Context: an optimization exercise on an open-source flow, tuned for small area. The choices shown serve that exercise and are no tape-out recipe.
Only simulation tests tie the RTL to the original design; equivalence was not proved.
Not every run is shown, and edits may drop behaviour that the tests do not exercise.
Power is estimated from default activity; no workload was simulated.

==> flow/design.v <==
`timescale 1ns / 1ps
module lcd_driver(line1, line2, clk, rst, lcd_rs, lcd_w, lcd_e, data);
		input [127:0]line1;
		input [127:0]line2;
		input clk;
		input rst;
		output lcd_rs, lcd_w, lcd_e;
		output [3:0]data;
		reg lcd_rs, lcd_w, lcd_e;
		reg [3:0]data;
		reg [7:0] db;
		reg [19:0]counter;
		reg [5:0] state;
		reg [2:0] s1;
		reg [6:0] idx;
		always @(posedge clk) begin
			if(rst) begin
				counter <= 20'b0;
				state <= 6'b0;
				s1 <= 3'b0;
				idx <= 7'b1111111;
				lcd_rs <= 0;
				lcd_w <= 0;
				lcd_e <= 0;
				data <= 4'b0;
			end
			else if(counter == 500) begin
				case(state)
					6'b000000: begin
									lcd_e <= 0;
									state <= state + 1;
								end
					6'b000001: begin
									lcd_rs <= 0;
									lcd_w <= 0;
									data <= 4'b0011;
									state <= state + 1;
								end
					6'b000010: begin
									lcd_e <= 1;
									state <= state + 1;
								end
					6'b000011: begin
									lcd_e <= 0;
									state <= state + 1;
								end
					6'b000100: begin
									lcd_rs <= 0;
									lcd_w <= 0;
									data <= 4'b0011;
									state <= state + 1;
								end
					6'b000101: begin
									lcd_e <= 1;
									state <= state + 1;
								end
					6'b000110: begin
									lcd_e <= 0;
									state <= state + 1;
								end
					6'b000111: begin
									lcd_rs <= 0;
									lcd_w <= 0;
									data <= 4'b0011;
									state <= state + 1;
								end
					6'b001000: begin
									lcd_e <= 1;
									state <= state + 1;
								end
					6'b001001: begin
									lcd_e <= 0;
									state <= state + 1;
								end
					6'b001010: begin
									lcd_rs <= 0;
									lcd_w <= 0;
									data <= 4'b0010;
									state <= state + 1;
								end
					6'b001011: begin
									lcd_e <= 1;
									state <= state + 1;
								end
					6'b001100: begin
									lcd_e <= 0;
									state <= state + 1;
								end
					6'b001101: begin
									lcd_rs <= 0;
									lcd_w <= 0;
									data <= 4'b0010;
									state <= state + 1;
								end
					6'b001110: begin
									lcd_e <= 1;
									state <= state + 1;
								end
					6'b001111: begin
									lcd_e <= 0;
									state <= state + 1;
								end
					6'b010000: begin
									lcd_rs <= 0;
									lcd_w <= 0;
									data <= 4'b1000;
									state <= state + 1;
								end
					6'b010001: begin
									lcd_e <= 1;
									state <= state + 1;
								end
					6'b010010: begin
									lcd_e <= 0;
									state <= state + 1;
								end
					6'b010011: begin
									lcd_rs <= 0;
									lcd_w <= 0;
									data <= 4'b0000;
									state <= state + 1;
								end
					6'b010100: begin
									lcd_e <= 1;
									state <= state + 1;
								end
					6'b010101: begin
									lcd_e <= 0;
									state <= state + 1;
								end
					6'b010110: begin
									lcd_rs <= 0;
									lcd_w <= 0;
									data <= 4'b0110;
									state <= state + 1;
								end
					6'b010111: begin
									lcd_e <= 1;
									state <= state + 1;
								end
					6'b011000: begin
									lcd_e <= 0;
									state <= state + 1;
								end
					6'b011001: begin
									lcd_rs <= 0;
									lcd_w <= 0;
									data <= 4'b0000;
									state <= state + 1;
								end
					6'b011010: begin
									lcd_e <= 1;
									state <= state + 1;
								end
					6'b011011: begin
									lcd_e <= 0;
									state <= state + 1;
								end
					6'b011100: begin
									lcd_rs <= 0;
									lcd_w <= 0;
									data <= 4'b1100;
									state <= state + 1;
								end
					6'b011101: begin
									lcd_e <= 1;
									state <= state + 1;
								end
					6'b011110: begin
									lcd_e <= 0;
									state <= state + 1;
								end
					6'b011111: begin
									lcd_rs <= 0;
									lcd_w <= 0;
									data <= 4'b0000;
									state <= state + 1;
								end
					6'b100000: begin
									lcd_e <= 1;
									state <= state + 1;
								end
					6'b100001: begin
									lcd_e <= 0;
									state <= state + 1;
								end
					6'b100010: begin
									lcd_rs <= 0;
									lcd_w <= 0;
									data <= 4'b0001;
									state <= state + 1;
								end
					6'b100011: begin
									lcd_e <= 1;
									state <= state + 1;
								end
					6'b100100: begin
									lcd_e <= 0;
									state <= state + 1;
								end
					6'b100101: begin
									lcd_rs <= 0;
									lcd_w <= 0;
									data <= 4'b1000;
									state <= state + 1;
								end
					6'b100110: begin
									lcd_e <= 1;
									state <= state + 1;
								end
					6'b100111: begin
									lcd_e <= 0;
									state <= state + 1;
								end
					6'b101000: begin
									lcd_rs <= 0;
									lcd_w <= 0;
									data <= 4'b0000;
									state <= state + 1;
								end
					6'b101001: begin
									lcd_e <= 1;
									state <= state + 1;
								end
					6'b101010:begin
									case(s1)
										3'b000: begin
													db= {line1[idx],line1[idx-1],line1[idx-2],line1[idx-3],line1[idx-4],line1[idx-5],line1[idx-6],line1[idx-7]};
													lcd_e <= 0;
													s1 <= s1 + 1;
												end
										3'b001: begin
													lcd_rs <= 1;
													lcd_w <= 0;
													data <= db[7:4];
													s1 <= s1 + 1;
												end
										3'b010: begin
													lcd_e <= 1;
													s1 <= s1 + 1;
												end
										3'b011: begin
													lcd_e <= 0;
													s1 <= s1 + 1;
												end
										3'b100: begin
													lcd_rs <= 1;
													lcd_w <= 0;
													data <= db[3:0];
													s1 <= s1 + 1;
												end
										3'b101: begin
													lcd_e <= 1;
													if(idx > 7'b0000111) begin
														idx <= idx - 8;
													end
													else begin
														state <= state + 1;
														idx <= 7'b1111111;
													end
													s1 <= 3'b000;
												end
									endcase
								end
					6'b101011: begin
									lcd_e <= 0;
									state <= state + 1;
								end
					6'b101100: begin
									lcd_rs <= 0;
									lcd_w <= 0;
									data <= 4'b1100;
									state <= state + 1;
								end
					6'b101101: begin
									lcd_e <= 1;
									state <= state + 1;
								end
					6'b101110: begin
									lcd_e <= 0;
									state <= state + 1;
								end
					6'b101111: begin
									lcd_rs <= 0;
									lcd_w <= 0;
									data <= 4'b0000;
									state <= state + 1;
								end
					6'b110000: begin
									lcd_e <= 1;
									state <= state + 1;
								end
					6'b110001:begin
									case(s1)
										3'b000: begin
													db= {line2[idx],line2[idx-1],line2[idx-2],line2[idx-3],line2[idx-4],line2[idx-5],line2[idx-6],line2[idx-7]};
													lcd_e <= 0;
													s1 <= s1 + 1;
												end
										3'b001: begin
													lcd_rs <= 1;
													lcd_w <= 0;
													data <= db[7:4];
													s1 <= s1 + 1;
												end
										3'b010: begin
													lcd_e <= 1;
													s1 <= s1 + 1;
												end
										3'b011: begin
													lcd_e <= 0;
													s1 <= s1 + 1;
												end
										3'b100: begin
													lcd_rs <= 1;
													lcd_w <= 0;
													data <= db[3:0];
													s1 <= s1 + 1;
												end
										3'b101: begin
													lcd_e <= 1;
													if(idx > 7'b0000111) begin
														idx <= idx - 8;
													end
													else begin
														state <= state + 1;
														idx <= 7'b1111111;
													end
													s1 <= 3'b000;
												end
									endcase
								end
					6'b110010: begin
									lcd_e <= 0;
								end
				endcase
				counter <= 20'b0;
			end
			else begin
				counter <= counter + 1;
			end
		end
endmodule
==> flow/run.sh <==
#!/bin/bash
# synth_recipe.tcl (not shown) runs the flow's synth.tcl, then flattens the netlist and writes it again
# the make line also repeats each setting of config.mk as NAME=value (left out here)
make -C /OpenROAD-flow-scripts/flow DESIGN_CONFIG=/design/flow/config.mk WORK_HOME=/design/flow/orfs CLKGATE_MAP_FILE= SYNTH_SCRIPT=/design/flow/synth_recipe.tcl finish
==> flow/config.mk <==
export PLATFORM = sky130hd
export DESIGN_NAME = lcd_driver
export DESIGN_NICKNAME = lcd_driver
export VERILOG_FILES = /design/flow/design.v
export SDC_FILE = /design/flow/constraint.sdc
export NUM_CORES = 4
export LEC_CHECK = 0
export CAP_MARGIN = 20
export CORE_MARGIN = 2
export CORE_UTILIZATION = 40
export SLEW_MARGIN = 20
==> flow/constraint.sdc <==
create_clock -name core_clock -period 10.0 [get_ports {clk}]
set_input_delay 2.0000 -clock core_clock [delete_from_list [all_inputs] [get_ports {clk}]]
set_output_delay 2.0000 -clock core_clock [all_outputs]
set_load 0.01 [all_outputs]
==> results.tsv, run 1 <==
stage	metric	value	unit
status	status	complete, no violations	
floorplan	Core Rows	45	
routing	DRC violations left	0	
clock_tree	Clock Sinks	48	
sta	clock period minus final worst setup slack	4.343	ns
yosys	synthesized cell area	0.006180	mm2
floorplan	chip width	128.3	um
cells_and_area	fin util	59.33	%
routing	initial DRC count	763	
routing	via count	6865	
pwr	P_sw	0.0001270	W
clock_tree	CTS buffer count	5	
grt	number of global-route vias before repair	6736	
yosys	share of the synthesized area in the top cell type	17.86	%
grt	total congestion overflow	0	
sta	TNS Setup	0	ns
place	Routability Congestion	0.9771	
cells_and_area	most frequent cells in the layout	263 x clkdlybuf4s50_1, 83 x mux2i_1, 70 x nor2_1	
cells_and_area	register area	0.001041	mm2
sta	f_max	230.3	MHz
routing	Avg WL per Cell	22.09	um
place	IO buf count	263	
clock_tree	clk buf depth	2	
sta	Rel. slew slack	34.94	%
sta	RSZ-0062 raised after global routing	no	
yosys	register area share after synthesis	16.85	%
flow_run	max_cap viols	0	
clock_tree	CTS tree	done	
floorplan	Chip Height	128.3	um
hold_path	Hold WC Path Type	reg2reg	
yosys	EDFF count, synth	8	
pwr	Comb group	0.000164	W
routing	DR pass1 iterations	8	
pwr	clock power share	34.2	%
pwr	Max VDD drop	0.07973	mV
pwr	Switching Share	23.10	%
grt	Total GRT Usage	28.70	%
worst_setup_path	Worst R2R Path Depth	8	
clock_tree	CTS root buf	clkbuf_16	
clock_tree	hold buffer count at CTS	0	
worst_setup_path	Data arrival, critical path	4.37	ns
floorplan	Initial Utilization	40.80	%
clock_tree	post-CTS setup buffers	0	
routing	vias per inst	6.168	
cells_and_area	commonest non-fill, non-tap cell in the layout	clkdlybuf4s50_1	
yosys	synth top area cells	mux4_2 18%, mux2i_1 13%, dfxtp_1 13%	
worst_setup_path	CP startpoint kind	flip-flop	
pwr	Seq. pwr	0.000198	W
clock_tree	Worst-Skew Late Latency	0.29	ns
floorplan	Die Area	0.01646	mm2
yosys	YS warnings	1	
worst_setup_path	worst path cell trace	or3b_1 > nor2_8 > buf_4 > mux4_2 > a22oi_1 > nor2_1 > o41ai_1 > nor3_1	
sta	max-slew violation count	0	
pwr	Gate power share	29.8	%
sta	Setup Viol. Count Final	0	
worst_setup_path	Largest delay share family, worst path	simple AND/OR/NAND/NOR gates	
clock_tree	CTS H-Tree Depth	2	
yosys	Syn Nets	969	
worst_setup_path	WS Path Type	reg2reg	
worst_setup_path	Max FO, Critical Path	58	
sta	Final WS setup	5.657	ns
sta	Final Hold Fails	0	
worst_setup_path	Critical Path End	db[2]	
sta	Worst-Margin Slew	0.9759	ns
yosys	Post-synth ARST share	0	%
worst_setup_path	CP startpoint	state[3]	
place	Detailed Place HPWL	20100	um
clock_tree	# resized after CTS	0	
routing	Post-DRT Antenna Nets	0	
clock_tree	Clk pin slew, worst setup/hold paths	0.07	ns
routing	Post-Route WL	24590	um
yosys	Distinct cells, synth	70	
sta	crit share post-route	43.43	%
yosys	Mapped Cells	698	
pwr	Pleak	3.041	nW
pwr	P_clk	0.000188	W
cells_and_area	area delta synth->final	45.41	%
yosys	syn avg cell area	8.853	um2
cells_and_area	footprint of the multi-input gates	0.004771	mm2
worst_setup_path	CP endpoint kind	flip-flop	
pwr	register share of total power	36.1	%
place	dpl ws	5.723	ns
pwr	Int Power	0.0004229	W
yosys	cell taking the most area after synthesis	mux4_2	
yosys	Yosys reg bits	48	
worst_setup_path	Slowest cell on crit path	buf_4	
floorplan	total core area	0.01515	mm2
worst_setup_path	WP data required	10.03	ns
cells_and_area	layout cells sized above 1	9.416	%
pwr	highest-power group	sequential cells	
worst_setup_path	CP peak stage delay	0.79	ns
pwr	P per Cell Area	61.19	mW/mm2
floorplan	Ports	265	
worst_setup_path	reg2reg end	db[2]	
grt	global-route wire length before repair	36910	um
worst_setup_path	R2R setup slack	5.66	ns
cells_and_area	fill count	1358	
yosys	Synth Flop Type	dfxtp_1	
grt	largest net degree at the start of global routing	59	
sta	Hold WS	0.4804	ns
cells_and_area	fin nets	1194	
grt	initial antenna violation count	2	
worst_setup_path	Worst Path Buf+Inv	1	
sta	Layout Skew	0.006549	ns
worst_setup_path	cell depth of the worst setup path	8	
worst_setup_path	reg2reg start	state[3]	
==> run 1: worst min-delay path by stage <==
stage / from / end / depth (start not counted)
final: counter[0] / counter[0] / 1
after global routing: counter[0] / counter[0] / 1
after CTS: counter[0] / counter[0] / 1
after detailed placement: counter[0] / counter[0] / 1
after global placement: counter[0] / counter[0] / 1
after floorplan: counter[0] / counter[0] / 1
==> run 1: logic make-up after synthesis <==
family	count (synthesis)	share of synthesized area, %
simple gates	213	17.25
compound gates	182	20.29
mux	137	32.21
buf+inv	72	6.175
flops	48	16.85
xor+xnor	32	4.535
fa+ha+maj	13	2.632
other cells	1	0.06068
==> run 1: state kept, by name (all words and copies together) (netlist names) <==
name	flops
data	4
lcd_rs	1
db	8
lcd_e	1
s1	3
idx	5
counter	20
state	6
==> run 1: metal layers <==
metal	wire length [um]	vias to the layer above	part of all wire (%)	track usage [%]
met5	0	-	0	0
met4	388	0	1.6	6.076
met3	1774	37	7.2	3.715
met2	12500	349	51	50.53
met1	9927	3312	40	37.59
li1	-	3167	-	-
==> run 1: synth_stat cells (5+ instances only) <==
library cell and instances:
nor3_1 10, o221ai_1 20, mux4_2 49, and3b_1 5, a2111oi_0 5, o211ai_1 5, nor2_1 70, nand4_1 9
nand3_1 28, a22oi_1 8, clkbuf_1 31, or2_2 6, inv_1 15, nor2b_1 11, dfxtp_1 40, buf_4 5
ha_1 13, or3_1 5, nand2_1 38, o22ai_1 17, a221oi_1 10, a21oi_1 40, o21ai_0 33, mux2_2 5
and2_1 6, buf_6 5, xnor2_1 16, buf_2 9, edfxtp_1 8, a31oi_1 8, nor4_1 5, a211oi_1 5
mux2i_1 83, xor2_1 16
==> run 1: layout make-up <==
type / instances / area share (%)
diodes: 1 / 0.02785
clock buffers: 6 / 1.671
clock inverters: 2 / 0.1671
inverters: 17 / 0.7101
multi-input cells: 578 / 53.09
flip-flops and latches: 48 / 11.58
well taps: 188 / 2.618
repair buffers: 273 / 30.13
==> run 1: stage by stage <==
| stage | power [W] | area (um2) | std cells |
|---|---|---|---|
| detailed placement | 0.0003649 | 8812 | 1104 |
| finish | 0.0005499 | 8986 | 1113 |
| global placement | 0.0003634 | 8812 | 1104 |
| floorplan | 0.0002451 | 6180 | 698 |
| CTS | 0.0005523 | 8977 | 1112 |
| global route | 0.0005687 | 8986 | 1113 |
==> run_1/density.png <==
The bar under the picture is 50 um long. The die is cut into 13 by 13 equal tiles; dark blue is low, red is high, 0 to 100% covered.
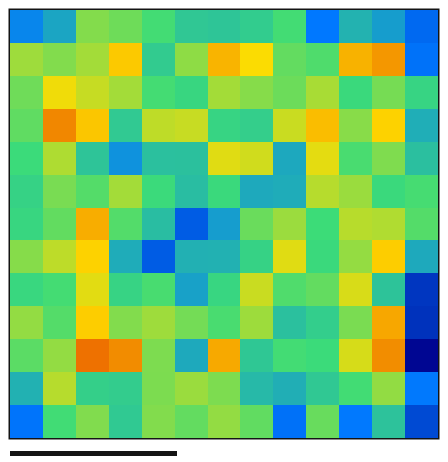
- tiles over 75% full: 10%
- mean over tiles: 53%
- fullest tile: 87%
- nearly empty tiles: 0.60%

==> run_1/port_nets.png <==
The bar under the picture is 50 um long.
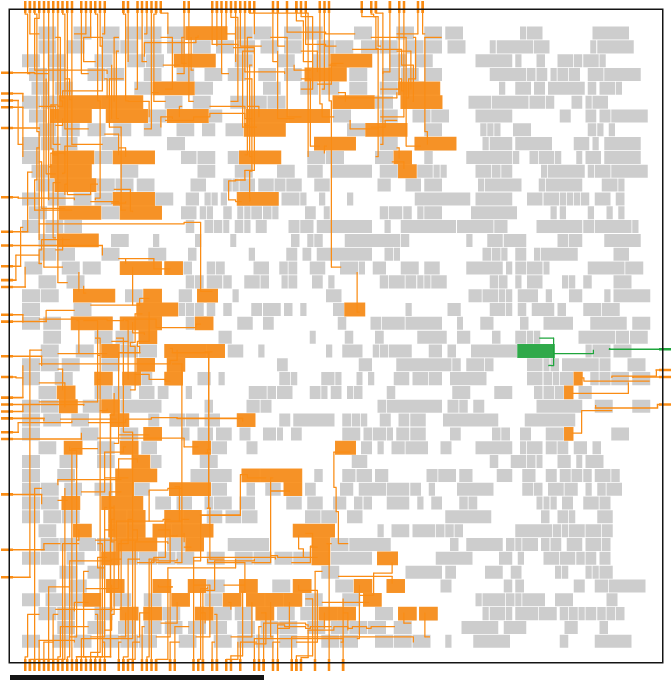
- green: `lcd_e` (bits 1; direction output; edge east; end cells 1; buffers 1; wire 27.8 um)
- orange: `line2` (bits 128; direction input; edge 54 north, 47 south, 24 west, 3 east; end cells 110; buffers 128; wire 4190 um)

==> run_1/metal_stack.png <==
Only two layers are drawn.
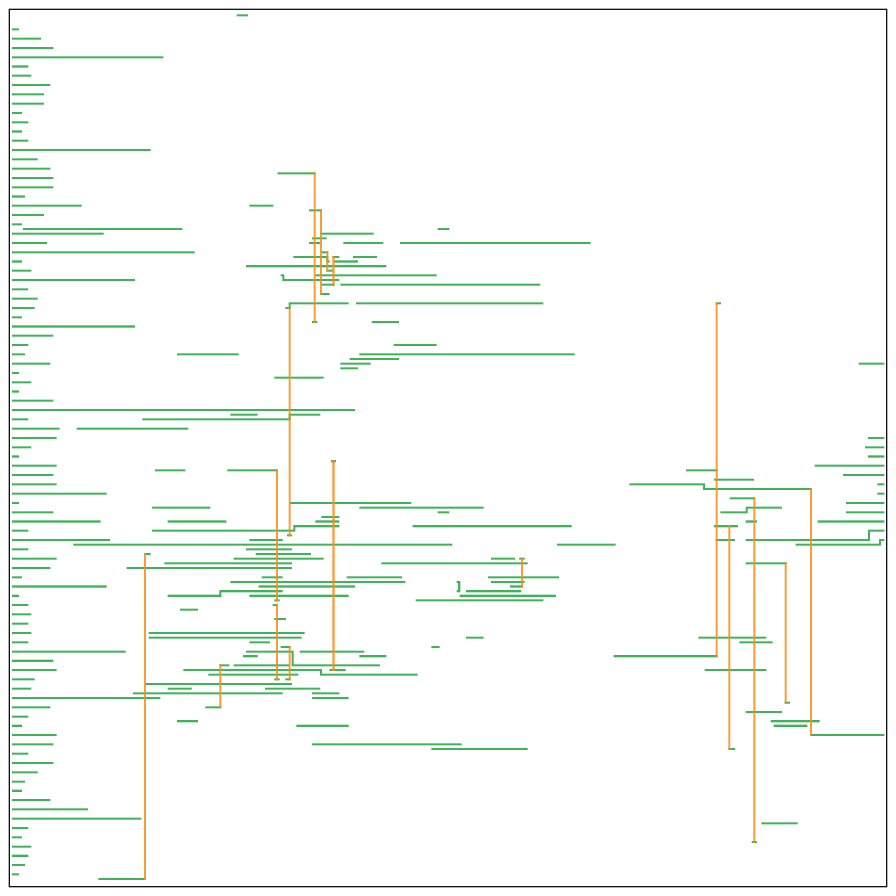
- green: met3 (wire length 1780 um)
- orange: met4 (wire length 388 um)

==> run_1/final_clocks.png <==
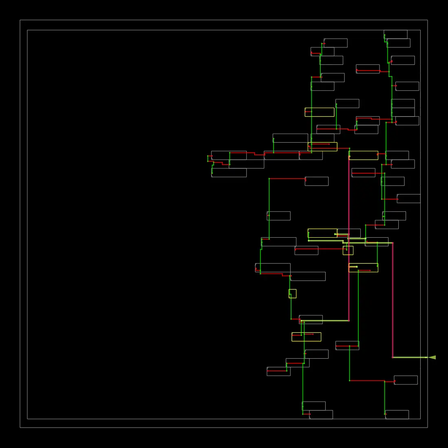

--- run 2 (diff from run 1) ---
==> flow/design.v (replaced) <==
module lcd_driver(line1, line2, clk, rst, lcd_rs, lcd_w, lcd_e, data);
  input  [127:0] line1;
  input  [127:0] line2;
  input  clk;
  input  rst;
  output lcd_rs, lcd_w, lcd_e;
  output [3:0] data;
  reg [8:0] div;      
  reg [1:0] ph;       
  reg [1:0] sec;      
  reg [3:0] c;        
  reg       h;        
  reg [3:0] dreg;
  wire tick = (div == 9'd500);
  wire done = (sec == 2'd3) & (&c) & h;
  wire       h_n   = ~h;
  wire       cc    = h & ((&c) | (sec == 2'd2));
  wire [3:0] c_n   = (sec == 2'd2) ? 4'd0 : c + {3'b0, h};
  wire [1:0] sec_n = sec + {1'b0, cc};
  wire [127:0] ln  = sec_n[1] ? line2 : line1;
  wire [4:0]   k   = {c_n, h_n};
  wire [3:0]   lnib = ln[(5'd31 - k)*4 +: 4];
  reg  [3:0]   cnib;
  always @* begin
    case ({sec_n[1], c_n, h_n})
      6'b0_1001_0: cnib = 4'h3;
      6'b0_1001_1: cnib = 4'h3;
      6'b0_1010_0: cnib = 4'h3;
      6'b0_1010_1: cnib = 4'h2;
      6'b0_1011_0: cnib = 4'h2;
      6'b0_1011_1: cnib = 4'h8;
      6'b0_1100_0: cnib = 4'h0;
      6'b0_1100_1: cnib = 4'h6;
      6'b0_1101_0: cnib = 4'h0;
      6'b0_1101_1: cnib = 4'hC;
      6'b0_1110_0: cnib = 4'h0;
      6'b0_1110_1: cnib = 4'h1;
      6'b0_1111_0: cnib = 4'h8;
      6'b0_1111_1: cnib = 4'h0;
      6'b1_0000_0: cnib = 4'hC;
      6'b1_0000_1: cnib = 4'h0;
      default:     cnib = 4'hx;
    endcase
  end
  wire [3:0] nib = sec_n[0] ? lnib : cnib;
  always @(posedge clk) begin
    if (rst) begin
      div  <= 9'd0;
      ph   <= 2'd3;
      sec  <= 2'd0;
      c    <= 4'd8;
      h    <= 1'b1;
      dreg <= 4'd0;
    end else begin
      div <= tick ? 9'd0 : div + 9'd1;
      if (tick) begin
        case (ph)
          2'd3: ph <= 2'd2;
          2'd0: ph <= 2'd1;
          2'd1: ph <= 2'd2;
          2'd2: if (!done) begin
                  ph   <= 2'd0;
                  sec  <= sec_n;
                  c    <= c_n;
                  h    <= h_n;
                  dreg <= nib;
                end
        endcase
      end
    end
  end
  assign lcd_rs = sec[0];
  assign lcd_w  = 1'b0;
  assign lcd_e  = (ph == 2'd1);
  assign data   = dreg;
endmodule
==> flow/flow/run.sh (new file) <==
#!/bin/bash
# Standard ORFS layout, with the port buffers made from the smallest buffer cell.
set -euo pipefail
export BUFFER_PORTS_ARGS="-buffer_cell sky130_fd_sc_hd__buf_1"
bash standard.sh finish > orfs_make.log 2>&1
==> flow/standard.sh (new file) <==
#!/bin/bash
# synth_recipe.tcl (not shown) runs the flow's synth.tcl, then flattens the netlist and writes it again
# the make line also repeats each setting of config.mk as NAME=value (left out here)
make -C /OpenROAD-flow-scripts/flow DESIGN_CONFIG=/design/flow/config.mk WORK_HOME=/design/flow/orfs CLKGATE_MAP_FILE= SYNTH_SCRIPT=/design/flow/synth_recipe.tcl "${@:-finish}"
removed: flow/run.sh
==> run_2/final_clocks.png <==
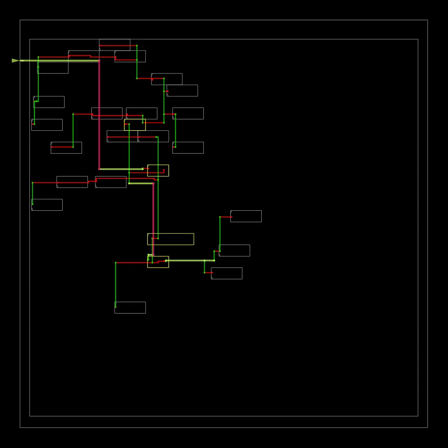
flip-flop and latch count: 22
Clock Sinks: 22

==> run_2/cell_classes.png <==
Fill, decap, tap and diode cells in grey.
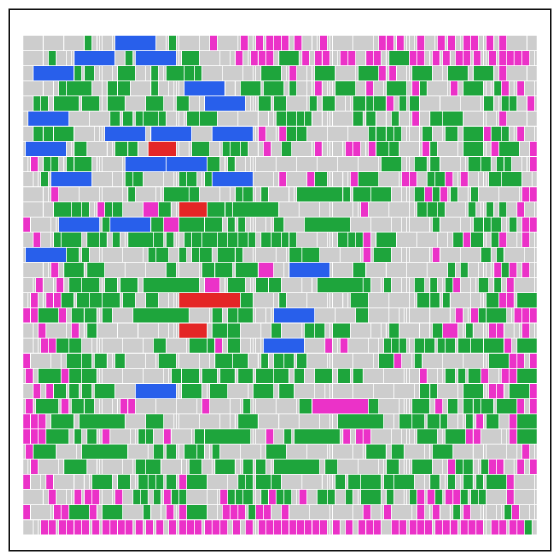
- magenta: other buffers and delay cells (cells 269)
- green: all other logic (cells 435)
- red: clock drivers and dummy loads (cells 4)
- blue: flops (cells 22)

==> run_2/metal_stack.png <==
Only two layers are drawn.
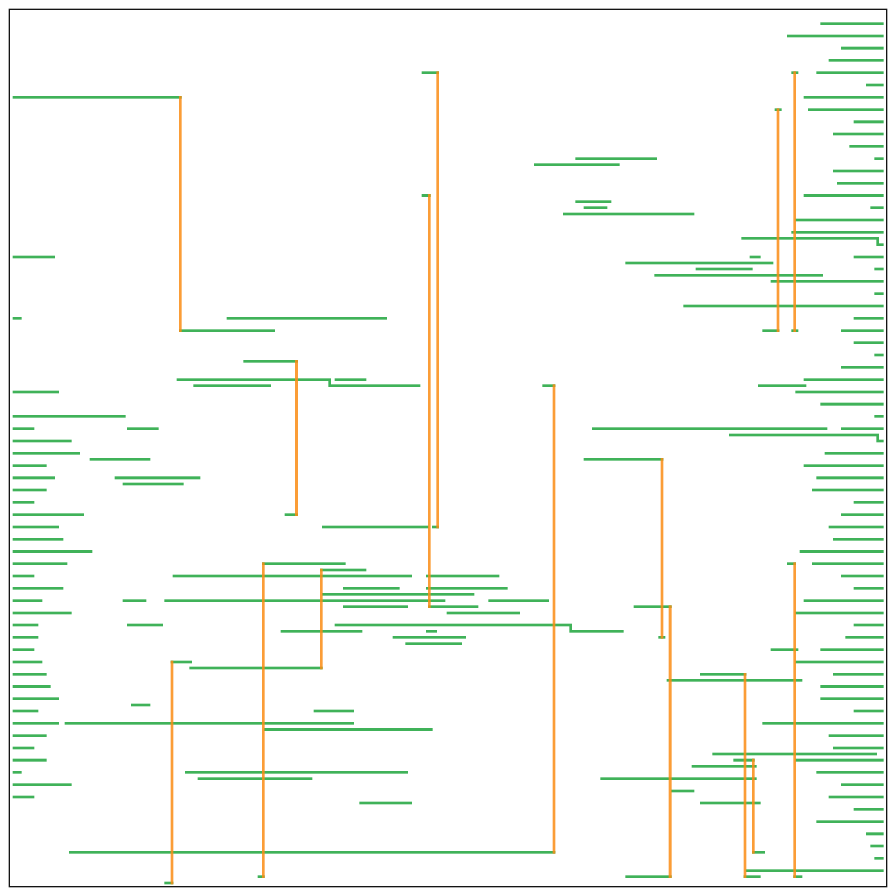
- orange: met4 (wire length 430 um)
- green: met3 (wire length 1290 um)
Post-Route WL: 16080 um
Avg WL per Cell: 19.25 um
Total GRT Usage: 31.68%
via count: 4878

==> run 2 against run 1 <==
  * Still clean
  * Via count shrank 29%
  * Wire length shrank 35%
  * Combinational power shrank 57%
  * Flip-flop and latch count shrank 26
  * Final cell count shrank 25%
  * Count of clock-buffer cells in the layout shrank 3
  * Power shrank 55%
  * Critical path type unchanged
  * Largest power group unchanged
  * Highest routed layer unchanged
==> results.tsv, run 2 <==
stage	metric	value	unit
status	status	complete, no violations	
routing	DR pass1 iterations	7	
clock_tree	CTS H-Tree Depth	1	
floorplan	Die Area	0.009419	mm2
yosys	most common cell in the netlist	nand2_1	
clock_tree	CTS root buf	clkbuf_8	
hold_path	Hold EP	div[0]	
routing	Post-DRT Antenna Nets	0	
yosys	synthesized cell area	0.003463	mm2
worst_setup_path	worst path cell trace	nand2b_1 > a21oi_1 > ha_1 > xnor2_4 > buf_4 > buf_4 > mux4_2 > nand2_1 > o221ai_1 > a221o_1 > a211oi_1 > nor3_1	
grt	total congestion overflow	0	
worst_setup_path	CP startpoint kind	flip-flop	
pwr	register share of total power	36.1	%
sta	Setup Viol. Count Final	0	
floorplan	Initial Utilization	41.73	%
worst_setup_path	Max FO, Critical Path	60	
worst_setup_path	Data arrival, critical path	5.22	ns
place	post-placement cell count	830	
pwr	Int Power	0.0001803	W
grt	met1 usage	41.46	%
cells_and_area	fin nets	994	
yosys	YS warnings	1	
cells_and_area	Reg with most FFs	div	
floorplan	Chip Height	97.05	um
sta	TNS Setup	0	ns
hold_path	Hold WC Path Type	reg2reg	
sta	Final WS setup	4.951	ns
sta	Hold WS	0.4674	ns
clock_tree	CTS tree	done	
worst_setup_path	Worst Path Buf+Inv	2	
cells_and_area	# diodes	0	
pwr	Gate power share	28.8	%
sta	Rel. slew slack	36.50	%
place	Detailed Place HPWL	12650	um
sta	crit share post-route	50.49	%
routing	DRC violations left	0	
sta	max-slew violation count	0	
floorplan	Ports	265	
clock_tree	# resized after CTS	0	
pwr	P per Cell Area	54.67	mW/mm2
yosys	Synth Flop Type	dfxtp_1	
clock_tree	clk buf depth	2	
yosys	cell taking the most area after synthesis	mux2i_1	
cells_and_area	layout cells sized above 1	4.247	%
cells_and_area	most frequent cells in the layout	263 x buf_1, 108 x nand2_1, 58 x a21oi_1	
place	IO buf count	263	
place	Post-DP Area	0.004432	mm2
hold_path	worst hold start	div[0]	
pwr	clock power share	35.1	%
cells_and_area	number of flip-flops in the largest register	9	
worst_setup_path	R2R setup slack	4.95	ns
grt	largest net degree at the start of global routing	61	
cells_and_area	commonest non-fill, non-tap cell in the layout	buf_1	
clock_tree	Worst-Skew Late Latency	0.28	ns
sta	Worst-Margin Slew	0.9523	ns
yosys	Yosys reg bits	22	
hold_path	hold path cells	1	
worst_setup_path	reg2reg end	dreg[3]	
clock_tree	CTS buffer count	3	
pwr	Pleak	1.926	nW
sta	clock period minus final worst setup slack	5.049	ns
grt	met2 Use GR	53.58	%
cells_and_area	design area	0.004531	mm2
clock_tree	hold buffer count at CTS	0	
clock_tree	Clk pin slew, worst setup/hold paths	0.09	ns
floorplan	Core Rows	33	
sta	f_max	198.1	MHz
yosys	synth top area cells	mux2i_1 15%, dfxtp_1 13%, nand2_1 12%	
grt	number of global-route vias before repair	4643	
worst_setup_path	CP endpoint kind	flip-flop	
floorplan	chip width	97.05	um
yosys	register area share after synthesis	12.72	%
yosys	Distinct cells, synth	48	
sta	RSZ-0062 raised after global routing	no	
place	dpl ws	5.020	ns
grt	global-route wire length before repair	24130	um
sta	Layout Skew	0.007783	ns
worst_setup_path	CP peak stage delay	0.81	ns
place	Routability Congestion	0.9481	
worst_setup_path	WS Path Type	reg2reg	
pwr	Max VDD drop	0.05639	mV
yosys	Mapped Cells	498	
flow_run	max_cap viols	0	
cells_and_area	area delta synth->final	30.82	%
grt	GR peak layer	met2	
worst_setup_path	WP data required	10.17	ns
yosys	share of the synthesized area in the top cell type	15.32	%
yosys	syn avg cell area	6.954	um2
## run 2: per-stage QoR
step | util (%) | power [W]
after floorplan | - | 0.0001165
after global placement | 53.40 | 0.0001620
after detailed placement | 53.40 | 0.0001616
after CTS | 54.26 | 0.0002480
after global routing | 54.59 | 0.0002593
final | 54.59 | 0.0002477
## run 2: worst max-delay path by stage
stage	from	slack (ns)	end	depth (start not counted)
global route	sec[1]	4.60	dreg[1]	11
CTS	sec[1]	5.00	dreg[1]	11
floorplan	line1[111]	6.64	dreg[3]	6
finish	sec[1]	4.95	dreg[3]	12
detailed placement	sec[1]	5.02	dreg[3]	12
global placement	sec[1]	5.13	dreg[3]	12
## run 2: cells by family (layout without fill, tap and decap cells)
logic type      after synthesis  after routing  synth area share (%)
simple gates                187            187                 23.88
flops                        22             22                 12.72
buf+inv                      48            280                 6.503
mux                          69             69                 23.77
other cells                   1              1                0.1083
xor+xnor                     12             12                 3.793
fa+ha+maj                     5              5                 1.806
compound gates              154            154                 27.42
## run 2: final cells by class
type | count | area (um2)
Fill cell | 916 | 3769
Multi-Input combinational cell | 428 | 2809
Timing Repair Buffer | 269 | 1052
Sequential cell | 22 | 440.4
Tap cell | 105 | 131.4
Clock buffer | 3 | 41.29
Clock inverter | 1 | 30.03
Inverter | 7 | 26.28
## run 2: power groups by stage
stage	combinational, W	sequential [W]	clock (W)
floorplan	0.0000251	0.0000914	0
global placement	0.0000705	0.0000915	0
detailed placement	0.0000700	0.0000916	0
CTS	0.0000706	0.0000895	0.0000879
global route	0.0000782	0.0000897	0.0000913
finish	0.0000712	0.0000895	0.0000869
## run 2: routing by layer
| metal | wire length, um | part of all wire [%] |
|---|---|---|
| met1 | 6638 | 41 |
| met2 | 7713 | 48 |
| met3 | 1294 | 8.0 |
| met4 | 430 | 2.7 |
| met5 | 0 | 0 |
==> run_2/port_nets.png <==
The bar under the picture is 20 um long.
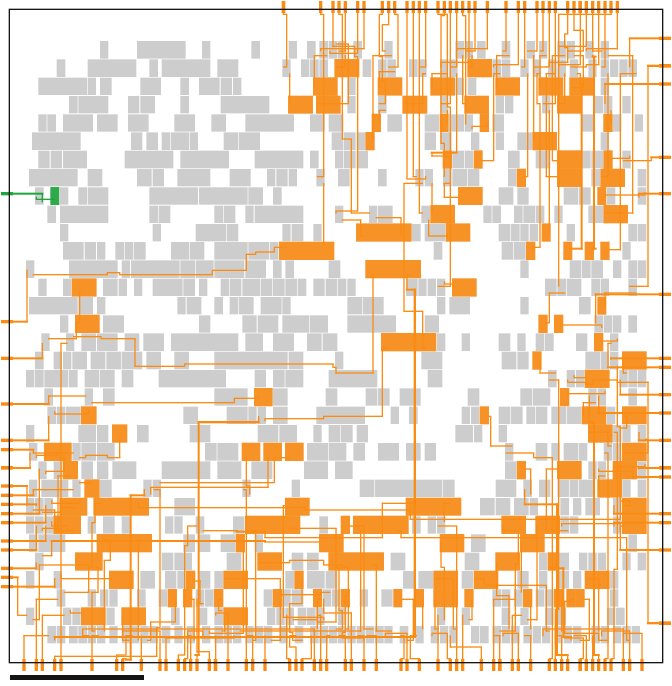

--- run 3 (diff from run 2) ---
==> flow/run.sh (new file) <==
#!/bin/bash
# synth_recipe.tcl (not shown) runs the flow's synth.tcl, then flattens the netlist and writes it again
# the make line also repeats each setting of config.mk as NAME=value (left out here)
make -C /OpenROAD-flow-scripts/flow DESIGN_CONFIG=/design/flow/config.mk WORK_HOME=/design/flow/orfs CLKGATE_MAP_FILE= SYNTH_SCRIPT=/design/flow/synth_recipe.tcl finish
removed: flow/flow/run.sh
removed: flow/standard.sh
==> run_3/port_nets.png <==
The bar under the picture is 20 um long.
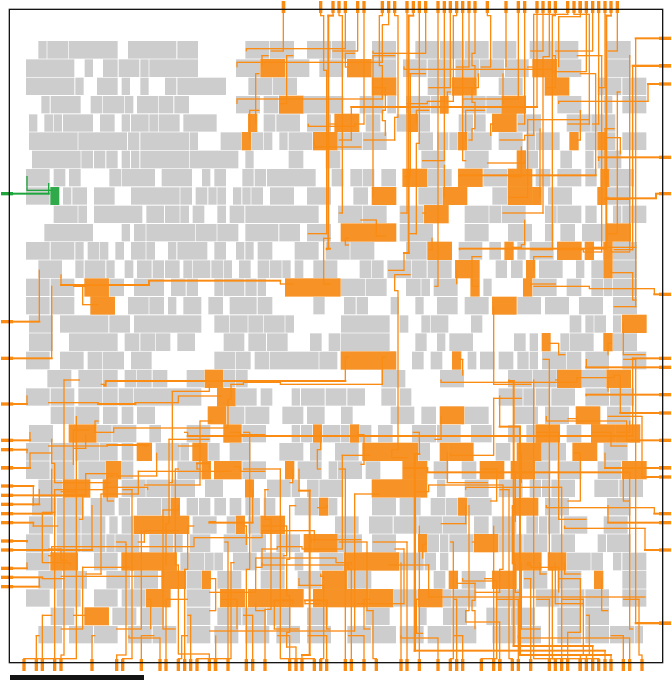
IO buf count: 263
Ports: 265

==> run_3/final_clocks.png <==
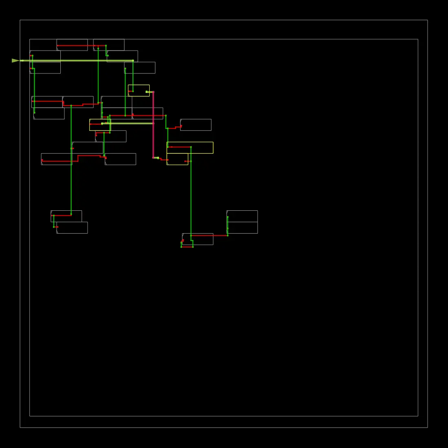
CTS buffer count: 3
Worst-Skew Late Latency: 0.27 ns
clock buffer count: 3
Layout Skew: 0.006832 ns
P_clk: 0.0000852 W

==> run 3 against run 2 <==
  * Still clean on timing, DRC and antenna
  * Die area is the same
  * Count of clock-buffer cells in the layout unchanged
  * Sequential power about the same
  * Via count up 1.8%
  * Non-clock buffer count unchanged
  * Register-to-register slack better by 0.17 ns
  * Critical endpoint is now dreg[0]
  * Largest power group is now combinational cells
==> results.tsv, run 3 <==
stage	metric	value	unit
worst_setup_path	CP peak stage delay	0.84	ns
yosys	YS warnings	1	
routing	DRC violations left	0	
worst_setup_path	WS Path Type	reg2reg	
pwr	Max VDD drop	0.08260	mV
routing	via count	4968	
flow_run	max_cap viols	0	
yosys	top cells by count, synth	108 x nand2_1, 58 x a21oi_1, 53 x mux2i_1	
sta	Worst-Margin Slew	0.9777	ns
cells_and_area	register area	440.4	um2
floorplan	chip width	97.05	um
yosys	synthesized cell area	0.003463	mm2
yosys	share of the synthesized area in the top cell type	15.32	%
worst_setup_path	worst path cell trace	nand2b_1 > a21oi_1 > ha_1 > xnor2_4 > buf_4 > buf_4 > mux2i_1 > o22ai_1 > nor4_1 > a211oi_1 > a221oi_1 > nor3_1	
clock_tree	Clock Sinks	22	
place	post-placement cell count	831	
pwr	Pleak	2.635	nW
sta	RSZ-0062 raised after global routing	no	
hold_path	Hold WC Path Type	reg2reg	
clock_tree	CTS H-Tree Depth	1	
grt	initial antenna violation count	1	
routing	DR pass1 iterations	5	
hold_path	worst hold start	div[0]	
cells_and_area	fin cells	836	
worst_setup_path	Largest delay share family, worst path	buffers and inverters	
cells_and_area	fill count	677	
worst_setup_path	reg2reg start	sec[1]	
worst_setup_path	WP data required	10.16	ns
routing	Avg WL per Cell	21.03	um
cells_and_area	Reg with most FFs	div	
yosys	Syn Nets	761	
yosys	Distinct cells, synth	48	
floorplan	Initial Utilization	41.73	%
grt	largest net degree at the start of global routing	72	
sta	Rel. slew slack	34.82	%
yosys	syn avg cell area	6.954	um2
worst_setup_path	Slowest cell on crit path	buf_4	
clock_tree	CTS root buf	clkbuf_8	
yosys	EDFF count, synth	0	
cells_and_area	footprint of the multi-input gates	0.002809	mm2
yosys	cell taking the most area after synthesis	mux2i_1	
cells_and_area	number of flip-flops in the largest register	9	
floorplan	Die Area	0.009419	mm2
worst_setup_path	CP startpoint kind	flip-flop	
routing	Post-Route WL	17580	um
cells_and_area	most frequent cells in the layout	263 x clkdlybuf4s50_1, 108 x nand2_1, 58 x a21oi_1	
routing	vias per inst	5.943	
place	Detailed Place HPWL	13860	um
yosys	Post-synth ARST share	0	%
sta	TNS Setup	0	ns
routing	initial DRC count	312	
sta	max-slew violation count	0	
floorplan	total core area	0.008299	mm2
clock_tree	hold buffer count at CTS	0	
cells_and_area	area delta synth->final	77.82	%
worst_setup_path	Worst Path Buf+Inv	2	
clock_tree	clk buf depth	2	
routing	Metal-1 WL	6727	um
clock_tree	post-CTS setup buffers	0	
worst_setup_path	CP endpoint kind	flip-flop	
routing	max layer used	met4	
worst_setup_path	CP startpoint	sec[1]	
yosys	most common cell in the netlist	nand2_1	
worst_setup_path	CP most frequent cell	buf_4	
sta	f_max	204.8	MHz
status	status	complete, no violations	
cells_and_area	layout cells sized above 1	4.247	%
clock_tree	# resized after CTS	0	
clock_tree	Clk pin slew, worst setup/hold paths	0.09	ns
place	Routability Congestion	0.9733	
yosys	Mapped Cells	498	
yosys	Synth Flop Type	dfxtp_1	
worst_setup_path	Data arrival, critical path	5.04	ns
routing	DR WL met3	1825	um
sta	Setup Viol. Count Final	0	
yosys	synth top area cells	mux2i_1 15%, dfxtp_1 13%, nand2_1 12%	
sta	Final Hold Fails	0	
floorplan	Chip Height	97.05	um
yosys	register area share after synthesis	12.72	%
grt	number of global-route vias before repair	4850	
sta	clock period minus final worst setup slack	4.883	ns
worst_setup_path	Max FO, Critical Path	71	
yosys	Yosys reg bits	22	
routing	routed wl met2	8610	um
sta	crit share post-route	48.83	%
pwr	P per Cell Area	50.37	mW/mm2
grt	global-route wire length before repair	26800	um
grt	total congestion overflow	0	
grt	Total GRT Usage	35.30	%
clock_tree	CTS tree	done	
routing	Post-DRT Antenna Nets	0	
cells_and_area	fin nets	994	
cells_and_area	commonest non-fill, non-tap cell in the layout	clkdlybuf4s50_1	
==> run_3/cell_classes.png <==
Fill, decap, tap and diode cells in grey.
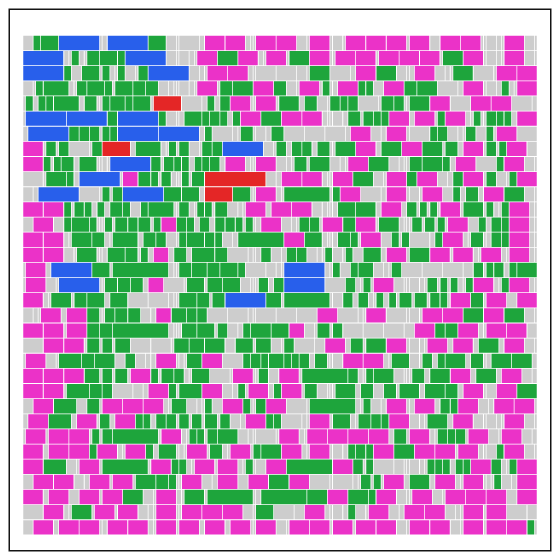
- blue: flops (cells 22)
- green: all other logic (cells 435)
- red: clock drivers and dummy loads (cells 4)
- magenta: other buffers and delay cells (cells 269)
Core Rows: 33
fin util: 74.20%

==> run 3: cell types whose count changed in the layout (fill, tap and decap cells not counted) <==
| cell | delta |
|---|---|
| buf_1 | -263 |
| clkdlybuf4s50_1 | +263 |
| buf_16 | -1 |
| buf_4 | +1 |
| diode_2 | +1 |
==> run 3: worst reg2reg max path: stages (launching register included) <==
cell and delay (ns):
dfxtp_1 0.80, nand2b_1 0.31, a21oi_1 0.23, ha_1 0.62, xnor2_4 0.17, buf_4 0.43
buf_4 0.86, mux2i_1 0.33, o22ai_1 0.11, nor4_1 0.40, a211oi_1 0.09, a221oi_1 0.34
nor3_1 0.10
==> run 3: area by class of cell <==
type                       instances  area share (%)
antenna                            1         0.04063
clock buffer                       3          0.6705
clock inverter                     1          0.4876
inverter                           7          0.4267
multi-input combinational        428           45.61
sequential                        22           7.152
tap                              105           2.133
timing repair buffer             269           43.48
==> run 3: report_power, final <==
group	internal, W	leakage, nW	total (W)	switching, W
clock	0.0000535	0.0357	0.0000852	0.0000316
combinational	0.000103	2.42	0.000135	0.0000326
sequential	0.0000885	0.178	0.0000896	0.00000102
total	0.000245	2.64	0.000310	0.0000653
==> run 3: path summary, 6_finish.rpt <==
| check | endpoint | slack, ns | cells after the start |
|---|---|---|---|
| hold / removal | div[0] | 0.47 | 1 |
| setup / recovery | dreg[0] | 5.12 | 12 |
| hold reg to reg | div[0] | 0.47 | 1 |
| setup reg to reg | dreg[0] | 5.12 | 12 |
==> run 3: metrics by stage <==
step                instance area (um2)  hold slack (ns)  setup WS [ns]  total power (W)
CTS                                6156           0.4754          5.165        0.0003101
finish                             6158           0.4714          5.117        0.0003102
floorplan                          3463           0.4297          6.639        0.0001165
global placement                   6085           0.4417          5.324        0.0002243
detailed placement                 6085           0.4558          5.203        0.0002251
global route                       6156           0.5150          4.723        0.0003222
==> run 3: routing by layer <==
layer,GRT usage [%],up-vias
li1,-,2327
met1,44.55,2302
met2,62.07,307
met3,7.770,32
met4,6.826,0
met5,0,-
==> run 3: cell families after synthesis <==
| kind of cell | synth area share [%] |
|---|---|
| other cells | 0.1083 |
| simple gates | 23.88 |
| flops | 12.72 |
| compound gates | 27.42 |
| mux | 23.77 |
| xor+xnor | 3.793 |
| fa+ha+maj | 1.806 |
| buf+inv | 6.503 |
==> run_3/metal_stack.png <==
Only two layers are drawn.
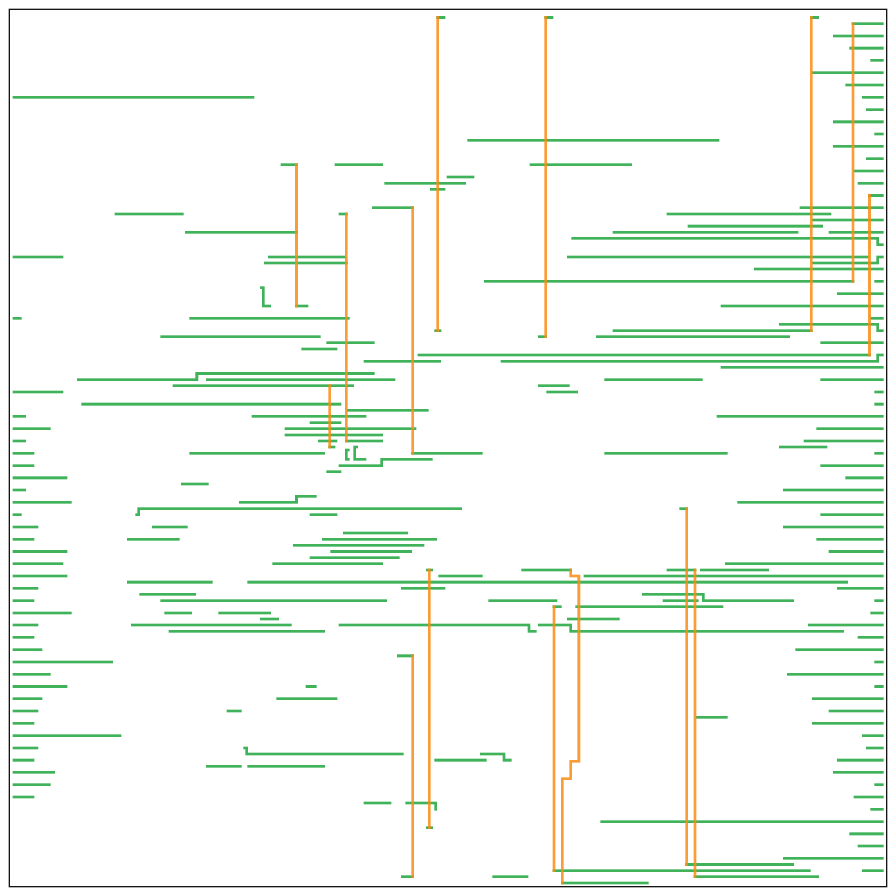

--- run 4 (diff from run 3) ---
==> flow/design.v (replaced) <==
module lcd_driver(line1, line2, clk, rst, lcd_rs, lcd_w, lcd_e, data);
  input  [127:0] line1;
  input  [127:0] line2;
  input  clk;
  input  rst;
  output lcd_rs, lcd_w, lcd_e;
  output [3:0] data;
  reg [8:0] lfsr;
  reg [1:0] ph;       
  reg [1:0] sec;
  reg [3:0] c;
  reg       h;
  reg [3:0] dreg;
  wire tick = (lfsr == 9'h043);           
  wire done = (&sec) & (&c) & h;
  wire adv  = tick & (ph == 2'd2) & ~done;
  wire       c15   = &c;
  wire       inc_c = adv & h & ~(c15 & (sec == 2'd1));
  wire       inc_s = adv & h & c15;
  wire       h_d   = rst ? 1'b1    : h ^ adv;
  wire [3:0] c_d   = rst ? 4'd8    : c + {3'b0, inc_c};
  wire [1:0] sec_d = rst ? 2'd0    : sec + {1'b0, inc_s};
  wire [4:0] k   = {c_d, h_d};
  wire [7:0] row = 8'd1 << k[2:0];
  wire [7:0] col = sec_d[0] ? (8'd1 << {sec_d[1], k[4:3]}) : 8'd0;
  reg  [3:0] lnib;
  reg  [7:0] y;
  integer j, cl, r, kk;
  always @* begin
    for (j = 0; j < 4; j = j + 1) begin
      for (cl = 0; cl < 8; cl = cl + 1) begin
        y[cl] = 1'b0;
        for (r = 0; r < 8; r = r + 1) begin
          kk = (cl & 3) * 8 + r;
          y[cl] = y[cl] | (row[r] & (cl >= 4 ? line2[(31-kk)*4 + j] : line1[(31-kk)*4 + j]));
        end
      end
      lnib[j] = |(y & col);
    end
  end
  reg [3:0] cnib;
  always @* begin
    case ({sec_d[1], c_d, h_d})
      6'b0_1000_1: cnib = 4'h0;
      6'b0_1001_0: cnib = 4'h3;
      6'b0_1001_1: cnib = 4'h3;
      6'b0_1010_0: cnib = 4'h3;
      6'b0_1010_1: cnib = 4'h2;
      6'b0_1011_0: cnib = 4'h2;
      6'b0_1011_1: cnib = 4'h8;
      6'b0_1100_0: cnib = 4'h0;
      6'b0_1100_1: cnib = 4'h6;
      6'b0_1101_0: cnib = 4'h0;
      6'b0_1101_1: cnib = 4'hC;
      6'b0_1110_0: cnib = 4'h0;
      6'b0_1110_1: cnib = 4'h1;
      6'b0_1111_0: cnib = 4'h8;
      6'b0_1111_1: cnib = 4'h0;
      6'b1_1111_0: cnib = 4'hC;
      6'b1_1111_1: cnib = 4'h0;
      default:     cnib = 4'hx;
    endcase
  end
  wire [3:0] nib = lnib | (sec_d[0] ? 4'd0 : cnib);
  always @(posedge clk) begin
    if (rst | tick) lfsr <= 9'd0;
    else            lfsr <= {lfsr[7:0], ~(lfsr[8] ^ lfsr[4])};
    if (rst) ph <= 2'd3;
    else if (tick) begin
      case (ph)
        2'd3: ph <= 2'd2;
        2'd0: ph <= 2'd1;
        2'd1: ph <= 2'd2;
        2'd2: if (!done) ph <= 2'd0;
      endcase
    end
    h    <= h_d;
    c    <= c_d;
    sec  <= sec_d;
    dreg <= nib;
  end
  assign lcd_rs = sec[0];
  assign lcd_w  = 1'b0;
  assign lcd_e  = (ph == 2'd1);
  assign data   = dreg;
endmodule
==> flow/flow/run.sh (new file) <==
#!/bin/bash
# Standard ORFS layout (standard.sh), except:
#  - synthesis maps with an area-oriented ABC script (flow/synth.tcl);
#  - the port buffers use the smallest buffer cell, sky130_fd_sc_hd__buf_1.
set -euo pipefail
here=$(pwd)
export AREA_ABC_SCRIPT=$here/flow/abc_area.script
export BUFFER_PORTS_ARGS="-buffer_cell sky130_fd_sc_hd__buf_1"
bash standard.sh SYNTH_SCRIPT=$here/flow/synth.tcl finish > orfs_make.log 2>&1
==> flow/flow/abc_area.script (new file) <==
strash
&get -n
&fraig -x
&put
scorr
dc2
dretime
strash
&get -n
&dch -f
&nf -a
&put
==> flow/flow/synth.tcl (new file) <==
# synth_recipe.tcl (the standard synthesis), with ABC mapping for area:
# the abc call of ORFS's synth.tcl uses flow/abc_area.script instead of its
# own script, and no delay target.
proc synth {args} { yosys synth -nofsm -noshare {*}$args }
proc abc {args} {
  set i [lsearch $args -script]
  set args [lreplace $args $i [expr {$i+1}] -script $::env(AREA_ABC_SCRIPT)]
  set j [lsearch $args -D]
  if {$j >= 0} { set args [lreplace $args $j [expr {$j+1}]] }
  yosys abc {*}$args
}
source $::env(SCRIPTS_DIR)/synth.tcl
# left out here: clear keep_hierarchy, flatten, clean up, hide names made inside functions, write 1_2_yosys.v
==> flow/standard.sh (new file) <==
#!/bin/bash
# synth_recipe.tcl (not shown) runs the flow's synth.tcl, then flattens the netlist and writes it again
# the make line also repeats each setting of config.mk as NAME=value (left out here)
make -C /OpenROAD-flow-scripts/flow DESIGN_CONFIG=/design/flow/config.mk WORK_HOME=/design/flow/orfs CLKGATE_MAP_FILE= SYNTH_SCRIPT=/design/flow/synth_recipe.tcl "${@:-finish}"
removed: flow/run.sh
==> run_4/metal_stack.png <==
Only two layers are drawn.
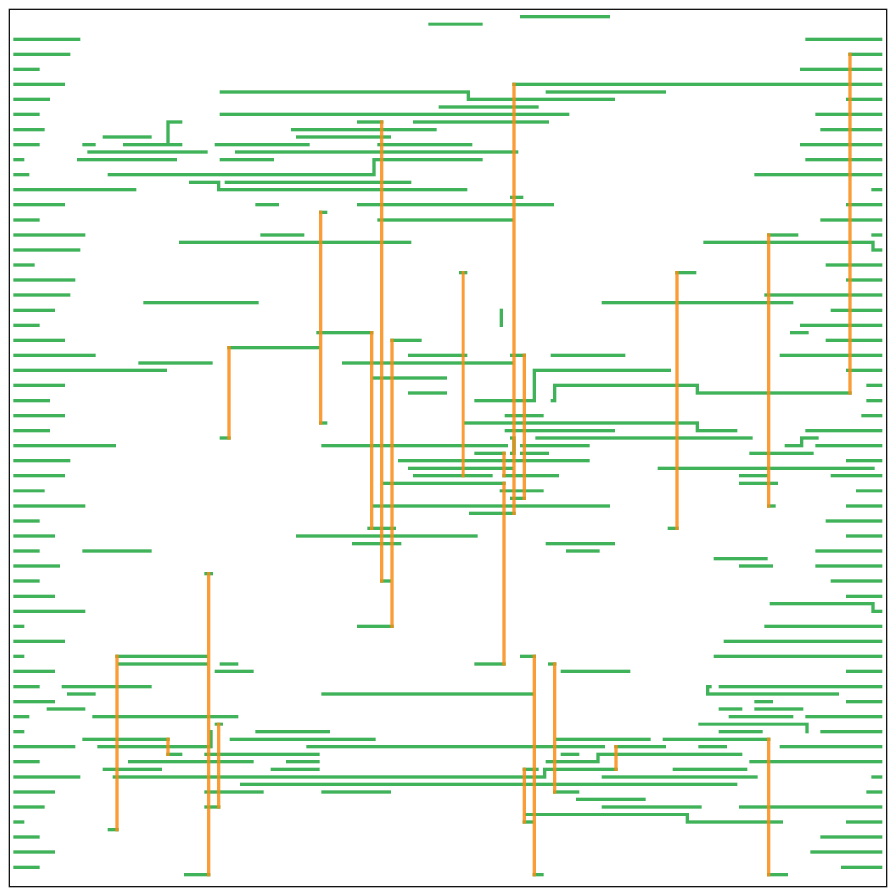
Avg WL per Cell: 20.73 um
via count: 4114
Total GRT Usage: 37.68%
Post-Route WL: 12880 um

==> run_4/cell_classes.png <==
Fill, decap, tap and diode cells in grey.
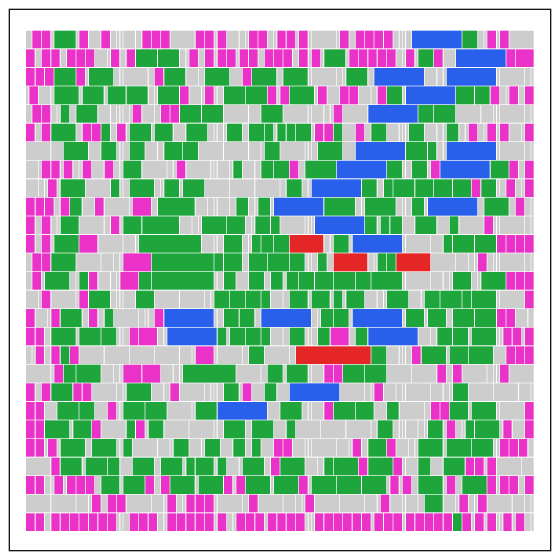
- blue: flops (cells 22)
- red: clock drivers and dummy loads (cells 4)
- green: all other logic (cells 248)
- magenta: other buffers and delay cells (cells 273)

==> run_4/port_nets.png <==
The bar under the picture is 20 um long.
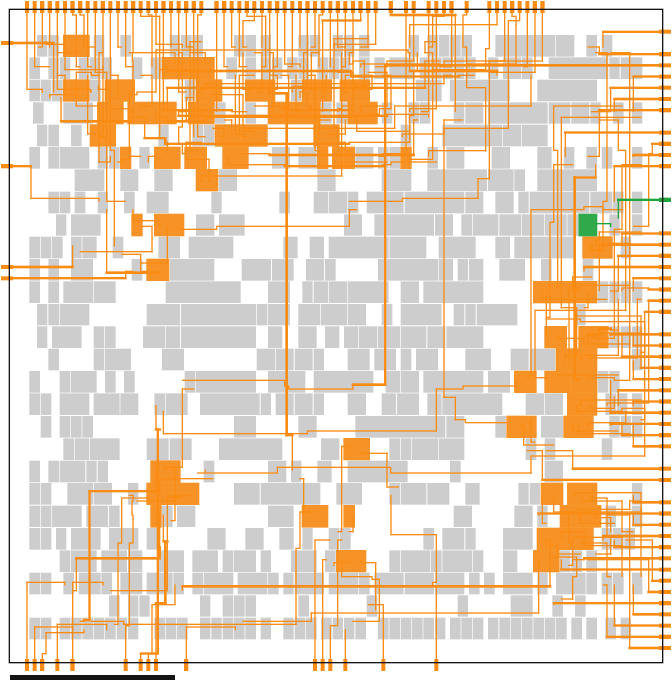
- orange: `line2` (bits 128; direction input; edge 62 north, 46 east, 16 south, 4 west; end cells 61; buffers 128; wire 3520 um)
- green: `lcd_e` (bits 1; direction output; edge east; end cells 1; buffers 1; wire 9.20 um)

==> run 4 against run 3 <==
  * Register-to-register slack better by 0.52 ns
  * Critical path depth is 2 higher
  * Synthesized area is 35% lower
  * Fmax is 12% higher
  * Clock power is 1% lower
  * First-iteration DRC count is 130% higher
  * Sequential power is 0.8% lower
  * Global-route usage is 2.4 points higher
  * Synthesized cell count is 46% lower
  * Flip-flop and latch count stayed put
  * Sequential share of layout area is 5.2 points higher
  * Hold slack worse by 0.0077 ns
  * Critical endpoint is now dreg[2]
==> results.tsv, run 4 <==
stage	metric	value	unit
place	Routability Congestion	0.9306	
sta	Rel. slew slack	35.06	%
clock_tree	Clock Sinks	22	
yosys	syn avg cell area	8.334	um2
cells_and_area	number of flip-flops in the largest register	9	
sta	f_max	229.1	MHz
place	dpl ws	5.510	ns
place	Detailed Place HPWL	10360	um
pwr	Pleak	1.089	nW
worst_setup_path	Largest delay share family, worst path	simple AND/OR/NAND/NOR gates	
cells_and_area	fin nets	810	
grt	number of global-route vias before repair	3726	
cells_and_area	Reg with most FFs	lfsr	
pwr	P per Cell Area	63.38	mW/mm2
cells_and_area	layout cells sized above 1	3.656	%
worst_setup_path	Slowest cell on crit path	a2111oi_0	
clock_tree	post-CTS setup buffers	0	
yosys	most common cell in the netlist	a222oi_1	
floorplan	Initial Utilization	41.27	%
routing	DR pass1 iterations	8	
yosys	register area share after synthesis	19.50	%
worst_setup_path	Data arrival, critical path	4.48	ns
sta	RSZ-0062 raised after global routing	no	
cells_and_area	area delta synth->final	57.45	%
yosys	Synth Flop Type	dfxtp_1	
worst_setup_path	WS Path Type	reg2reg	
yosys	synthesized cell area	0.002258	mm2
yosys	YS warnings	1	
cells_and_area	fin cells	621	
place	post-placement cell count	614	
pwr	Gate power share	23.2	%
floorplan	total core area	0.005473	mm2
floorplan	Chip Height	79.14	um
worst_setup_path	CP peak stage delay	0.64	ns
pwr	Int Power	0.0001700	W
sta	Layout Skew	0.002550	ns
clock_tree	CTS buffer count	3	
floorplan	Die Area	0.006263	mm2
worst_setup_path	Worst Path Buf+Inv	1	
pwr	post-layout power	0.0002254	W
clock_tree	CTS root buf	clkbuf_8	
sta	crit share post-route	43.65	%
yosys	share of the synthesized area in the top cell type	19.50	%
sta	Hold WS	0.4637	ns
clock_tree	CTS tree	done	
sta	Final WS setup	5.635	ns
sta	max-slew violation count	0	
sta	Worst-Margin Slew	0.9726	ns
pwr	Switching Share	24.55	%
sta	Setup Viol. Count Final	0	
flow_run	max_cap viols	0	
yosys	cell taking the most area after synthesis	dfxtp_1	
routing	DRC violations left	0	
pwr	register share of total power	39.5	%
pwr	P_sw	0.00005534	W
worst_setup_path	CP startpoint kind	flip-flop	
status	status	complete, no violations	
worst_setup_path	Max FO, Critical Path	17	
sta	clock period minus final worst setup slack	4.365	ns
clock_tree	CTS H-Tree Depth	1	
clock_tree	Worst-Skew Late Latency	0.27	ns
floorplan	Core Rows	27	
cells_and_area	most frequent cells in the layout	263 x buf_1, 41 x a222oi_1, 23 x nand2_1	
cells_and_area	fin util	64.97	%
worst_setup_path	CP endpoint kind	flip-flop	
clock_tree	Clk pin slew, worst setup/hold paths	0.08	ns
floorplan	Ports	265	
clock_tree	clk buf depth	2	
yosys	Mapped Cells	271	
worst_setup_path	WP data required	10.11	ns
grt	initial antenna violation count	1	
grt	largest net degree at the start of global routing	27	
place	IO buf count	263	
cells_and_area	design area	0.003556	mm2
yosys	Distinct cells, synth	42	
grt	total congestion overflow	0	
pwr	Max VDD drop	0.06588	mV
place	Post-DP Area	0.003460	mm2
grt	global-route wire length before repair	18580	um
yosys	Yosys reg bits	22	
clock_tree	hold buffer count at CTS	0	
floorplan	chip width	79.14	um
hold_path	Hold WC Path Type	reg2reg	
yosys	synth top area cells	dfxtp_1 20%, a222oi_1 18%, a22o_1 8.1%	
worst_setup_path	CP most frequent cell	ha_1	
routing	initial DRC count	705	
yosys	Syn Nets	533	
sta	Final Hold Fails	0	
routing	vias per inst	6.625	
clock_tree	# resized after CTS	0	
==> run 4: changes by cell type after synthesis, sizes merged, moves of 16 or more <==
cell / delta
a222oi: +41
o22ai: -24
a22o: +21
nand2: -85
buf: -18
o21ai: -17
clkbuf: -22
a221oi: +19
a21oi: -54
nor2: -16
mux2i: -53
a22oi: +16
==> run 4: final cells by class <==
cell class	instances	area, um2	area share, %
multi-input combinational	246	1876	52.74
sequential	22	440.4	12.39
antenna	2	5.005	0.1407
clock buffer	3	41.29	1.161
clock inverter	1	30.03	0.8445
timing repair buffer	273	1066	29.98
tap	72	90.09	2.533
inverter	2	7.507	0.2111
==> run 4: cell families (layout without fill, tap and decap cells) <==
kind of cell / count (synthesis) / count (layout) / synth area share [%]
DFF: 22 / 22 / 19.50
AOI/OAI and AO/OA: 146 / 146 / 53.79
other: 1 / 3 / 0.1660
and+or+nand+nor: 93 / 93 / 22.88
adders and majority gates: 4 / 4 / 2.216
buffers and inverters: 3 / 279 / 0.6651
xor gates and xnor gates: 2 / 2 / 0.7758
==> run 4: path summary, 6_finish.rpt <==
path	from	to	slack (ns)	cells after the start
max	lfsr[3]	dreg[2]	5.63	14
min	lfsr[3]	lfsr[4]	0.46	1
max reg2reg	lfsr[3]	dreg[2]	5.63	14
min reg2reg	lfsr[3]	lfsr[4]	0.46	1
==> run 4: worst register-to-register path, cell delays in order (launching register included) <==
cell and delay, ns:
dfxtp_1 0.31, nor4_1 0.32, nand4_1 0.18, nor4b_1 0.32, ha_1 0.21, clkinv_1 0.07
nor2_1 0.13, ha_1 0.22, ha_1 0.44, o21bai_1 0.16, and2_1 0.41, a222oi_1 0.44
a31oi_1 0.16, a2111oi_0 0.64, nand4_1 0.20
==> run 4: routing by layer <==
layer	vias up	part of all wire, %	routed length, um	GRT usage [%]
met5	-	0	0	0
met3	44	13	1729	8.409
met2	374	46	5918	60.00
met4	0	3.0	380	10.17
met1	1873	38	4847	51.25
li1	1823	-	-	-
==> run 4: power groups by stage <==
stage                     Combinational (W)  Clock (W)  Sequential (W)
final                             0.0000522  0.0000842       0.0000889
after global routing              0.0000561  0.0000865       0.0000891
after CTS                         0.0000508  0.0000831       0.0000889
after detailed placement          0.0000505          0       0.0000910
after global placement            0.0000517          0       0.0000910
after floorplan                  0.00000801          0       0.0000909
==> run_4/density.png <==
The bar under the picture is 20 um long. The die is cut into 8 by 8 equal tiles; dark blue is low, red is high, 0 to 100% covered.
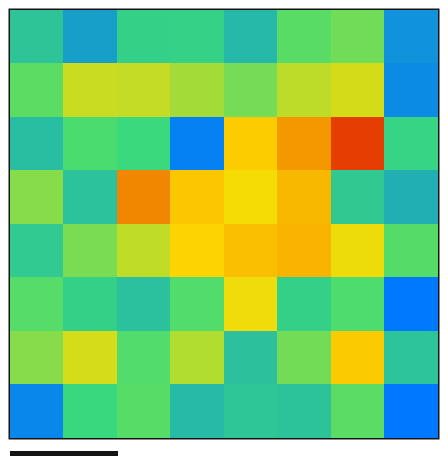

--- run 5 (diff from run 4) ---
--- a/flow/design.v
+++ b/flow/design.v
@@ -20,22 +20,35 @@
   wire       h_d   = rst ? 1'b1    : h ^ adv;
-  wire [3:0] c_d   = rst ? 4'd8    : c + {3'b0, inc_c};
-  wire [1:0] sec_d = rst ? 2'd0    : sec + {1'b0, inc_s};
-  wire [4:0] k   = {c_d, h_d};
-  wire [7:0] row = 8'd1 << k[2:0];
-  wire [7:0] col = sec_d[0] ? (8'd1 << {sec_d[1], k[4:3]}) : 8'd0;
-  reg  [3:0] lnib;
-  reg  [7:0] y;
-  integer j, cl, r, kk;
+  wire [3:0] c_inc = {c[3] ^ (inc_c & c[2] & c[1] & c[0]),
+                      c[2] ^ (inc_c & c[1] & c[0]),
+                      c[1] ^ (inc_c & c[0]),
+                      c[0] ^ inc_c};
+  wire [3:0] c_d   = rst ? 4'd8    : c_inc;
+  wire [1:0] sec_d = rst ? 2'd0    : {sec[1] ^ (inc_s & sec[0]), sec[0] ^ inc_s};
+  wire [4:0] k = {c_d, h_d};
+  reg  [7:0] rown, coln;
+  integer q;
   always @* begin
-    for (j = 0; j < 4; j = j + 1) begin
-      for (cl = 0; cl < 8; cl = cl + 1) begin
-        y[cl] = 1'b0;
-        for (r = 0; r < 8; r = r + 1) begin
-          kk = (cl & 3) * 8 + r;
-          y[cl] = y[cl] | (row[r] & (cl >= 4 ? line2[(31-kk)*4 + j] : line1[(31-kk)*4 + j]));
-        end
-      end
-      lnib[j] = |(y & col);
+    for (q = 0; q < 8; q = q + 1) begin
+      rown[q] = ~(k[2:0] == q);
+      coln[q] = ~(sec_d[0] & ({sec_d[1], k[4:3]} == q));
     end
   end
+  wire [3:0] lnib;
+  genvar gj, gc, gr;
+  generate
+    for (gj = 0; gj < 4; gj = gj + 1) begin : bit_g
+      wire [7:0] y;
+      for (gc = 0; gc < 8; gc = gc + 1) begin : col_g
+        wire [7:0] d;
+        for (gr = 0; gr < 8; gr = gr + 1) begin : row_g
+          if (gc >= 4)
+            assign d[gr] = line2[(31 - ((gc % 4) * 8 + gr)) * 4 + gj];
+          else
+            assign d[gr] = line1[(31 - ((gc % 4) * 8 + gr)) * 4 + gj];
+        end
+        lcd_and8 u_row (.sn(rown), .d(d), .y(y[gc]));
+      end
+      lcd_and8 u_col (.sn(coln), .d(y), .y(lnib[gj]));
+    end
+  endgenerate
   reg [3:0] cnib;
@@ -63,3 +76,3 @@
   end
-  wire [3:0] nib = lnib | (sec_d[0] ? 4'd0 : cnib);
+  wire [3:0] nib = lnib & (sec_d[0] ? 4'hf : cnib);
   always @(posedge clk) begin
@@ -86 +99,22 @@
 endmodule
+module lcd_and8(sn, d, y);
+  input  [7:0] sn;
+  input  [7:0] d;
+  output y;
+  wire [3:0] z;
+  lcd_oai22 u0 (.a0(d[0]), .s0(sn[0]), .a1(d[1]), .s1(sn[1]), .y(z[0]));
+  lcd_oai22 u1 (.a0(d[2]), .s0(sn[2]), .a1(d[3]), .s1(sn[3]), .y(z[1]));
+  lcd_oai22 u2 (.a0(d[4]), .s0(sn[4]), .a1(d[5]), .s1(sn[5]), .y(z[2]));
+  lcd_oai22 u3 (.a0(d[6]), .s0(sn[6]), .a1(d[7]), .s1(sn[7]), .y(z[3]));
+  lcd_nor4  u4 (.a(z), .y(y));
+endmodule
+module lcd_oai22(a0, s0, a1, s1, y);
+  input a0, s0, a1, s1;
+  output y;
+  assign y = ~((a0 | s0) & (a1 | s1));
+endmodule
+module lcd_nor4(a, y);
+  input [3:0] a;
+  output y;
+  assign y = ~|a;
+endmodule
==> flow/flow/run.sh (replaced) <==
#!/bin/bash
# Standard ORFS layout (standard.sh), except:
#  - synthesis maps with an area-oriented ABC script (flow/synth.tcl);
#  - the port buffers use the smallest buffer cell, sky130_fd_sc_hd__buf_1;
#  - clock tree synthesis uses small clock buffers and no dummy loads.
set -euo pipefail
here=$(pwd)
export AREA_ABC_SCRIPT=$here/flow/abc_area.script
export BUFFER_PORTS_ARGS="-buffer_cell sky130_fd_sc_hd__buf_1"
export CTS_ARGS="-sink_clustering_enable -repair_clock_nets -dont_use_dummy_load -buf_list {sky130_fd_sc_hd__clkbuf_2 sky130_fd_sc_hd__clkbuf_4 sky130_fd_sc_hd__clkbuf_8}"
bash standard.sh SYNTH_SCRIPT=$here/flow/synth.tcl finish > orfs_make.log 2>&1
==> flow/flow/abc_area.script (replaced) <==
strash
dc2
&get -n
&dch -f
&nf -a -p
&put
--- a/flow/config.mk
+++ b/flow/config.mk
@@ -11 +11,2 @@
 export SLEW_MARGIN = 20
+export SYNTH_HIERARCHICAL = 1
==> run_5/density.png <==
The bar under the picture is 20 um long. The die is cut into 8 by 8 equal tiles; dark blue is low, red is high, 0 to 100% covered.
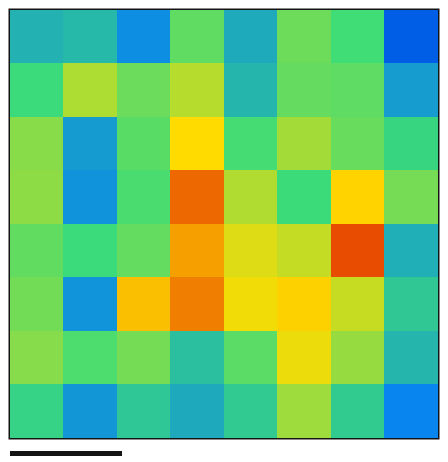
- densest ninth of the die: centre
- fullest tile: 91%
- mean over tiles: 54%
- tiles over 75% full: 13%
Initial Utilization: 41.32%
total core area: 0.005075 mm2
fin util: 64.40%

==> run_5/metal_stack.png <==
Only two layers are drawn.
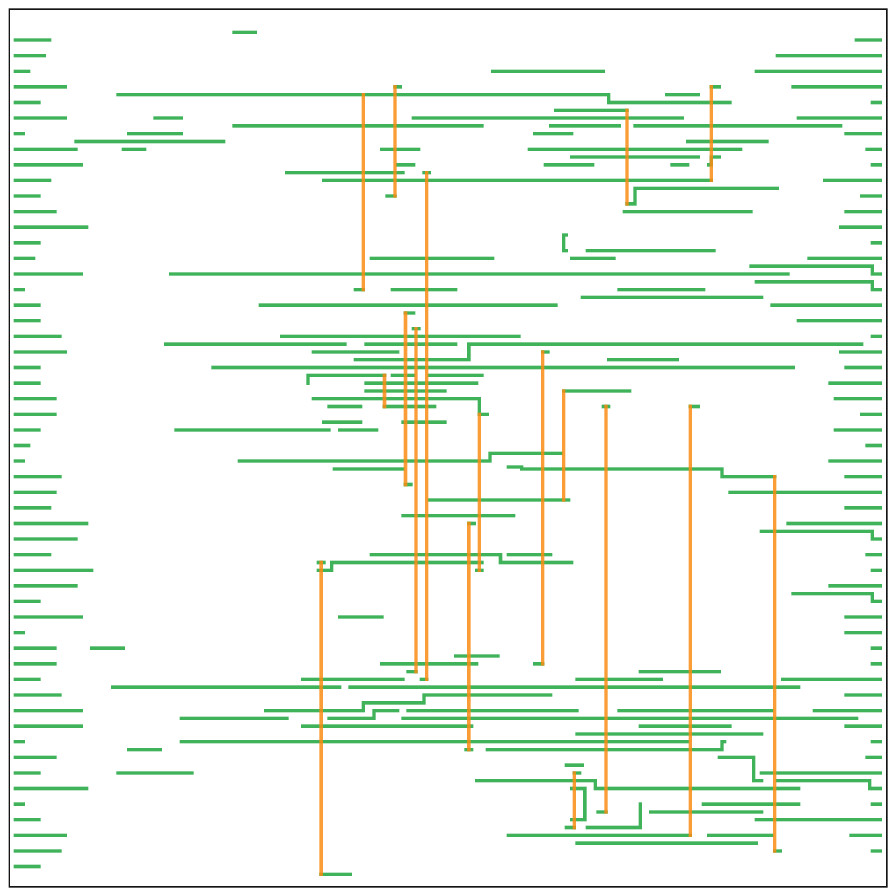
- green: met3 (wire length 1630 um)
- orange: met4 (wire length 342 um)
Avg WL per Cell: 19.74 um
Post-Route WL: 12570 um
Total GRT Usage: 40.58%
via count: 3977

==> run_5/final_clocks.png <==
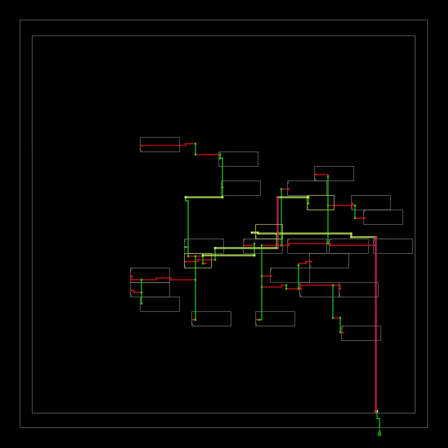
Layout Skew: 0.01011 ns
P_clk: 0.0000569 W

==> run 5 against run 4 <==
  * Highest routed layer unchanged
  * Via count down 3.3%
  * Count of clock-buffer cells in the layout is the same
  * Largest power group unchanged
  * Sequential share of layout area increased by 1.1 points
  * Final area is 8.1% lower
  * Still clean
  * Hold slack lost 0.0050 ns
  * Clock power down 32%
==> results.tsv, run 5 <==
stage	metric	value	unit
status	status	complete, no violations	
place	IO buf count	263	
pwr	Pleak	1.001	nW
flow_run	max_cap viols	0	
worst_setup_path	R2R setup slack	4.83	ns
floorplan	chip width	76.41	um
clock_tree	CTS root buf	clkbuf_8	
sta	Final WS setup	4.828	ns
place	Post-DP Area	0.003217	mm2
sta	max-slew violation count	0	
sta	crit share post-route	51.72	%
routing	initial DRC count	398	
yosys	Distinct cells, synth	29	
worst_setup_path	WS Path Type	reg2reg	
floorplan	Core Rows	26	
sta	Hold WS	0.4587	ns
grt	number of global-route vias before repair	3655	
worst_setup_path	Slowest cell on crit path	nor4_1	
worst_setup_path	CP startpoint kind	flip-flop	
floorplan	Ports	265	
yosys	Mapped Cells	292	
grt	global-route wire length before repair	18880	um
sta	Final Hold Fails	0	
yosys	share of the synthesized area in the top cell type	42.96	%
hold_path	worst hold start	lfsr[6]	
yosys	top cells by count, synth	144 x o22ai_1, 37 x nor4_1, 22 x dfxtp_1	
yosys	EDFF count, synth	0	
sta	clock period minus final worst setup slack	5.172	ns
clock_tree	CTS buffer count	3	
routing	DRC violations left	0	
cells_and_area	area delta synth->final	55.85	%
pwr	P per Cell Area	61.06	mW/mm2
place	Routability Congestion	1.023	
worst_setup_path	CP endpoint kind	flip-flop	
yosys	most common cell in the netlist	o22ai_1	
routing	DR pass1 iterations	5	
yosys	Synth Flop Type	dfxtp_1	
worst_setup_path	reg2reg start	lfsr[4]	
grt	total congestion overflow	0	
routing	Post-DRT Antenna Nets	0	
cells_and_area	commonest non-fill, non-tap cell in the layout	buf_1	
worst_setup_path	CP peak stage delay	0.59	ns
yosys	synth top area cells	o22ai_1 43%, dfxtp_1 21%, nor4_1 11%	
place	dpl ws	5.032	ns
worst_setup_path	worst path cell trace	or4b_1 > nor4_1 > o21ai_0 > nor3b_1 > ha_1 > o21a_1 > ha_1 > xnor2_1 > a21oi_1 > or2_1 > buf_4 > o22ai_1 > nor4_1 > o22ai_1 > nor4_1 > o21a_1	
worst_setup_path	CP most frequent cell	nor4_1	
yosys	YS warnings	7	
cells_and_area	most frequent cells in the layout	263 x buf_1, 144 x o22ai_1, 37 x nor4_1	
clock_tree	Clock Sinks	22	
clock_tree	CTS H-Tree Depth	1	
worst_setup_path	CP startpoint	lfsr[4]	
yosys	cell taking the most area after synthesis	o22ai_1	
worst_setup_path	Largest delay share family, worst path	simple AND/OR/NAND/NOR gates	
cells_and_area	Reg with most FFs	lfsr	
cells_and_area	design area	0.003268	mm2
yosys	syn avg cell area	7.182	um2
cells_and_area	fin nets	827	
grt	initial antenna violation count	1	
hold_path	Hold EP	lfsr[7]	
worst_setup_path	WP data required	10.21	ns
worst_setup_path	Max FO, Critical Path	17	
cells_and_area	fill count	506	
sta	f_max	193.3	MHz
cells_and_area	number of flip-flops in the largest register	9	
yosys	synthesized cell area	0.002097	mm2
clock_tree	post-CTS setup buffers	0	
sta	Rel. slew slack	49.47	%
sta	RSZ-0062 raised after global routing	no	
cells_and_area	fin cells	637	
worst_setup_path	reg2reg end	dreg[1]	
clock_tree	hold buffer count at CTS	0	
routing	vias per inst	6.243	
worst_setup_path	Data arrival, critical path	5.38	ns
sta	Worst-Margin Slew	0.7510	ns
yosys	Syn Nets	553	
place	post-placement cell count	631	
clock_tree	Clk pin slew, worst setup/hold paths	0.09	ns
pwr	Max VDD drop	0.04343	mV
clock_tree	CTS tree	done	
cells_and_area	layout cells sized above 1	1.950	%
worst_setup_path	Worst R2R Path Depth	16	
yosys	register area share after synthesis	21.00	%
sta	Setup Viol. Count Final	0	
clock_tree	# resized after CTS	0	
clock_tree	Worst-Skew Late Latency	0.27	ns
pwr	post-layout power	0.0001995	W
yosys	Yosys reg bits	22	
place	Detailed Place HPWL	10160	um
sta	TNS Setup	0	ns
worst_setup_path	Worst Path Buf+Inv	1	
clock_tree	clk buf depth	2	
grt	largest net degree at the start of global routing	34	
yosys	Post-synth ARST share	0	%
floorplan	Chip Height	76.41	um
hold_path	Hold WC Path Type	reg2reg	
floorplan	Die Area	0.005838	mm2
hold_path	hold path cells	1	
-- run 5: cell types whose count changed in the layout (fill, tap and decap cells not counted), moves of 5 or more --
| cell | before | now |
|---|---|---|
| a22o_1 | 21 | 0 |
| a221oi_1 | 20 | 0 |
| o22ai_1 | 0 | 144 |
| a222oi_1 | 41 | 0 |
| a31oi_1 | 20 | 1 |
| a22oi_1 | 16 | 0 |
| nand4_1 | 10 | 1 |
| nor4_1 | 1 | 37 |
| nand2b_1 | 0 | 5 |
| nand2_1 | 23 | 10 |
-- run 5: modules after synthesis (local to each module, per instance), a selection --
module      cell area (um2)  cells inside
lcd_nor4              6.256             1
lcd_driver            970.9           112
lcd_oai22             6.256             1
-- run 5: area by class of cell --
class	count	area (um2)	area share (%)
antenna	3	7.507	0.2297
clock buffer	3	41.29	1.263
inverter	3	11.26	0.3446
multi-input combinational	266	1640	50.19
sequential	22	440.4	13.48
tap	70	87.58	2.680
timing repair buffer	270	1040	31.81
-- run 5: report_power, final --
group	internal, W	total [W]	leakage, nW	switching, W
clock	0.0000270	0.0000569	0.0216	0.0000300
combinational	0.0000297	0.0000538	0.801	0.0000241
sequential	0.0000884	0.0000889	0.178	0.000000435
total	0.000145	0.000200	1.00	0.0000544
-- run 5: routing by layer --
layer  share of wire [%]  vias to the layer above  track usage, %
met2                  46                      325           64.07
met5                   0                        -               0
met1                  39                     1783           53.43
met3                  13                       34           10.90
li1                    -                     1835               -
met4                 2.7                        0           13.64
-- run 5: worst max-delay path by stage --
| stage | endpoint | slack (ns) | cells after the start |
|---|---|---|---|
| global route | dreg[1] | 4.54 | 16 |
| detailed placement | dreg[1] | 5.03 | 16 |
| floorplan | dreg[2] | 5.60 | 15 |
| finish | dreg[1] | 4.83 | 16 |
| CTS | dreg[1] | 4.96 | 16 |
| global placement | dreg[3] | 5.20 | 8 |
-- run 5: kinds of logic (layout without fill, tap and decap cells) --
logic type	count (synthesis)	count (layout)	share of synthesized area, %
compound gates	161	161	48.03
xor+xnor	5	5	2.089
fa+ha+maj	3	3	1.790
buf+inv	4	276	0.8951
flops	22	22	21.00
other cells	1	4	0.1788
simple gates	96	96	26.02
==> run_5/port_nets.png <==
The bar under the picture is 20 um long.
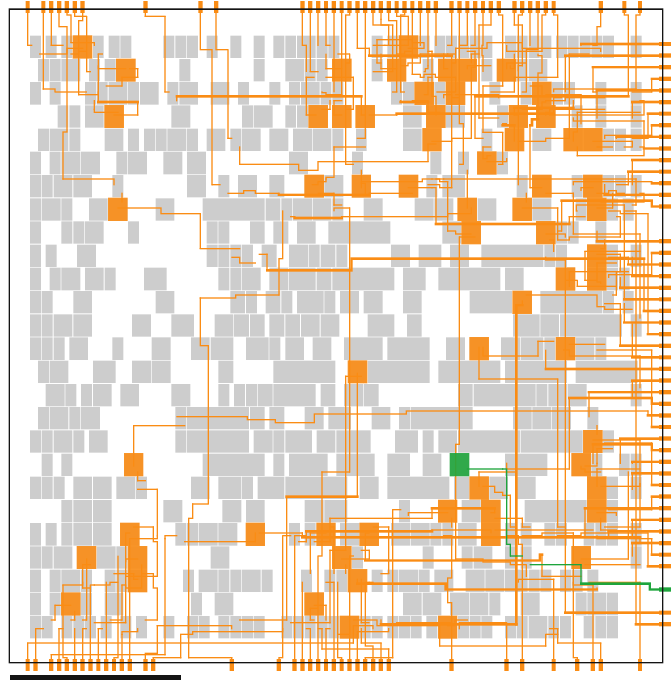

--- run 6 (diff from run 5) ---
--- a/flow/design.v
+++ b/flow/design.v
@@ -7,4 +7,4 @@
   output [3:0] data;
-  reg [8:0] lfsr;
-  reg [1:0] ph;       
+  reg [8:0] tmr;
+  reg [1:0] ph;
   reg [1:0] sec;
@@ -13,9 +13,13 @@
   reg [3:0] dreg;
-  wire tick = (lfsr == 9'h043);           
+  wire tick = tmr[0] & ~tmr[1] & tmr[2] & ~tmr[3] & ~tmr[4] & ~tmr[5] &
+              ~tmr[6] & ~tmr[7] & tmr[8];
+  wire clr  = rst | tick;
   wire done = (&sec) & (&c) & h;
-  wire adv  = tick & (ph == 2'd2) & ~done;
+  wire adv  = tick & ~ph[1] & ~ph[0] & ~done;     
+  wire p1_n = ~ph[1] & ph[0];                      
+  wire p0_n = ~ph[1] & (ph[0] | ~done);            
   wire       c15   = &c;
-  wire       inc_c = adv & h & ~(c15 & (sec == 2'd1));
+  wire       inc_c = adv & h & ~(c15 & ~sec[1] & sec[0]);
   wire       inc_s = adv & h & c15;
-  wire       h_d   = rst ? 1'b1    : h ^ adv;
+  wire       h_d   = rst | (h ^ adv);
   wire [3:0] c_inc = {c[3] ^ (inc_c & c[2] & c[1] & c[0]),
@@ -24,4 +28,4 @@
                       c[0] ^ inc_c};
-  wire [3:0] c_d   = rst ? 4'd8    : c_inc;
-  wire [1:0] sec_d = rst ? 2'd0    : {sec[1] ^ (inc_s & sec[0]), sec[0] ^ inc_s};
+  wire [3:0] c_d   = rst ? 4'd8 : c_inc;
+  wire [1:0] sec_d = rst ? 2'd0 : {sec[1] ^ (inc_s & sec[0]), sec[0] ^ inc_s};
   wire [4:0] k = {c_d, h_d};
@@ -53,38 +57,18 @@
   endgenerate
-  reg [3:0] cnib;
-  always @* begin
-    case ({sec_d[1], c_d, h_d})
-      6'b0_1000_1: cnib = 4'h0;
-      6'b0_1001_0: cnib = 4'h3;
-      6'b0_1001_1: cnib = 4'h3;
-      6'b0_1010_0: cnib = 4'h3;
-      6'b0_1010_1: cnib = 4'h2;
-      6'b0_1011_0: cnib = 4'h2;
-      6'b0_1011_1: cnib = 4'h8;
-      6'b0_1100_0: cnib = 4'h0;
-      6'b0_1100_1: cnib = 4'h6;
-      6'b0_1101_0: cnib = 4'h0;
-      6'b0_1101_1: cnib = 4'hC;
-      6'b0_1110_0: cnib = 4'h0;
-      6'b0_1110_1: cnib = 4'h1;
-      6'b0_1111_0: cnib = 4'h8;
-      6'b0_1111_1: cnib = 4'h0;
-      6'b1_1111_0: cnib = 4'hC;
-      6'b1_1111_1: cnib = 4'h0;
-      default:     cnib = 4'hx;
-    endcase
-  end
-  wire [3:0] nib = lnib & (sec_d[0] ? 4'hf : cnib);
+  wire x = sec_d[1];
+  wire [2:0] cc = c_d[2:0];
+  wire hh = h_d;
+  wire [3:0] cnib;
+  assign cnib[0] = (~cc[2] & ~cc[0] & ~hh) | (~cc[2] & ~cc[1] & cc[0]) |
+                   (cc[2] & cc[1] & ~cc[0] & hh);
+  assign cnib[1] = (~cc[2] & ~hh) | (cc[2] & ~cc[1] & ~cc[0] & hh) |
+                   (~cc[2] & cc[1] & ~cc[0]) | (~cc[2] & ~cc[1] & cc[0]);
+  assign cnib[2] = (x & ~hh) | (cc[2] & ~cc[1] & hh);
+  assign cnib[3] = (cc[2] & ~cc[1] & cc[0] & hh) | (cc[2] & cc[1] & cc[0] & ~hh) |
+                   (~cc[2] & cc[1] & cc[0] & hh);
+  wire [3:0] nib = lnib & (cnib | {4{sec_d[0]}});
   always @(posedge clk) begin
-    if (rst | tick) lfsr <= 9'd0;
-    else            lfsr <= {lfsr[7:0], ~(lfsr[8] ^ lfsr[4])};
-    if (rst) ph <= 2'd3;
-    else if (tick) begin
-      case (ph)
-        2'd3: ph <= 2'd2;
-        2'd0: ph <= 2'd1;
-        2'd1: ph <= 2'd2;
-        2'd2: if (!done) ph <= 2'd0;
-      endcase
-    end
+    tmr  <= {~({8{clr}} | tmr[7:0]), ~clr & (tmr[3] ^ tmr[8])};
+    if (rst)       ph <= 2'b10;
+    else if (tick) ph <= {p1_n, p0_n};
     h    <= h_d;
@@ -96,3 +80,3 @@
   assign lcd_w  = 1'b0;
-  assign lcd_e  = (ph == 2'd1);
+  assign lcd_e  = ph[1] & ph[0];
   assign data   = dreg;
==> run_6/port_nets.png <==
The bar under the picture is 20 um long.
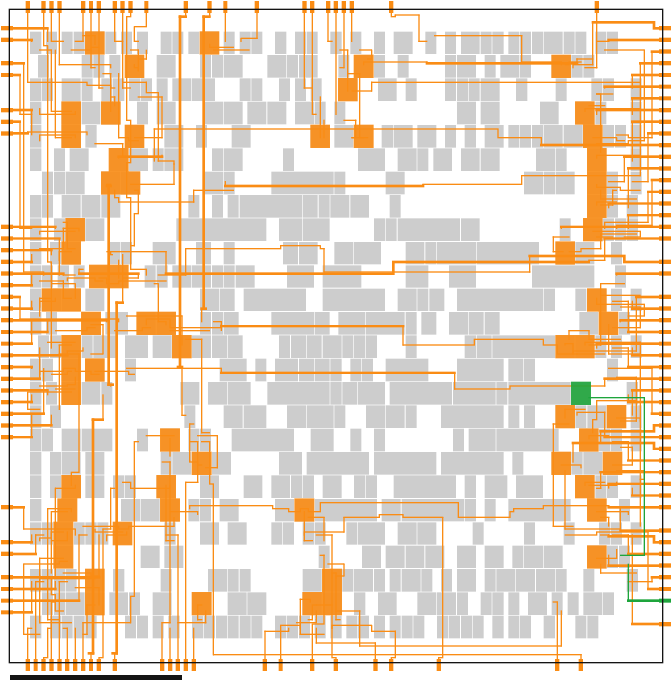
- green: `lcd_e` (bits 1; direction output; edge east; end cells 1; buffers 1; wire 35.3 um)
- orange: `line2` (bits 128; direction input; edge 47 east, 33 west, 25 south, 23 north; end cells 64; buffers 128; wire 2730 um)

==> run_6/final_clocks.png <==
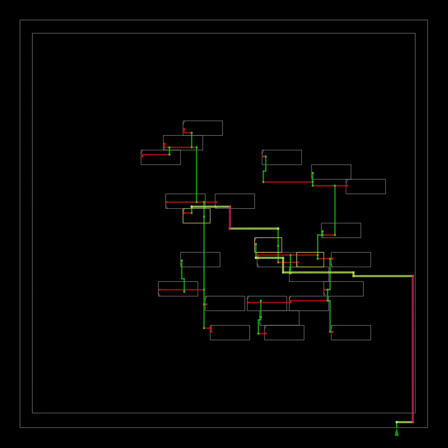
Worst-Skew Late Latency: 0.26 ns
P_clk: 0.0000543 W
Layout Skew: 0.01409 ns

==> run 6 against run 5 <==
  * Still clean on timing, DRC and antenna
  * Via count is 0.73% lower
  * Sequential power rose by 3.6%
  * Worst setup slack improved by 0.34 ns
  * Clock power decreased by 4.6%
  * Count of clock-buffer cells in the layout stayed put
  * Synthesized cell count grew 0.68%
  * Critical path depth grew 2
  * Die area is 1.3% lower
  * Utilization grew 0.47 points
  * Sequential share of layout area about the same
  * Synthesized area fell by 1.4%
  * Power up 0.60%
  * Critical path type unchanged
  * Highest routed layer unchanged
==> results.tsv, run 6 <==
stage	metric	value	unit
status	status	complete, no violations	
cells_and_area	Reg with most FFs	tmr	
cells_and_area	register area	440.4	um2
cells_and_area	commonest non-fill, non-tap cell in the layout	buf_1	
yosys	mux contribution to synthesized area	0	%
place	Detailed Place HPWL	9626	um
worst_setup_path	CP most frequent cell	nor2_1	
pwr	P_sw	0.00005287	W
yosys	Mapped Cells	294	
grt	total congestion overflow	0	
worst_setup_path	worst path cell trace	nor4b_1 > nand4b_1 > nor2_1 > o21ai_0 > nor2_1 > ha_1 > clkinv_1 > nor2_1 > ha_1 > nor2b_1 > nor2_1 > nand2_1 > buf_4 > o22ai_1 > nor4_1 > o22ai_1 > nor4_1 > a21boi_0	
worst_setup_path	Data arrival, critical path	5.01	ns
grt	initial antenna violation count	1	
clock_tree	CTS tree	done	
grt	met1 usage	53.56	%
sta	Setup Viol. Count Final	0	
sta	max-slew violation count	0	
cells_and_area	footprint of the multi-input gates	0.001602	mm2
sta	Final WS setup	5.170	ns
yosys	share of the synthesized area in the top cell type	43.56	%
floorplan	Ports	265	
sta	TNS Setup	0	ns
worst_setup_path	CP peak stage delay	0.67	ns
cells_and_area	fill count	510	
yosys	YS warnings	7	
yosys	cell taking the most area after synthesis	o22ai_1	
routing	Post-DRT Antenna Nets	0	
pwr	clock power share	27.0	%
cells_and_area	fin nets	830	
cells_and_area	number of flip-flops in the largest register	9	
grt	Total GRT Usage	39.16	%
clock_tree	CTS H-Tree Depth	1	
grt	met3 Use GR	7.143	%
yosys	Post-synth ARST share	0	%
yosys	Adder-Cell Fraction of Synth Area	1.815	%
clock_tree	clk buf depth	2	
yosys	synth top area cells	o22ai_1 44%, dfxtp_1 21%, nor4_1 11%	
pwr	Pleak	1.009	nW
worst_setup_path	WP data required	10.18	ns
grt	met2 Use GR	62.23	%
sta	Worst-Margin Slew	0.8712	ns
sta	Final Hold Fails	0	
yosys	Yosys reg bits	22	
grt	global-route wire length before repair	18240	um
hold_path	Hold WC Path Type	reg2reg	
pwr	Gate power share	27.1	%
cells_and_area	fin util	64.86	%
floorplan	Initial Utilization	41.02	%
flow_run	max_cap viols	0	
pwr	Max VDD drop	0.05286	mV
routing	initial DRC count	358	
routing	vias per inst	6.188	
pwr	P per Cell Area	61.38	mW/mm2
pwr	Switching Share	26.34	%
routing	Avg WL per Cell	18.86	um
floorplan	Die Area	0.005762	mm2
pwr	register share of total power	45.9	%
grt	GR peak layer	met2	
worst_setup_path	Slowest cell on crit path	nand2_1	
clock_tree	post-CTS setup buffers	0	
sta	crit share post-route	48.30	%
routing	via count	3948	
sta	RSZ-0062 raised after global routing	no	
worst_setup_path	CP endpoint kind	flip-flop	
yosys	main combinational cell family by area after synthesis	compound AO/OA/AOI/OAI gates	
yosys	Simple-Gate Fraction of Synth Area	24.08	%
yosys	synthesized cell area	0.002068	mm2
yosys	Synth Area in Compound Gates	49.49	%
clock_tree	Clk pin slew, worst setup/hold paths	0.08	ns
pwr	Int Power	0.0001479	W
routing	Post-Route WL	12030	um
place	Routability Congestion	0.9156	
clock_tree	CTS root buf	clkbuf_8	
clock_tree	Clock Sinks	22	
floorplan	total core area	0.005042	mm2
clock_tree	CTS buffer count	3	
place	IO buf count	263	
yosys	syn avg cell area	7.035	um2
cells_and_area	most frequent cells in the layout	263 x buf_1, 144 x o22ai_1, 36 x nor4_1	
yosys	Distinct cells, synth	30	
floorplan	chip width	75.91	um
grt	number of global-route vias before repair	3689	
yosys	EDFF count, synth	0	
yosys	Synth Area in XOR/XNOR	1.694	%
yosys	register area share after synthesis	21.29	%
yosys	top cells by count, synth	144 x o22ai_1, 36 x nor4_1, 24 x nor2_1	
==> run_6/density.png <==
The bar under the picture is 20 um long. The die is cut into 8 by 8 equal tiles; dark blue is low, red is high, 0 to 100% covered.
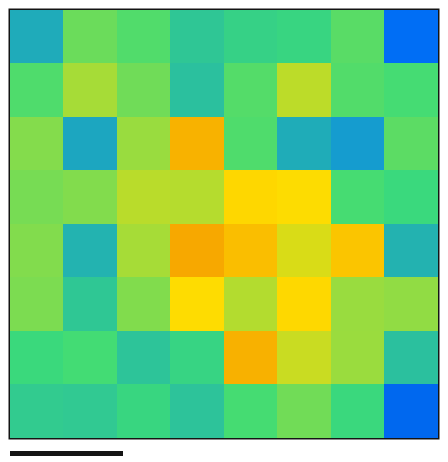
- densest ninth of the die: centre
- mean over tiles: 55%
- tiles over 75% full: 11%
- fullest tile: 81%

[run 6: changes by cell type after synthesis, sizes merged, moves of 3 or more]
cell | previous run | this run
nor2 | 8 | 24
nand2b | 5 | 1
and2 | 6 | 3
clkinv | 3 | 6
nor2b | 10 | 3
[run 6: stage by stage]
stage | std cells | hold slack, ns | power (W) | instance area [um2]
final | 638 | 0.4094 | 0.0002007 | 3271
after global routing | 637 | 0.4192 | 0.0002095 | 3268
after CTS | 637 | 0.4027 | 0.0001988 | 3268
after detailed placement | 634 | 0.3970 | 0.0001467 | 3227
after global placement | 632 | 0.3882 | 0.0001458 | 3184
after floorplan | 294 | 0.3833 | 0.0001063 | 2068
[run 6: cell type report]
type                       instances  share of cell area (%)
multi-input combinational        265                   48.97
clock buffer                       3                   1.262
sequential                        22                   13.47
timing repair buffer             271                   32.86
inverter                           6                  0.6886
tap                               70                   2.678
antenna                            1                 0.07651
[run 6: Yosys stat by module, one instance, submodules excluded, a selection]
module      copies in the design  flops+latches  cells inside
lcd_nor4                      36              0             1
lcd_oai22                    144              0             1
lcd_driver                     1             22           114
[run 6: final timing paths]
path,from,end,slack (ns),depth (start not counted)
setup / recovery,tmr[3],dreg[2],5.17,18
hold reg to reg,tmr[1],tmr[2],0.41,1
hold / removal,tmr[1],tmr[2],0.41,1
setup reg to reg,tmr[3],dreg[2],5.17,18
[run 6: cell families after synthesis]
family | count (synthesis)
other | 1
adder cells (fa/ha/maj) | 3
AO/OA/AOI/OAI | 162
flip-flops | 22
buffers and inverters | 7
AND/OR/NAND/NOR | 95
XOR/XNOR | 4
[run 6: worst max-delay path, delay by kind of cell (launching register included)]
family          cells  cell delay [ns]
flops               1             0.36
buf+inv             2             0.47
fa+ha+maj           2             0.41
compound gates      4             0.62
simple gates       10             2.87
[run 6: layer usage]
layer / part of all wire (%) / vias up
met5: 0 / -
met4: 2.7 / 0
met3: 11 / 30
met2: 46 / 299
met1: 40 / 1768
li1: - / 1851
[run 6: power groups by stage]
stage | clock network, W | logic [W] | registers, W
CTS | 0.0000536 | 0.0000531 | 0.0000920
detailed placement | 0 | 0.0000527 | 0.0000940
global placement | 0 | 0.0000519 | 0.0000939
finish | 0.0000543 | 0.0000543 | 0.0000921
floorplan | 0 | 0.0000127 | 0.0000936
global route | 0.0000576 | 0.0000596 | 0.0000923
==> run_6/cell_classes.png <==
Fill, decap, tap and diode cells in grey.
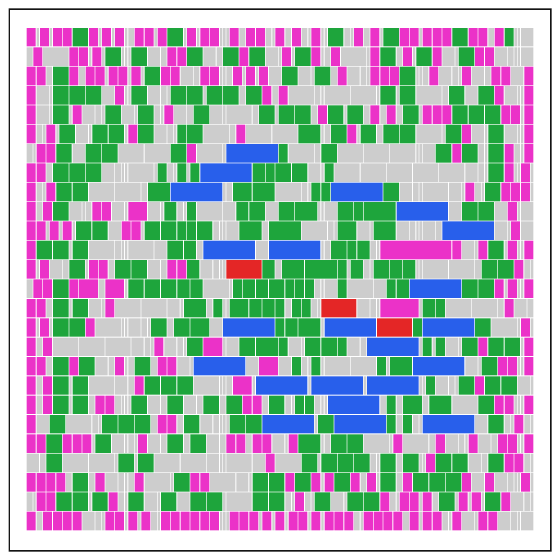

--- run 7 (diff from run 6) ---
--- a/flow/design.v
+++ b/flow/design.v
@@ -31,10 +31,12 @@
   wire [4:0] k = {c_d, h_d};
-  reg  [7:0] rown, coln;
+  wire [7:0] rown_a, rown_b, coln;
+  reg  [7:0] coln_r;
   integer q;
   always @* begin
-    for (q = 0; q < 8; q = q + 1) begin
-      rown[q] = ~(k[2:0] == q);
-      coln[q] = ~(sec_d[0] & ({sec_d[1], k[4:3]} == q));
-    end
+    for (q = 0; q < 8; q = q + 1)
+      coln_r[q] = ~(sec_d[0] & ({sec_d[1], k[4:3]} == q));
   end
+  assign coln = coln_r;
+  lcd_rowdec u_rowdec_a (.k(k[2:0]), .kn(~k[2:0]), .rown(rown_a));
+  lcd_rowdec u_rowdec_b (.k(k[2:0]), .kn(~k[2:0]), .rown(rown_b));
   wire [3:0] lnib;
@@ -52,3 +54,3 @@
         end
-        lcd_and8 u_row (.sn(rown), .d(d), .y(y[gc]));
+        lcd_and8 u_row (.sn(gj < 2 ? rown_a : rown_b), .d(d), .y(y[gc]));
       end
@@ -104 +106,12 @@
 endmodule
+module lcd_rowdec(k, kn, rown);
+  input  [2:0] k, kn;
+  output [7:0] rown;
+  genvar i;
+  generate
+    for (i = 0; i < 8; i = i + 1) begin : r_g
+      assign rown[i] = ~((i & 1 ? k[0] : kn[0]) & (i & 2 ? k[1] : kn[1]) &
+                         (i & 4 ? k[2] : kn[2]));
+    end
+  endgenerate
+endmodule
--- a/flow/config.mk
+++ b/flow/config.mk
@@ -10,2 +10,3 @@
 export CORE_UTILIZATION = 40
+export GPL_TIMING_DRIVEN = 0
 export SLEW_MARGIN = 20
==> run_7/cell_classes.png <==
Fill, decap, tap and diode cells in grey.
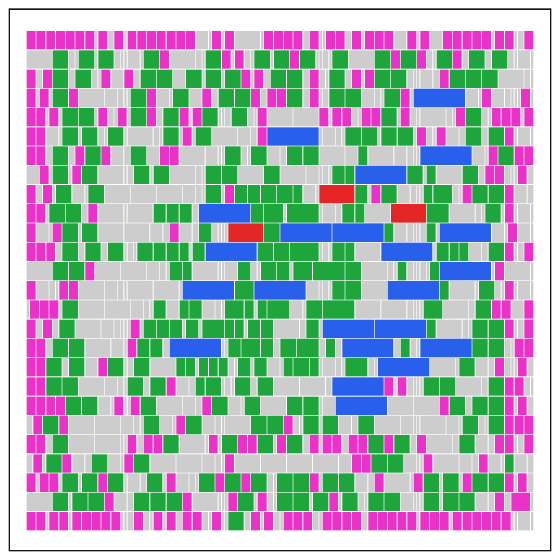
- red: cells driving clock nets (cells 3)
- magenta: other buffers and delay cells (cells 264)
- green: all other logic (cells 276)
- blue: flops (cells 22)

==> run_7/metal_stack.png <==
Only two layers are drawn.
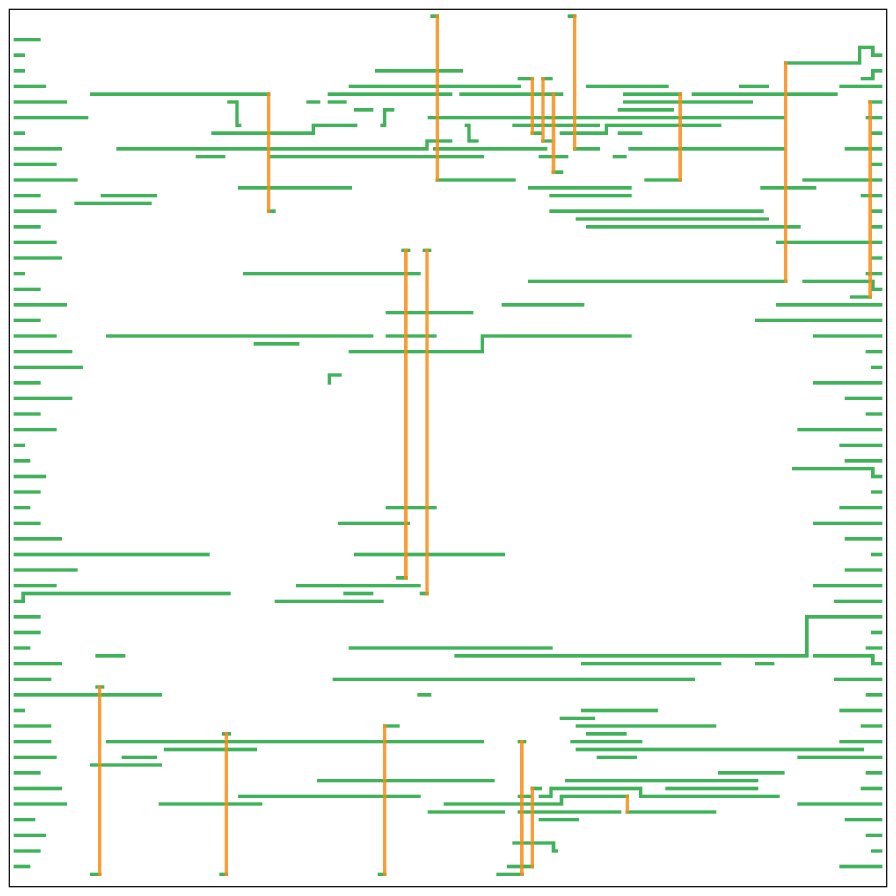
Post-Route WL: 11390 um
Avg WL per Cell: 17.90 um
Total GRT Usage: 35.61%
via count: 3968

==> run_7/final_clocks.png <==
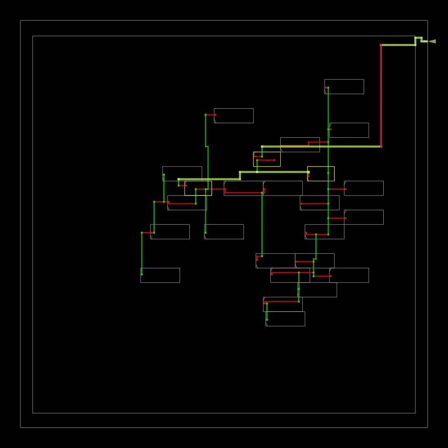
Layout Skew: 0.01016 ns
P_clk: 0.0000535 W

==> run 7 against run 6 <==
  * Power fell by 0.59%
  * Count of clock-buffer cells in the layout did not move
  * Final area fell by 1.8%
  * Critical path type is now in2reg
  * Combinational power barely moved
  * Largest power group unchanged
  * Hold slack got worse by 0.0010 ns
  * Critical endpoint is now dreg[0]
==> results.tsv, run 7 <==
stage	metric	value	unit
pwr	post-layout power	0.0001995	W
place	Detailed Place HPWL	9074	um
yosys	Synth Area in XOR/XNOR	1.254	%
yosys	syn avg cell area	7.005	um2
cells_and_area	most frequent cells in the layout	263 x buf_1, 144 x o22ai_1, 36 x nor4_1	
yosys	Distinct cells, synth	28	
yosys	Yosys reg bits	22	
routing	DR pass1 iterations	5	
routing	vias per inst	6.239	
routing	routed wl met2	5118	um
worst_setup_path	Slowest cell on crit path	nand3_1	
sta	Final Hold Fails	0	
hold_path	worst hold start	tmr[2]	
grt	met1 usage	50.40	%
clock_tree	Clk pin slew, worst setup/hold paths	0.08	ns
worst_setup_path	WS Path Type	in2reg	
clock_tree	CTS root buf	clkbuf_8	
yosys	Simple-Gate Fraction of Synth Area	25.99	%
flow_run	max_cap viols	0	
clock_tree	hold buffer count at CTS	0	
grt	GR peak layer	met2	
yosys	Synth Area in Compound Gates	48.33	%
pwr	P per Cell Area	62.10	mW/mm2
sta	Setup Viol. Count Final	0	
clock_tree	CTS tree	done	
routing	DRC violations left	0	
yosys	register area share after synthesis	21.03	%
place	post-placement cell count	632	
floorplan	Chip Height	76.36	um
floorplan	Die Area	0.005831	mm2
yosys	synth top area cells	o22ai_1 43%, dfxtp_1 21%, nor4_1 11%	
cells_and_area	fill count	519	
status	status	complete, no violations	
floorplan	Ports	265	
clock_tree	# resized after CTS	0	
grt	total congestion overflow	0	
worst_setup_path	worst path cell trace	buf_1 > nor2_1 > clkinv_1 > nand3_1 > o22ai_1 > nor4_1 > o22ai_1 > nor4_1 > o21ai_0 > a21oi_1	
sta	max-slew violation count	0	
worst_setup_path	Worst R2R Path Depth	19	
clock_tree	post-CTS setup buffers	0	
clock_tree	CTS buffer count	3	
hold_path	Hold WC Path Type	reg2reg	
worst_setup_path	reg2reg start	tmr[3]	
cells_and_area	Reg with most FFs	tmr	
grt	met2 Use GR	56.64	%
place	Routability Congestion	0.8670	
pwr	Pleak	0.9652	nW
yosys	mux contribution to synthesized area	0	%
sta	TNS Setup	0	ns
sta	crit share post-route	51.40	%
yosys	YS warnings	7	
yosys	Synth Flop Type	dfxtp_1	
yosys	synthesized cell area	0.002095	mm2
routing	Post-DRT Antenna Nets	0	
routing	Metal-1 WL	4794	um
clock_tree	Clock Sinks	22	
yosys	Syn Nets	560	
yosys	Adder-Cell Fraction of Synth Area	1.792	%
grt	number of global-route vias before repair	3458	
cells_and_area	layout cells sized above 1	0.7080	%
hold_path	Hold EP	tmr[3]	
cells_and_area	fin util	63.31	%
sta	RSZ-0062 raised after global routing	no	
floorplan	chip width	76.36	um
routing	initial DRC count	420	
worst_setup_path	reg2reg end	dreg[0]	
routing	DR WL met3	1257	um
yosys	Mapped Cells	299	
yosys	Post-synth ARST share	0	%
cells_and_area	area delta synth->final	53.40	%
grt	global-route wire length before repair	16950	um
yosys	cell taking the most area after synthesis	o22ai_1	
floorplan	total core area	0.005075	mm2
sta	f_max	194.6	MHz
worst_setup_path	CP startpoint kind	primary input	
routing	max layer used	met4	
place	IO buf count	263	
yosys	most common cell in the netlist	o22ai_1	
floorplan	Core Rows	26	
yosys	share of the synthesized area in the top cell type	43.01	%
worst_setup_path	Data arrival, critical path	5.32	ns
yosys	top cells by count, synth	144 x o22ai_1, 36 x nor4_1, 22 x dfxtp_1, 22 x nand3_1, 19 x nor2_1	
sta	Worst-Margin Slew	0.7761	ns
worst_setup_path	CP peak stage delay	0.66	ns
hold_path	hold path cells	1	
sta	Rel. slew slack	48.12	%
worst_setup_path	Largest delay share family, worst path	simple AND/OR/NAND/NOR gates	
cells_and_area	fin nets	828	
sta	Hold WS	0.4084	ns
worst_setup_path	Max FO, Critical Path	16	
worst_setup_path	R2R setup slack	4.95	ns
worst_setup_path	Worst Path Buf+Inv	2	
pwr	Max VDD drop	0.04017	mV
clock_tree	clk buf depth	2	
clock_tree	CTS H-Tree Depth	1	
-- run 7: cell types whose count changed in the layout (fill, tap and decap cells not counted), moves of 2 or more --
| cell | previous run | this run |
|---|---|---|
| nand2_1 | 11 | 7 |
| nand3_1 | 10 | 22 |
| nor2b_1 | 3 | 1 |
| or3_1 | 0 | 2 |
| buf_4 | 6 | 1 |
| nand2b_1 | 1 | 5 |
| nor2_1 | 24 | 19 |
| a31o_1 | 2 | 0 |
-- run 7: worst max path at each step --
stage / end / slack, ns / depth (start not counted)
after detailed placement: dreg[0] / 4.73 / 10
final: dreg[0] / 4.86 / 10
after global placement: dreg[0] / 4.73 / 10
after CTS: dreg[0] / 4.98 / 10
after global routing: dreg[0] / 4.54 / 16
after floorplan: dreg[0] / 5.82 / 9
-- run 7: report_power, final --
part           switching (W)  internal, W  leakage, nW   total, W
clock              0.0000267    0.0000269       0.0216  0.0000535
combinational      0.0000232    0.0000308        0.763  0.0000540
sequential        0.00000161    0.0000904        0.180  0.0000920
total              0.0000515     0.000148        0.965   0.000200
-- run 7: Yosys stat by module (local to each module, per instance), excerpt --
| module | times used | cells inside | area [um2] |
|---|---|---|---|
| lcd_rowdec | 2 | 8 | 40.04 |
| lcd_nor4 | 36 | 1 | 6.256 |
| lcd_oai22 | 144 | 1 | 6.256 |
| lcd_driver | 1 | 103 | 888.4 |
-- run 7: worst reg2reg max path: stages (launching register included) --
cell and delay (ns):
dfxtp_1 0.34, or4_1 0.52, nor3_1 0.20, nand3b_1 0.17, nor2_1 0.16, o21ai_0 0.13
nor2_1 0.11, ha_1 0.20, o21a_1 0.14, ha_1 0.15, and2_0 0.11, or3_1 0.30
clkinv_1 0.38, nand3_1 0.67, o22ai_1 0.30, nor4_1 0.51, o22ai_1 0.12, nor4_1 0.19
o21ai_0 0.12, a21oi_1 0.14
-- run 7: final cells by class --
type | instances | area, um2 | area share (%)
clock buffer | 3 | 41.29 | 1.285
tap | 70 | 87.58 | 2.726
timing repair buffer | 263 | 987.2 | 30.72
antenna | 1 | 2.502 | 0.07788
multi-input combinational | 270 | 1624 | 50.55
buffer | 1 | 7.507 | 0.2336
sequential | 22 | 440.4 | 13.71
inverter | 6 | 22.52 | 0.7009
-- run 7: metrics by stage --
step	instance area (um2)	worst slack, ns
after floorplan	2095	5.820
after global placement	3169	4.730
final	3213	4.860
after detailed placement	3169	4.729
after global routing	3211	4.545
after CTS	3211	4.982
==> run_7/density.png <==
The bar under the picture is 20 um long. The die is cut into 8 by 8 equal tiles; dark blue is low, red is high, 0 to 100% covered.
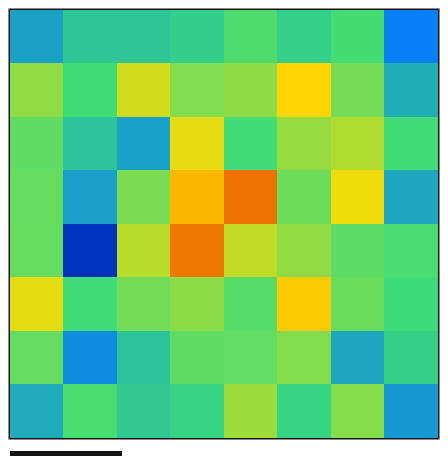

--- run 8 (diff from run 7) ---
--- a/flow/config.mk
+++ b/flow/config.mk
@@ -10,3 +10,2 @@
 export CORE_UTILIZATION = 40
-export GPL_TIMING_DRIVEN = 0
 export SLEW_MARGIN = 20
==> run_8/density.png <==
The bar under the picture is 20 um long. The die is cut into 8 by 8 equal tiles; dark blue is low, red is high, 0 to 100% covered.
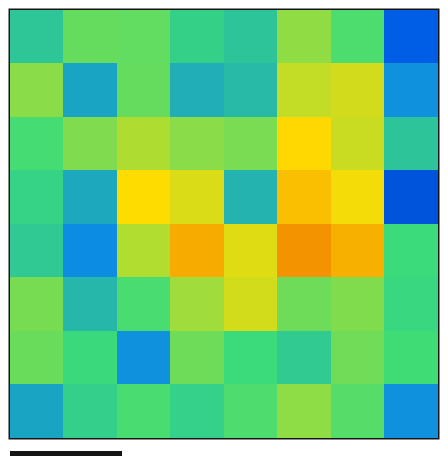
- tiles over 75% full: 7.8%
- fullest tile: 83%
- densest ninth of the die: centre
- mean over tiles: 53%
fin util: 63.12%
Initial Utilization: 41.27%

==> run_8/cell_classes.png <==
Fill, decap, tap and diode cells in grey.
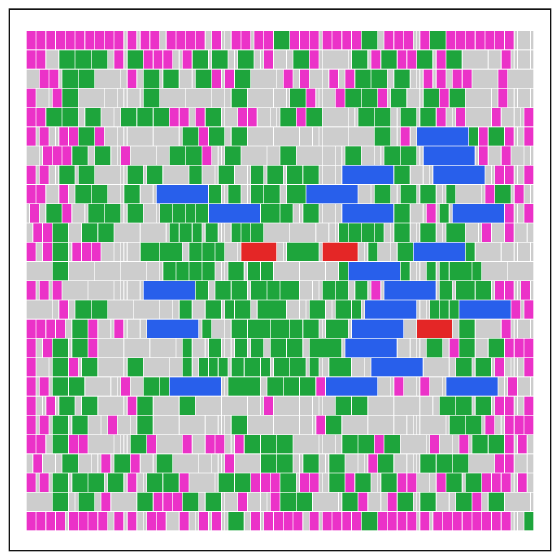
- red: cells driving clock nets (cells 3)
- green: all other logic (cells 276)
- blue: flops (cells 22)
- magenta: other buffers and delay cells (cells 263)
design area: 0.003203 mm2
fraction of area in registers: 13.75%
Core Rows: 26

==> run 8 against run 7 <==
  * Clock power up 7.1%
  * Final cell count down 0.31%
  * Still clean
  * Count of clock-buffer cells in the layout unchanged
  * Sequential power about the same
  * Via count up 0.30%
  * First-iteration DRC count up 4.0%
  * Utilization down 0.20 points
  * Flip-flop and latch count unchanged
  * Global-route usage up 2.5 points
==> results.tsv, run 8 <==
stage	metric	value	unit
cells_and_area	commonest non-fill, non-tap cell in the layout	buf_1	
yosys	synthesized cell area	0.002095	mm2
routing	Post-DRT Antenna Nets	0	
sta	f_max	198.6	MHz
routing	via count	3980	
yosys	Mapped Cells	299	
worst_setup_path	CP endpoint kind	flip-flop	
routing	DR pass1 iterations	8	
routing	initial DRC count	437	
yosys	Synth Flop Type	dfxtp_1	
yosys	YS warnings	7	
routing	Post-Route WL	11850	um
place	Detailed Place HPWL	9451	um
routing	Metal-1 WL	4892	um
clock_tree	CTS H-Tree Depth	1	
cells_and_area	number of flip-flops in the largest register	9	
place	Routability Congestion	1.010	
sta	max-slew violation count	0	
sta	crit share post-route	50.35	%
cells_and_area	fill count	508	
sta	TNS Setup	0	ns
routing	DRC violations left	0	
floorplan	Chip Height	76.36	um
yosys	most common cell in the netlist	o22ai_1	
cells_and_area	most frequent cells in the layout	263 x buf_1, 144 x o22ai_1, 36 x nor4_1	
routing	DR WL met3	1409	um
status	status	complete, no violations	
clock_tree	CTS root buf	clkbuf_8	
floorplan	Ports	265	
yosys	cell taking the most area after synthesis	o22ai_1	
pwr	P per Cell Area	63.78	mW/mm2
sta	clock period minus final worst setup slack	5.035	ns
routing	Avg WL per Cell	18.69	um
cells_and_area	area delta synth->final	52.93	%
worst_setup_path	CP startpoint kind	primary input	
routing	max layer used	met4	
grt	Total GRT Usage	38.11	%
cells_and_area	fin nets	827	
sta	RSZ-0062 raised after global routing	no	
cells_and_area	layout cells sized above 1	0.5319	%
yosys	top cells by count, synth	144 x o22ai_1, 36 x nor4_1, 22 x dfxtp_1, 22 x nand3_1, 19 x nor2_1	
clock_tree	Clock Sinks	22	
yosys	Post-synth ARST share	0	%
grt	global-route wire length before repair	18080	um
sta	Rel. slew slack	47.39	%
yosys	syn avg cell area	7.005	um2
floorplan	Die Area	0.005831	mm2
yosys	register area share after synthesis	21.03	%
routing	vias per inst	6.278	
cells_and_area	# diodes	0	
pwr	Max VDD drop	0.04832	mV
cells_and_area	register area	440.4	um2
hold_path	Hold WC Path Type	reg2reg	
clock_tree	clk buf depth	2	
yosys	Yosys reg bits	22	
flow_run	max_cap viols	0	
cells_and_area	footprint of the multi-input gates	0.001624	mm2
clock_tree	Clk pin slew, worst setup/hold paths	0.08	ns
sta	Setup Viol. Count Final	0	
yosys	share of the synthesized area in the top cell type	43.01	%
place	IO buf count	263	
sta	Final Hold Fails	0	
grt	number of global-route vias before repair	3679	
grt	total congestion overflow	0	
worst_setup_path	WS Path Type	in2reg	
grt	largest net degree at the start of global routing	17	
clock_tree	post-CTS setup buffers	0	
clock_tree	# resized after CTS	0	
routing	routed wl met2	5382	um
worst_setup_path	Data arrival, critical path	5.21	ns
yosys	Distinct cells, synth	28	
pwr	Pleak	0.9598	nW
yosys	synth top area cells	o22ai_1 43%, dfxtp_1 21%, nor4_1 11%	
worst_setup_path	Max FO, Critical Path	16	
worst_setup_path	WP data required	10.18	ns
sta	Worst-Margin Slew	0.7869	ns
floorplan	total core area	0.005075	mm2
clock_tree	CTS buffer count	3	
clock_tree	hold buffer count at CTS	0	
pwr	post-layout power	0.0002043	W
clock_tree	CTS tree	done	
floorplan	chip width	76.36	um
yosys	EDFF count, synth	0	
yosys	Syn Nets	560	
grt	initial antenna violation count	0	
cells_and_area	Reg with most FFs	tmr	
==> run_8/final_clocks.png <==
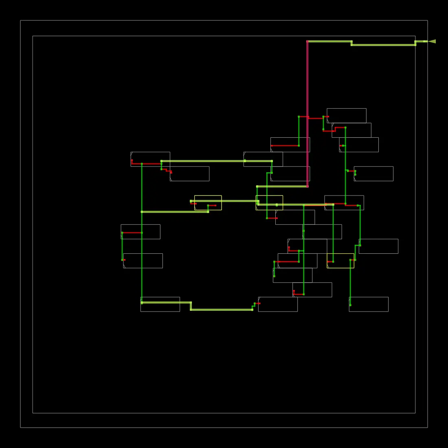
Worst-Skew Late Latency: 0.27 ns
P_clk: 0.0000573 W
Layout Skew: 0.004420 ns

==> run 8: cell counts after synthesis <==
Identical to the previous run, type by type.
==> run 8: metal layers <==
metal	up-vias	track usage [%]
li1	1844	-
met1	1789	53.96
met2	319	59.73
met3	28	7.109
met4	0	9.273
met5	-	0
==> run 8: logic make-up after synthesis <==
family / share of synthesized area [%]
and+or+nand+nor: 25.99
xor gates and xnor gates: 1.255
buffers and inverters: 1.434
adders and majority gates: 1.792
AOI/OAI and AO/OA: 48.33
other: 0.1790
DFF: 21.03
==> run 8: final timing paths <==
kind,from,end,slack [ns],cells past startpoint
worst max-delay path,rst,dreg[3],4.97,9
worst min-delay path,tmr[2],tmr[3],0.42,1
worst max register to register,tmr[1],dreg[3],5.07,17
worst min register to register,tmr[2],tmr[3],0.42,1
==> run 8: final cells by class <==
type | count | area share [%]
multi-input cells | 270 | 50.70
repair buffers | 263 | 30.82
clock buffers | 3 | 1.289
inverters | 6 | 0.7031
flip-flops and latches | 22 | 13.75
well taps | 70 | 2.734
==> run 8: per-module statistics from Yosys, one instance, submodules excluded, a selection <==
module	cells	area [um2]	flops+latches	times used
lcd_driver	103	888.4	22	1
lcd_nor4	1	6.256	0	36
lcd_oai22	1	6.256	0	144
lcd_rowdec	8	40.04	0	2
==> run 8: metrics by stage <==
step	hold WS, ns	instances	cell area [um2]	utilization (%)	setup slack, ns
floorplan	0.3833	299	2095	-	5.820
global placement	0.3997	631	3162	62.30	4.948
detailed placement	0.4008	631	3162	62.30	4.835
CTS	0.4136	634	3203	63.12	5.103
global route	0.4328	634	3203	63.12	4.618
finish	0.4152	634	3203	63.12	4.965
==> run 8: worst max-delay path, stage by stage <==
cell and delay (ns):
buf_1 0.22, nor2_1 0.61, clkinv_1 0.42, nand3_1 0.66, o22ai_1 0.18, nor4_1 0.53, o22ai_1 0.14, nor4_1 0.17
a21boi_0 0.26
==> run 8: where the power goes <==
part	internal (W)	switching, W	leakage, nW
clock	0.0000270	0.0000303	0.0216
sequential	0.0000904	0.00000172	0.180
combinational	0.0000305	0.0000244	0.758
==> run_8/metal_stack.png <==
Only two layers are drawn.
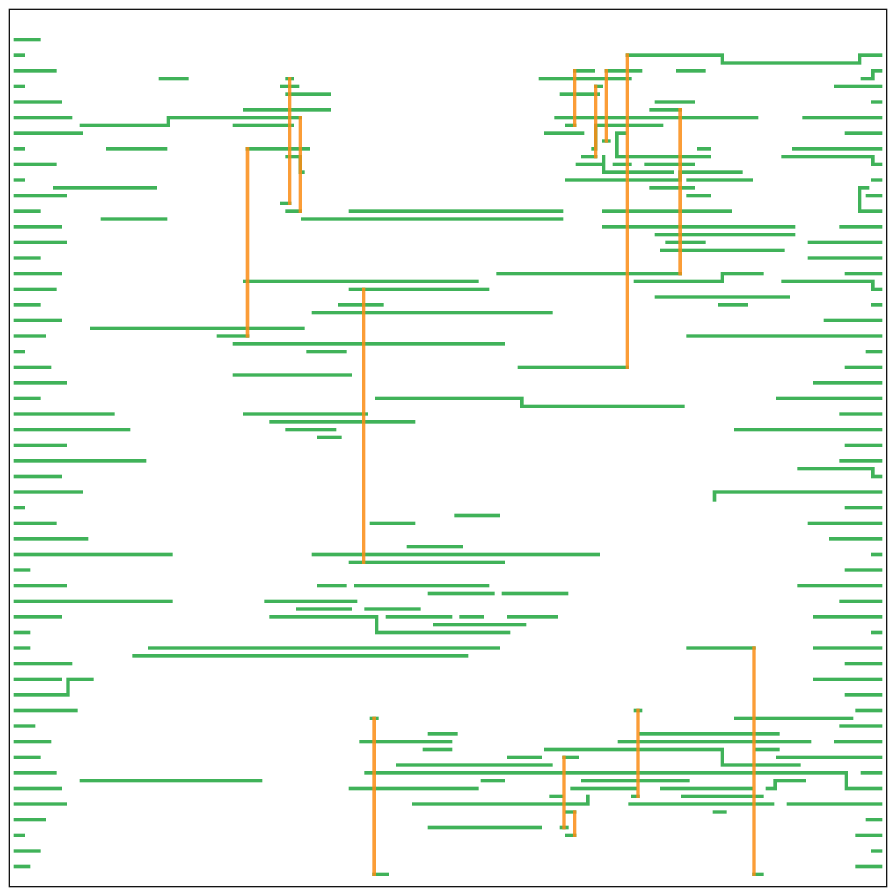

--- run 9 (diff from run 8) ---
--- a/flow/design.v
+++ b/flow/design.v
@@ -41,3 +41,3 @@
   lcd_rowdec u_rowdec_b (.k(k[2:0]), .kn(~k[2:0]), .rown(rown_b));
-  wire [3:0] lnib;
+  wire [3:0] nib, cmask;
   genvar gj, gc, gr;
@@ -56,3 +56,3 @@
       end
-      lcd_and8 u_col (.sn(coln), .d(y), .y(lnib[gj]));
+      lcd_and8g u_col (.sn(coln), .d(y), .g(cmask[gj]), .y(nib[gj]));
     end
@@ -70,3 +70,3 @@
                    (~cc[2] & cc[1] & cc[0] & hh);
-  wire [3:0] nib = lnib & (cnib | {4{sec_d[0]}});
+  assign cmask = cnib | {4{sec_d[0]}};
   always @(posedge clk) begin
@@ -96,2 +96,19 @@
 endmodule
+module lcd_and8g(sn, d, g, y);
+  input  [7:0] sn;
+  input  [7:0] d;
+  input  g;
+  output y;
+  wire [3:0] z;
+  lcd_oai22  u0 (.a0(d[0]), .s0(sn[0]), .a1(d[1]), .s1(sn[1]), .y(z[0]));
+  lcd_oai22  u1 (.a0(d[2]), .s0(sn[2]), .a1(d[3]), .s1(sn[3]), .y(z[1]));
+  lcd_oai22  u2 (.a0(d[4]), .s0(sn[4]), .a1(d[5]), .s1(sn[5]), .y(z[2]));
+  lcd_oai221 u3 (.a0(d[6]), .s0(sn[6]), .a1(d[7]), .s1(sn[7]), .g(g), .y(z[3]));
+  lcd_nor4   u4 (.a(z), .y(y));
+endmodule
+module lcd_oai221(a0, s0, a1, s1, g, y);
+  input a0, s0, a1, s1, g;
+  output y;
+  assign y = ~((a0 | s0) & (a1 | s1) & g);
+endmodule
 module lcd_oai22(a0, s0, a1, s1, y);
==> flow/flow/run.sh (replaced) <==
#!/bin/bash
# Standard ORFS layout (standard.sh), except:
#  - synthesis maps with several area-oriented ABC scripts and keeps the
#    smallest result (flow/synth.tcl, flow/abc_*.script);
#  - the port buffers use the smallest buffer cell, sky130_fd_sc_hd__buf_1;
#  - clock tree synthesis inserts no dummy loads.
set -euo pipefail
here=$(pwd)
AREA_ABC_SCRIPTS=""
for s in $here/flow/abc_*.script; do AREA_ABC_SCRIPTS="$AREA_ABC_SCRIPTS $s"; done
export AREA_ABC_SCRIPTS
export BUFFER_PORTS_ARGS="-buffer_cell sky130_fd_sc_hd__buf_1"
export CTS_ARGS="-sink_clustering_enable -repair_clock_nets -dont_use_dummy_load -buf_list {sky130_fd_sc_hd__clkbuf_2 sky130_fd_sc_hd__clkbuf_4 sky130_fd_sc_hd__clkbuf_8}"
bash standard.sh SYNTH_SCRIPT=$here/flow/synth.tcl finish > orfs_make.log 2>&1
==> flow/flow/abc_P1.script (new file) <==
strash
&get -n
&dch -f
&nf -a -p
&put
==> flow/flow/abc_P2.script (new file) <==
strash
dc2
&get -n
&dch -f
&nf -a -p -F 10 -A 10
&put
==> flow/flow/abc_P3.script (new file) <==
strash
&get -n
&fraig -x
&put
dc2
strash
&get -n
&dch -f
&nf -a
&put
==> flow/flow/abc_P4.script (new file) <==
strash
dch -f
map -a
topo
==> flow/flow/abc_P5.script (new file) <==
strash
dc2
dch -f
amap
topo
==> flow/flow/abc_P6.script (new file) <==
strash
balance
dc2
balance
dc2
&get -n
&dch -f
&nf -a -p
&put
==> flow/flow/abc_P7.script (new file) <==
strash
&get -n
&st
&synch2
&dch -f
&nf -a -p
&put
==> flow/flow/abc_P8.script (new file) <==
strash
rewrite -l
refactor -l
balance
dc2
&get -n
&dch -f
&nf -a -p
&put
==> flow/flow/synth.tcl (replaced) <==
# synth_recipe.tcl (the standard synthesis), with area-oriented ABC mapping:
# the abc call of ORFS synth.tcl is replaced by the proc below.
proc synth {args} { yosys synth -nofsm -noshare {*}$args }
# Technology mapping: run ABC with each script in AREA_ABC_SCRIPTS and keep
# the mapping with the smallest total cell area.
proc abc {args} {
  set j [lsearch $args -D]
  if {$j >= 0} { set args [lreplace $args $j [expr {$j+1}]] }
  set i [lsearch $args -script]
  yosys design -save pre_abc
  set best -1
  set best_area 1e30
  set k 0
  foreach script $::env(AREA_ABC_SCRIPTS) {
    yosys design -load pre_abc
    yosys abc {*}[lreplace $args $i [expr {$i+1}] -script $script]
    set s [tee -q -s result.string stat {*}$::lib_args]
    set area 1e30
    regexp {Chip area for top module '[^']*': ([0-9.]+)} $s -> area
    if {$area == 1e30} { regexp {Chip area for module '[^']*': ([0-9.]+)} $s -> area }
    puts "ABC script $script: area $area"
    if {$area < $best_area} {
      set best_area $area
      set best $k
      yosys design -save best_abc
    }
    incr k
  }
  puts "ABC: kept script [lindex $::env(AREA_ABC_SCRIPTS) $best], area $best_area"
  yosys design -load best_abc
}
source $::env(SCRIPTS_DIR)/synth.tcl
# left out here: clear keep_hierarchy, flatten, clean up, hide names made inside functions, write 1_2_yosys.v
removed: flow/flow/abc_area.script
==> run_9/metal_stack.png <==
Only two layers are drawn.
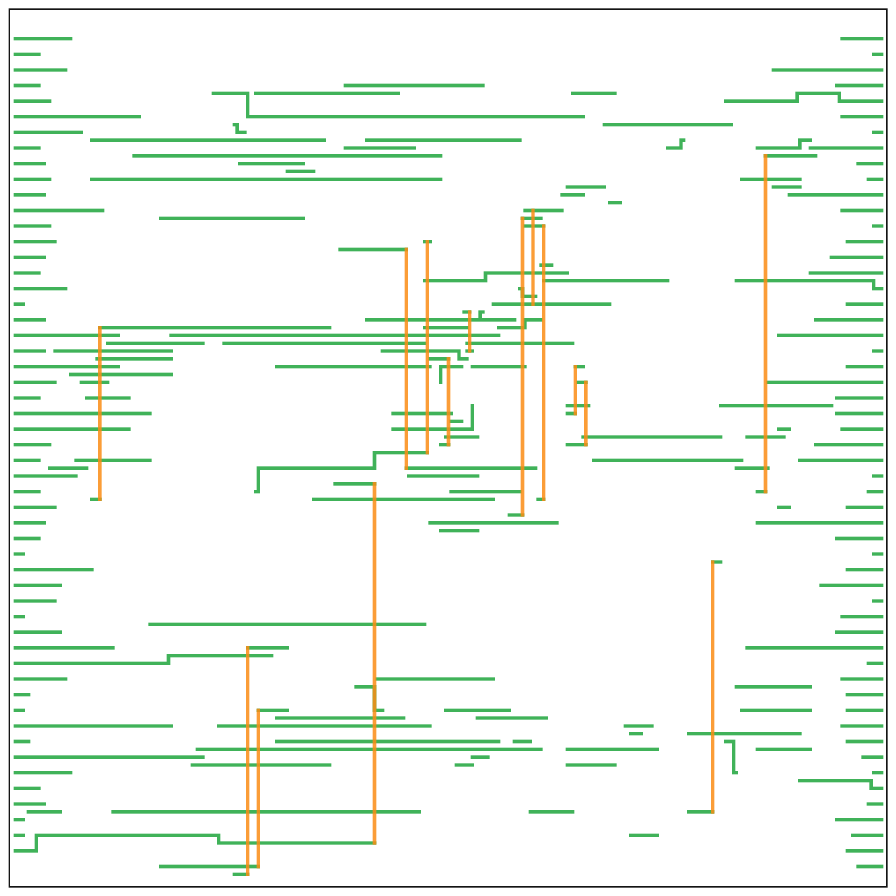
- orange: met4 (wire length 246 um)
- green: met3 (wire length 1330 um)

==> run_9/port_nets.png <==
The bar under the picture is 20 um long.
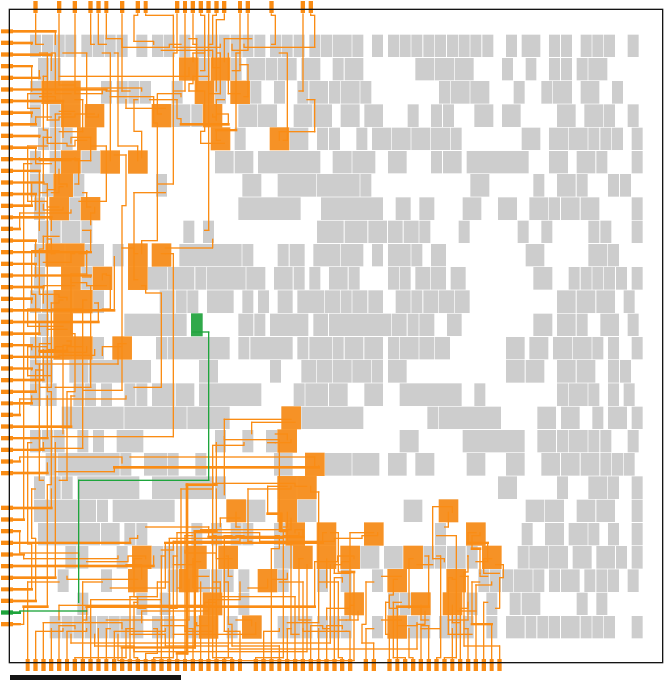
- orange: `line2` (bits 128; direction input; edge 58 south, 49 west, 21 north; end cells 64; buffers 128; wire 2790 um)
- green: `lcd_e` (bits 1; direction output; edge west; end cells 1; buffers 1; wire 57.3 um)

==> run_9/final_clocks.png <==
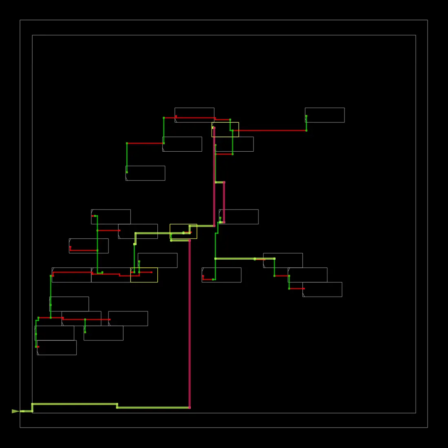
Layout Skew: 0.007899 ns
P_clk: 0.0000552 W

==> run 9 against run 8 <==
  * Still clean on timing, DRC and antenna
  * Via count rose by 1.1%
  * Final cell count did not move
  * Utilization fell by 0.099 points
  * Hold slack got worse by 0.013 ns
  * Wire length rose by 1.1%
  * Clock power fell by 3.7%
  * Combinational power rose by 3%
  * Power fell by 0.33%
==> results.tsv, run 9 <==
stage	metric	value	unit
status	status	complete, no violations	
pwr	register share of total power	45.2	%
routing	routed wl met2	5585	um
sta	f_max	181.3	MHz
routing	max layer used	met4	
pwr	P per Cell Area	63.67	mW/mm2
floorplan	chip width	76.28	um
pwr	Max VDD drop	0.07593	mV
routing	Avg WL per Cell	18.90	um
cells_and_area	fin nets	827	
clock_tree	# resized after CTS	0	
hold_path	Hold WC Path Type	reg2reg	
worst_setup_path	CP startpoint	tmr[4]	
routing	DR pass1 iterations	5	
routing	via count	4025	
routing	DRC violations left	0	
clock_tree	post-CTS setup buffers	0	
sta	RSZ-0062 raised after global routing	no	
cells_and_area	footprint of the multi-input gates	0.001593	mm2
cells_and_area	Reg with most FFs	tmr	
grt	met3 Use GR	7.346	%
grt	total congestion overflow	0	
worst_setup_path	Slowest cell on crit path	nand3_1	
worst_setup_path	R2R setup slack	4.48	ns
clock_tree	clk buf depth	2	
place	Routability Congestion	1.097	
yosys	Syn Nets	560	
hold_path	hold path cells	1	
worst_setup_path	CP startpoint kind	flip-flop	
worst_setup_path	WP data required	10.18	ns
sta	Rel. slew slack	29.53	%
floorplan	Core Rows	26	
routing	Post-Route WL	11980	um
routing	Post-DRT Antenna Nets	0	
clock_tree	CTS H-Tree Depth	1	
pwr	highest-power group	sequential cells	
clock_tree	CTS tree	done	
run 9: cell types whose count changed after synthesis, moves of 3 or more:
cell / change
o22ai_1: -4
o221ai_1: +5
a211oi_1: +3
nand2b_1: -5
or3_1: +6
nand3_1: -5
clkinv_1: +7
and2_0: -4
xnor2_1: -3
run 9: modules after synthesis, one instance, submodules excluded, excerpt:
module      cells  copies in the design
lcd_oai221      1                     4
lcd_rowdec      8                     2
lcd_driver    103                     1
lcd_nor4        1                    36
lcd_oai22       1                   140
run 9: cells by family after synthesis:
logic type / after synthesis / share of synthesized area, %
fa+ha+maj: 3 / 1.797
flops: 22 / 21.08
simple gates: 96 / 24.67
compound gates: 163 / 49.58
buf+inv: 14 / 2.695
other cells: 1 / 0.1795
run 9: layout make-up:
type / instances / share of cell area [%]
Multi-Input combinational cell: 263 / 49.80
Timing Repair Buffer: 263 / 30.87
Sequential cell: 22 / 13.77
Tap cell: 70 / 2.739
Inverter: 13 / 1.526
Clock buffer: 3 / 1.291
run 9: metrics by stage:
stage	total power, W	instance area [um2]	utilization, %	hold slack, ns	setup slack (ns)
after floorplan	0.0001073	2090	-	0.3833	5.688
after global placement	0.0001489	3157	62.20	0.3941	4.828
after detailed placement	0.0001487	3157	62.20	0.3969	4.644
after CTS	0.0002029	3198	63.02	0.4076	4.588
after global routing	0.0002128	3198	63.02	0.4221	4.047
final	0.0002036	3198	63.02	0.4026	4.484
run 9: how the worst min path moves through the flow:
stage                start  endpoint  slack, ns
floorplan           tmr[6]    tmr[7]       0.38
global placement    tmr[6]    tmr[7]       0.39
detailed placement  tmr[6]    tmr[7]       0.40
CTS                 tmr[6]    tmr[7]       0.41
global route        tmr[7]    tmr[8]       0.42
finish              tmr[6]    tmr[7]       0.40

==> separate check: timing with driven ports <==
Ports are ideal in the flow. The routed layouts listed here were re-timed in OpenROAD. Step 1: set_driving_cell puts a clkbuf_16 on clk and a buf_2 on each other input, an assumption about the parent block. Step 2 moves the port delays by t, midway between the first and last clock arrival at a register: inputs arrive t later, outputs are due t later. That takes back most of the time a late clock gives input paths. a / b / c = ideal ports / drivers / drivers and shift; a / b = the first two.
run	shift t [ns]	slack for setup (ns)	hold slack, ns	worst setup path after step 2	pins driven straight from the clock port
run 1	0.327	5.657 / 5.657 / 5.657	0.480 / 0.480 / 0.480	register to register	1
run 2	0.300	4.951 / 4.951 / 4.951	0.467 / 0.467 / 0.467	register to register	1
run 3	0.289	5.117 / 5.117 / 5.117	0.471 / 0.471 / 0.471	register to register	1
run 4	0.295	5.635 / 5.635 / 5.439	0.464 / 0.464 / 0.464	input to register	1
run 5	0.294	4.828 / 4.828 / 4.828	0.459 / 0.459 / 0.459	register to register	1
run 6	0.288	5.170 / 5.170 / 5.069	0.409 / 0.409 / 0.409	input to register	1
run 7	0.285	4.860 / 4.864 / 4.579	0.408 / 0.408 / 0.408	input to register	1
run 8	0.294	4.965 / 4.967 / 4.673	0.415 / 0.415 / 0.415	input to register	1
run 9	0.293	4.484 / 4.484 / 4.481	0.403 / 0.403 / 0.403	input to register	1
After both steps every run listed still meets setup and hold. For run 8, which loses most, drivers alone change the setup slack by +0.002 ns; drivers and shift together by -0.292 ns.
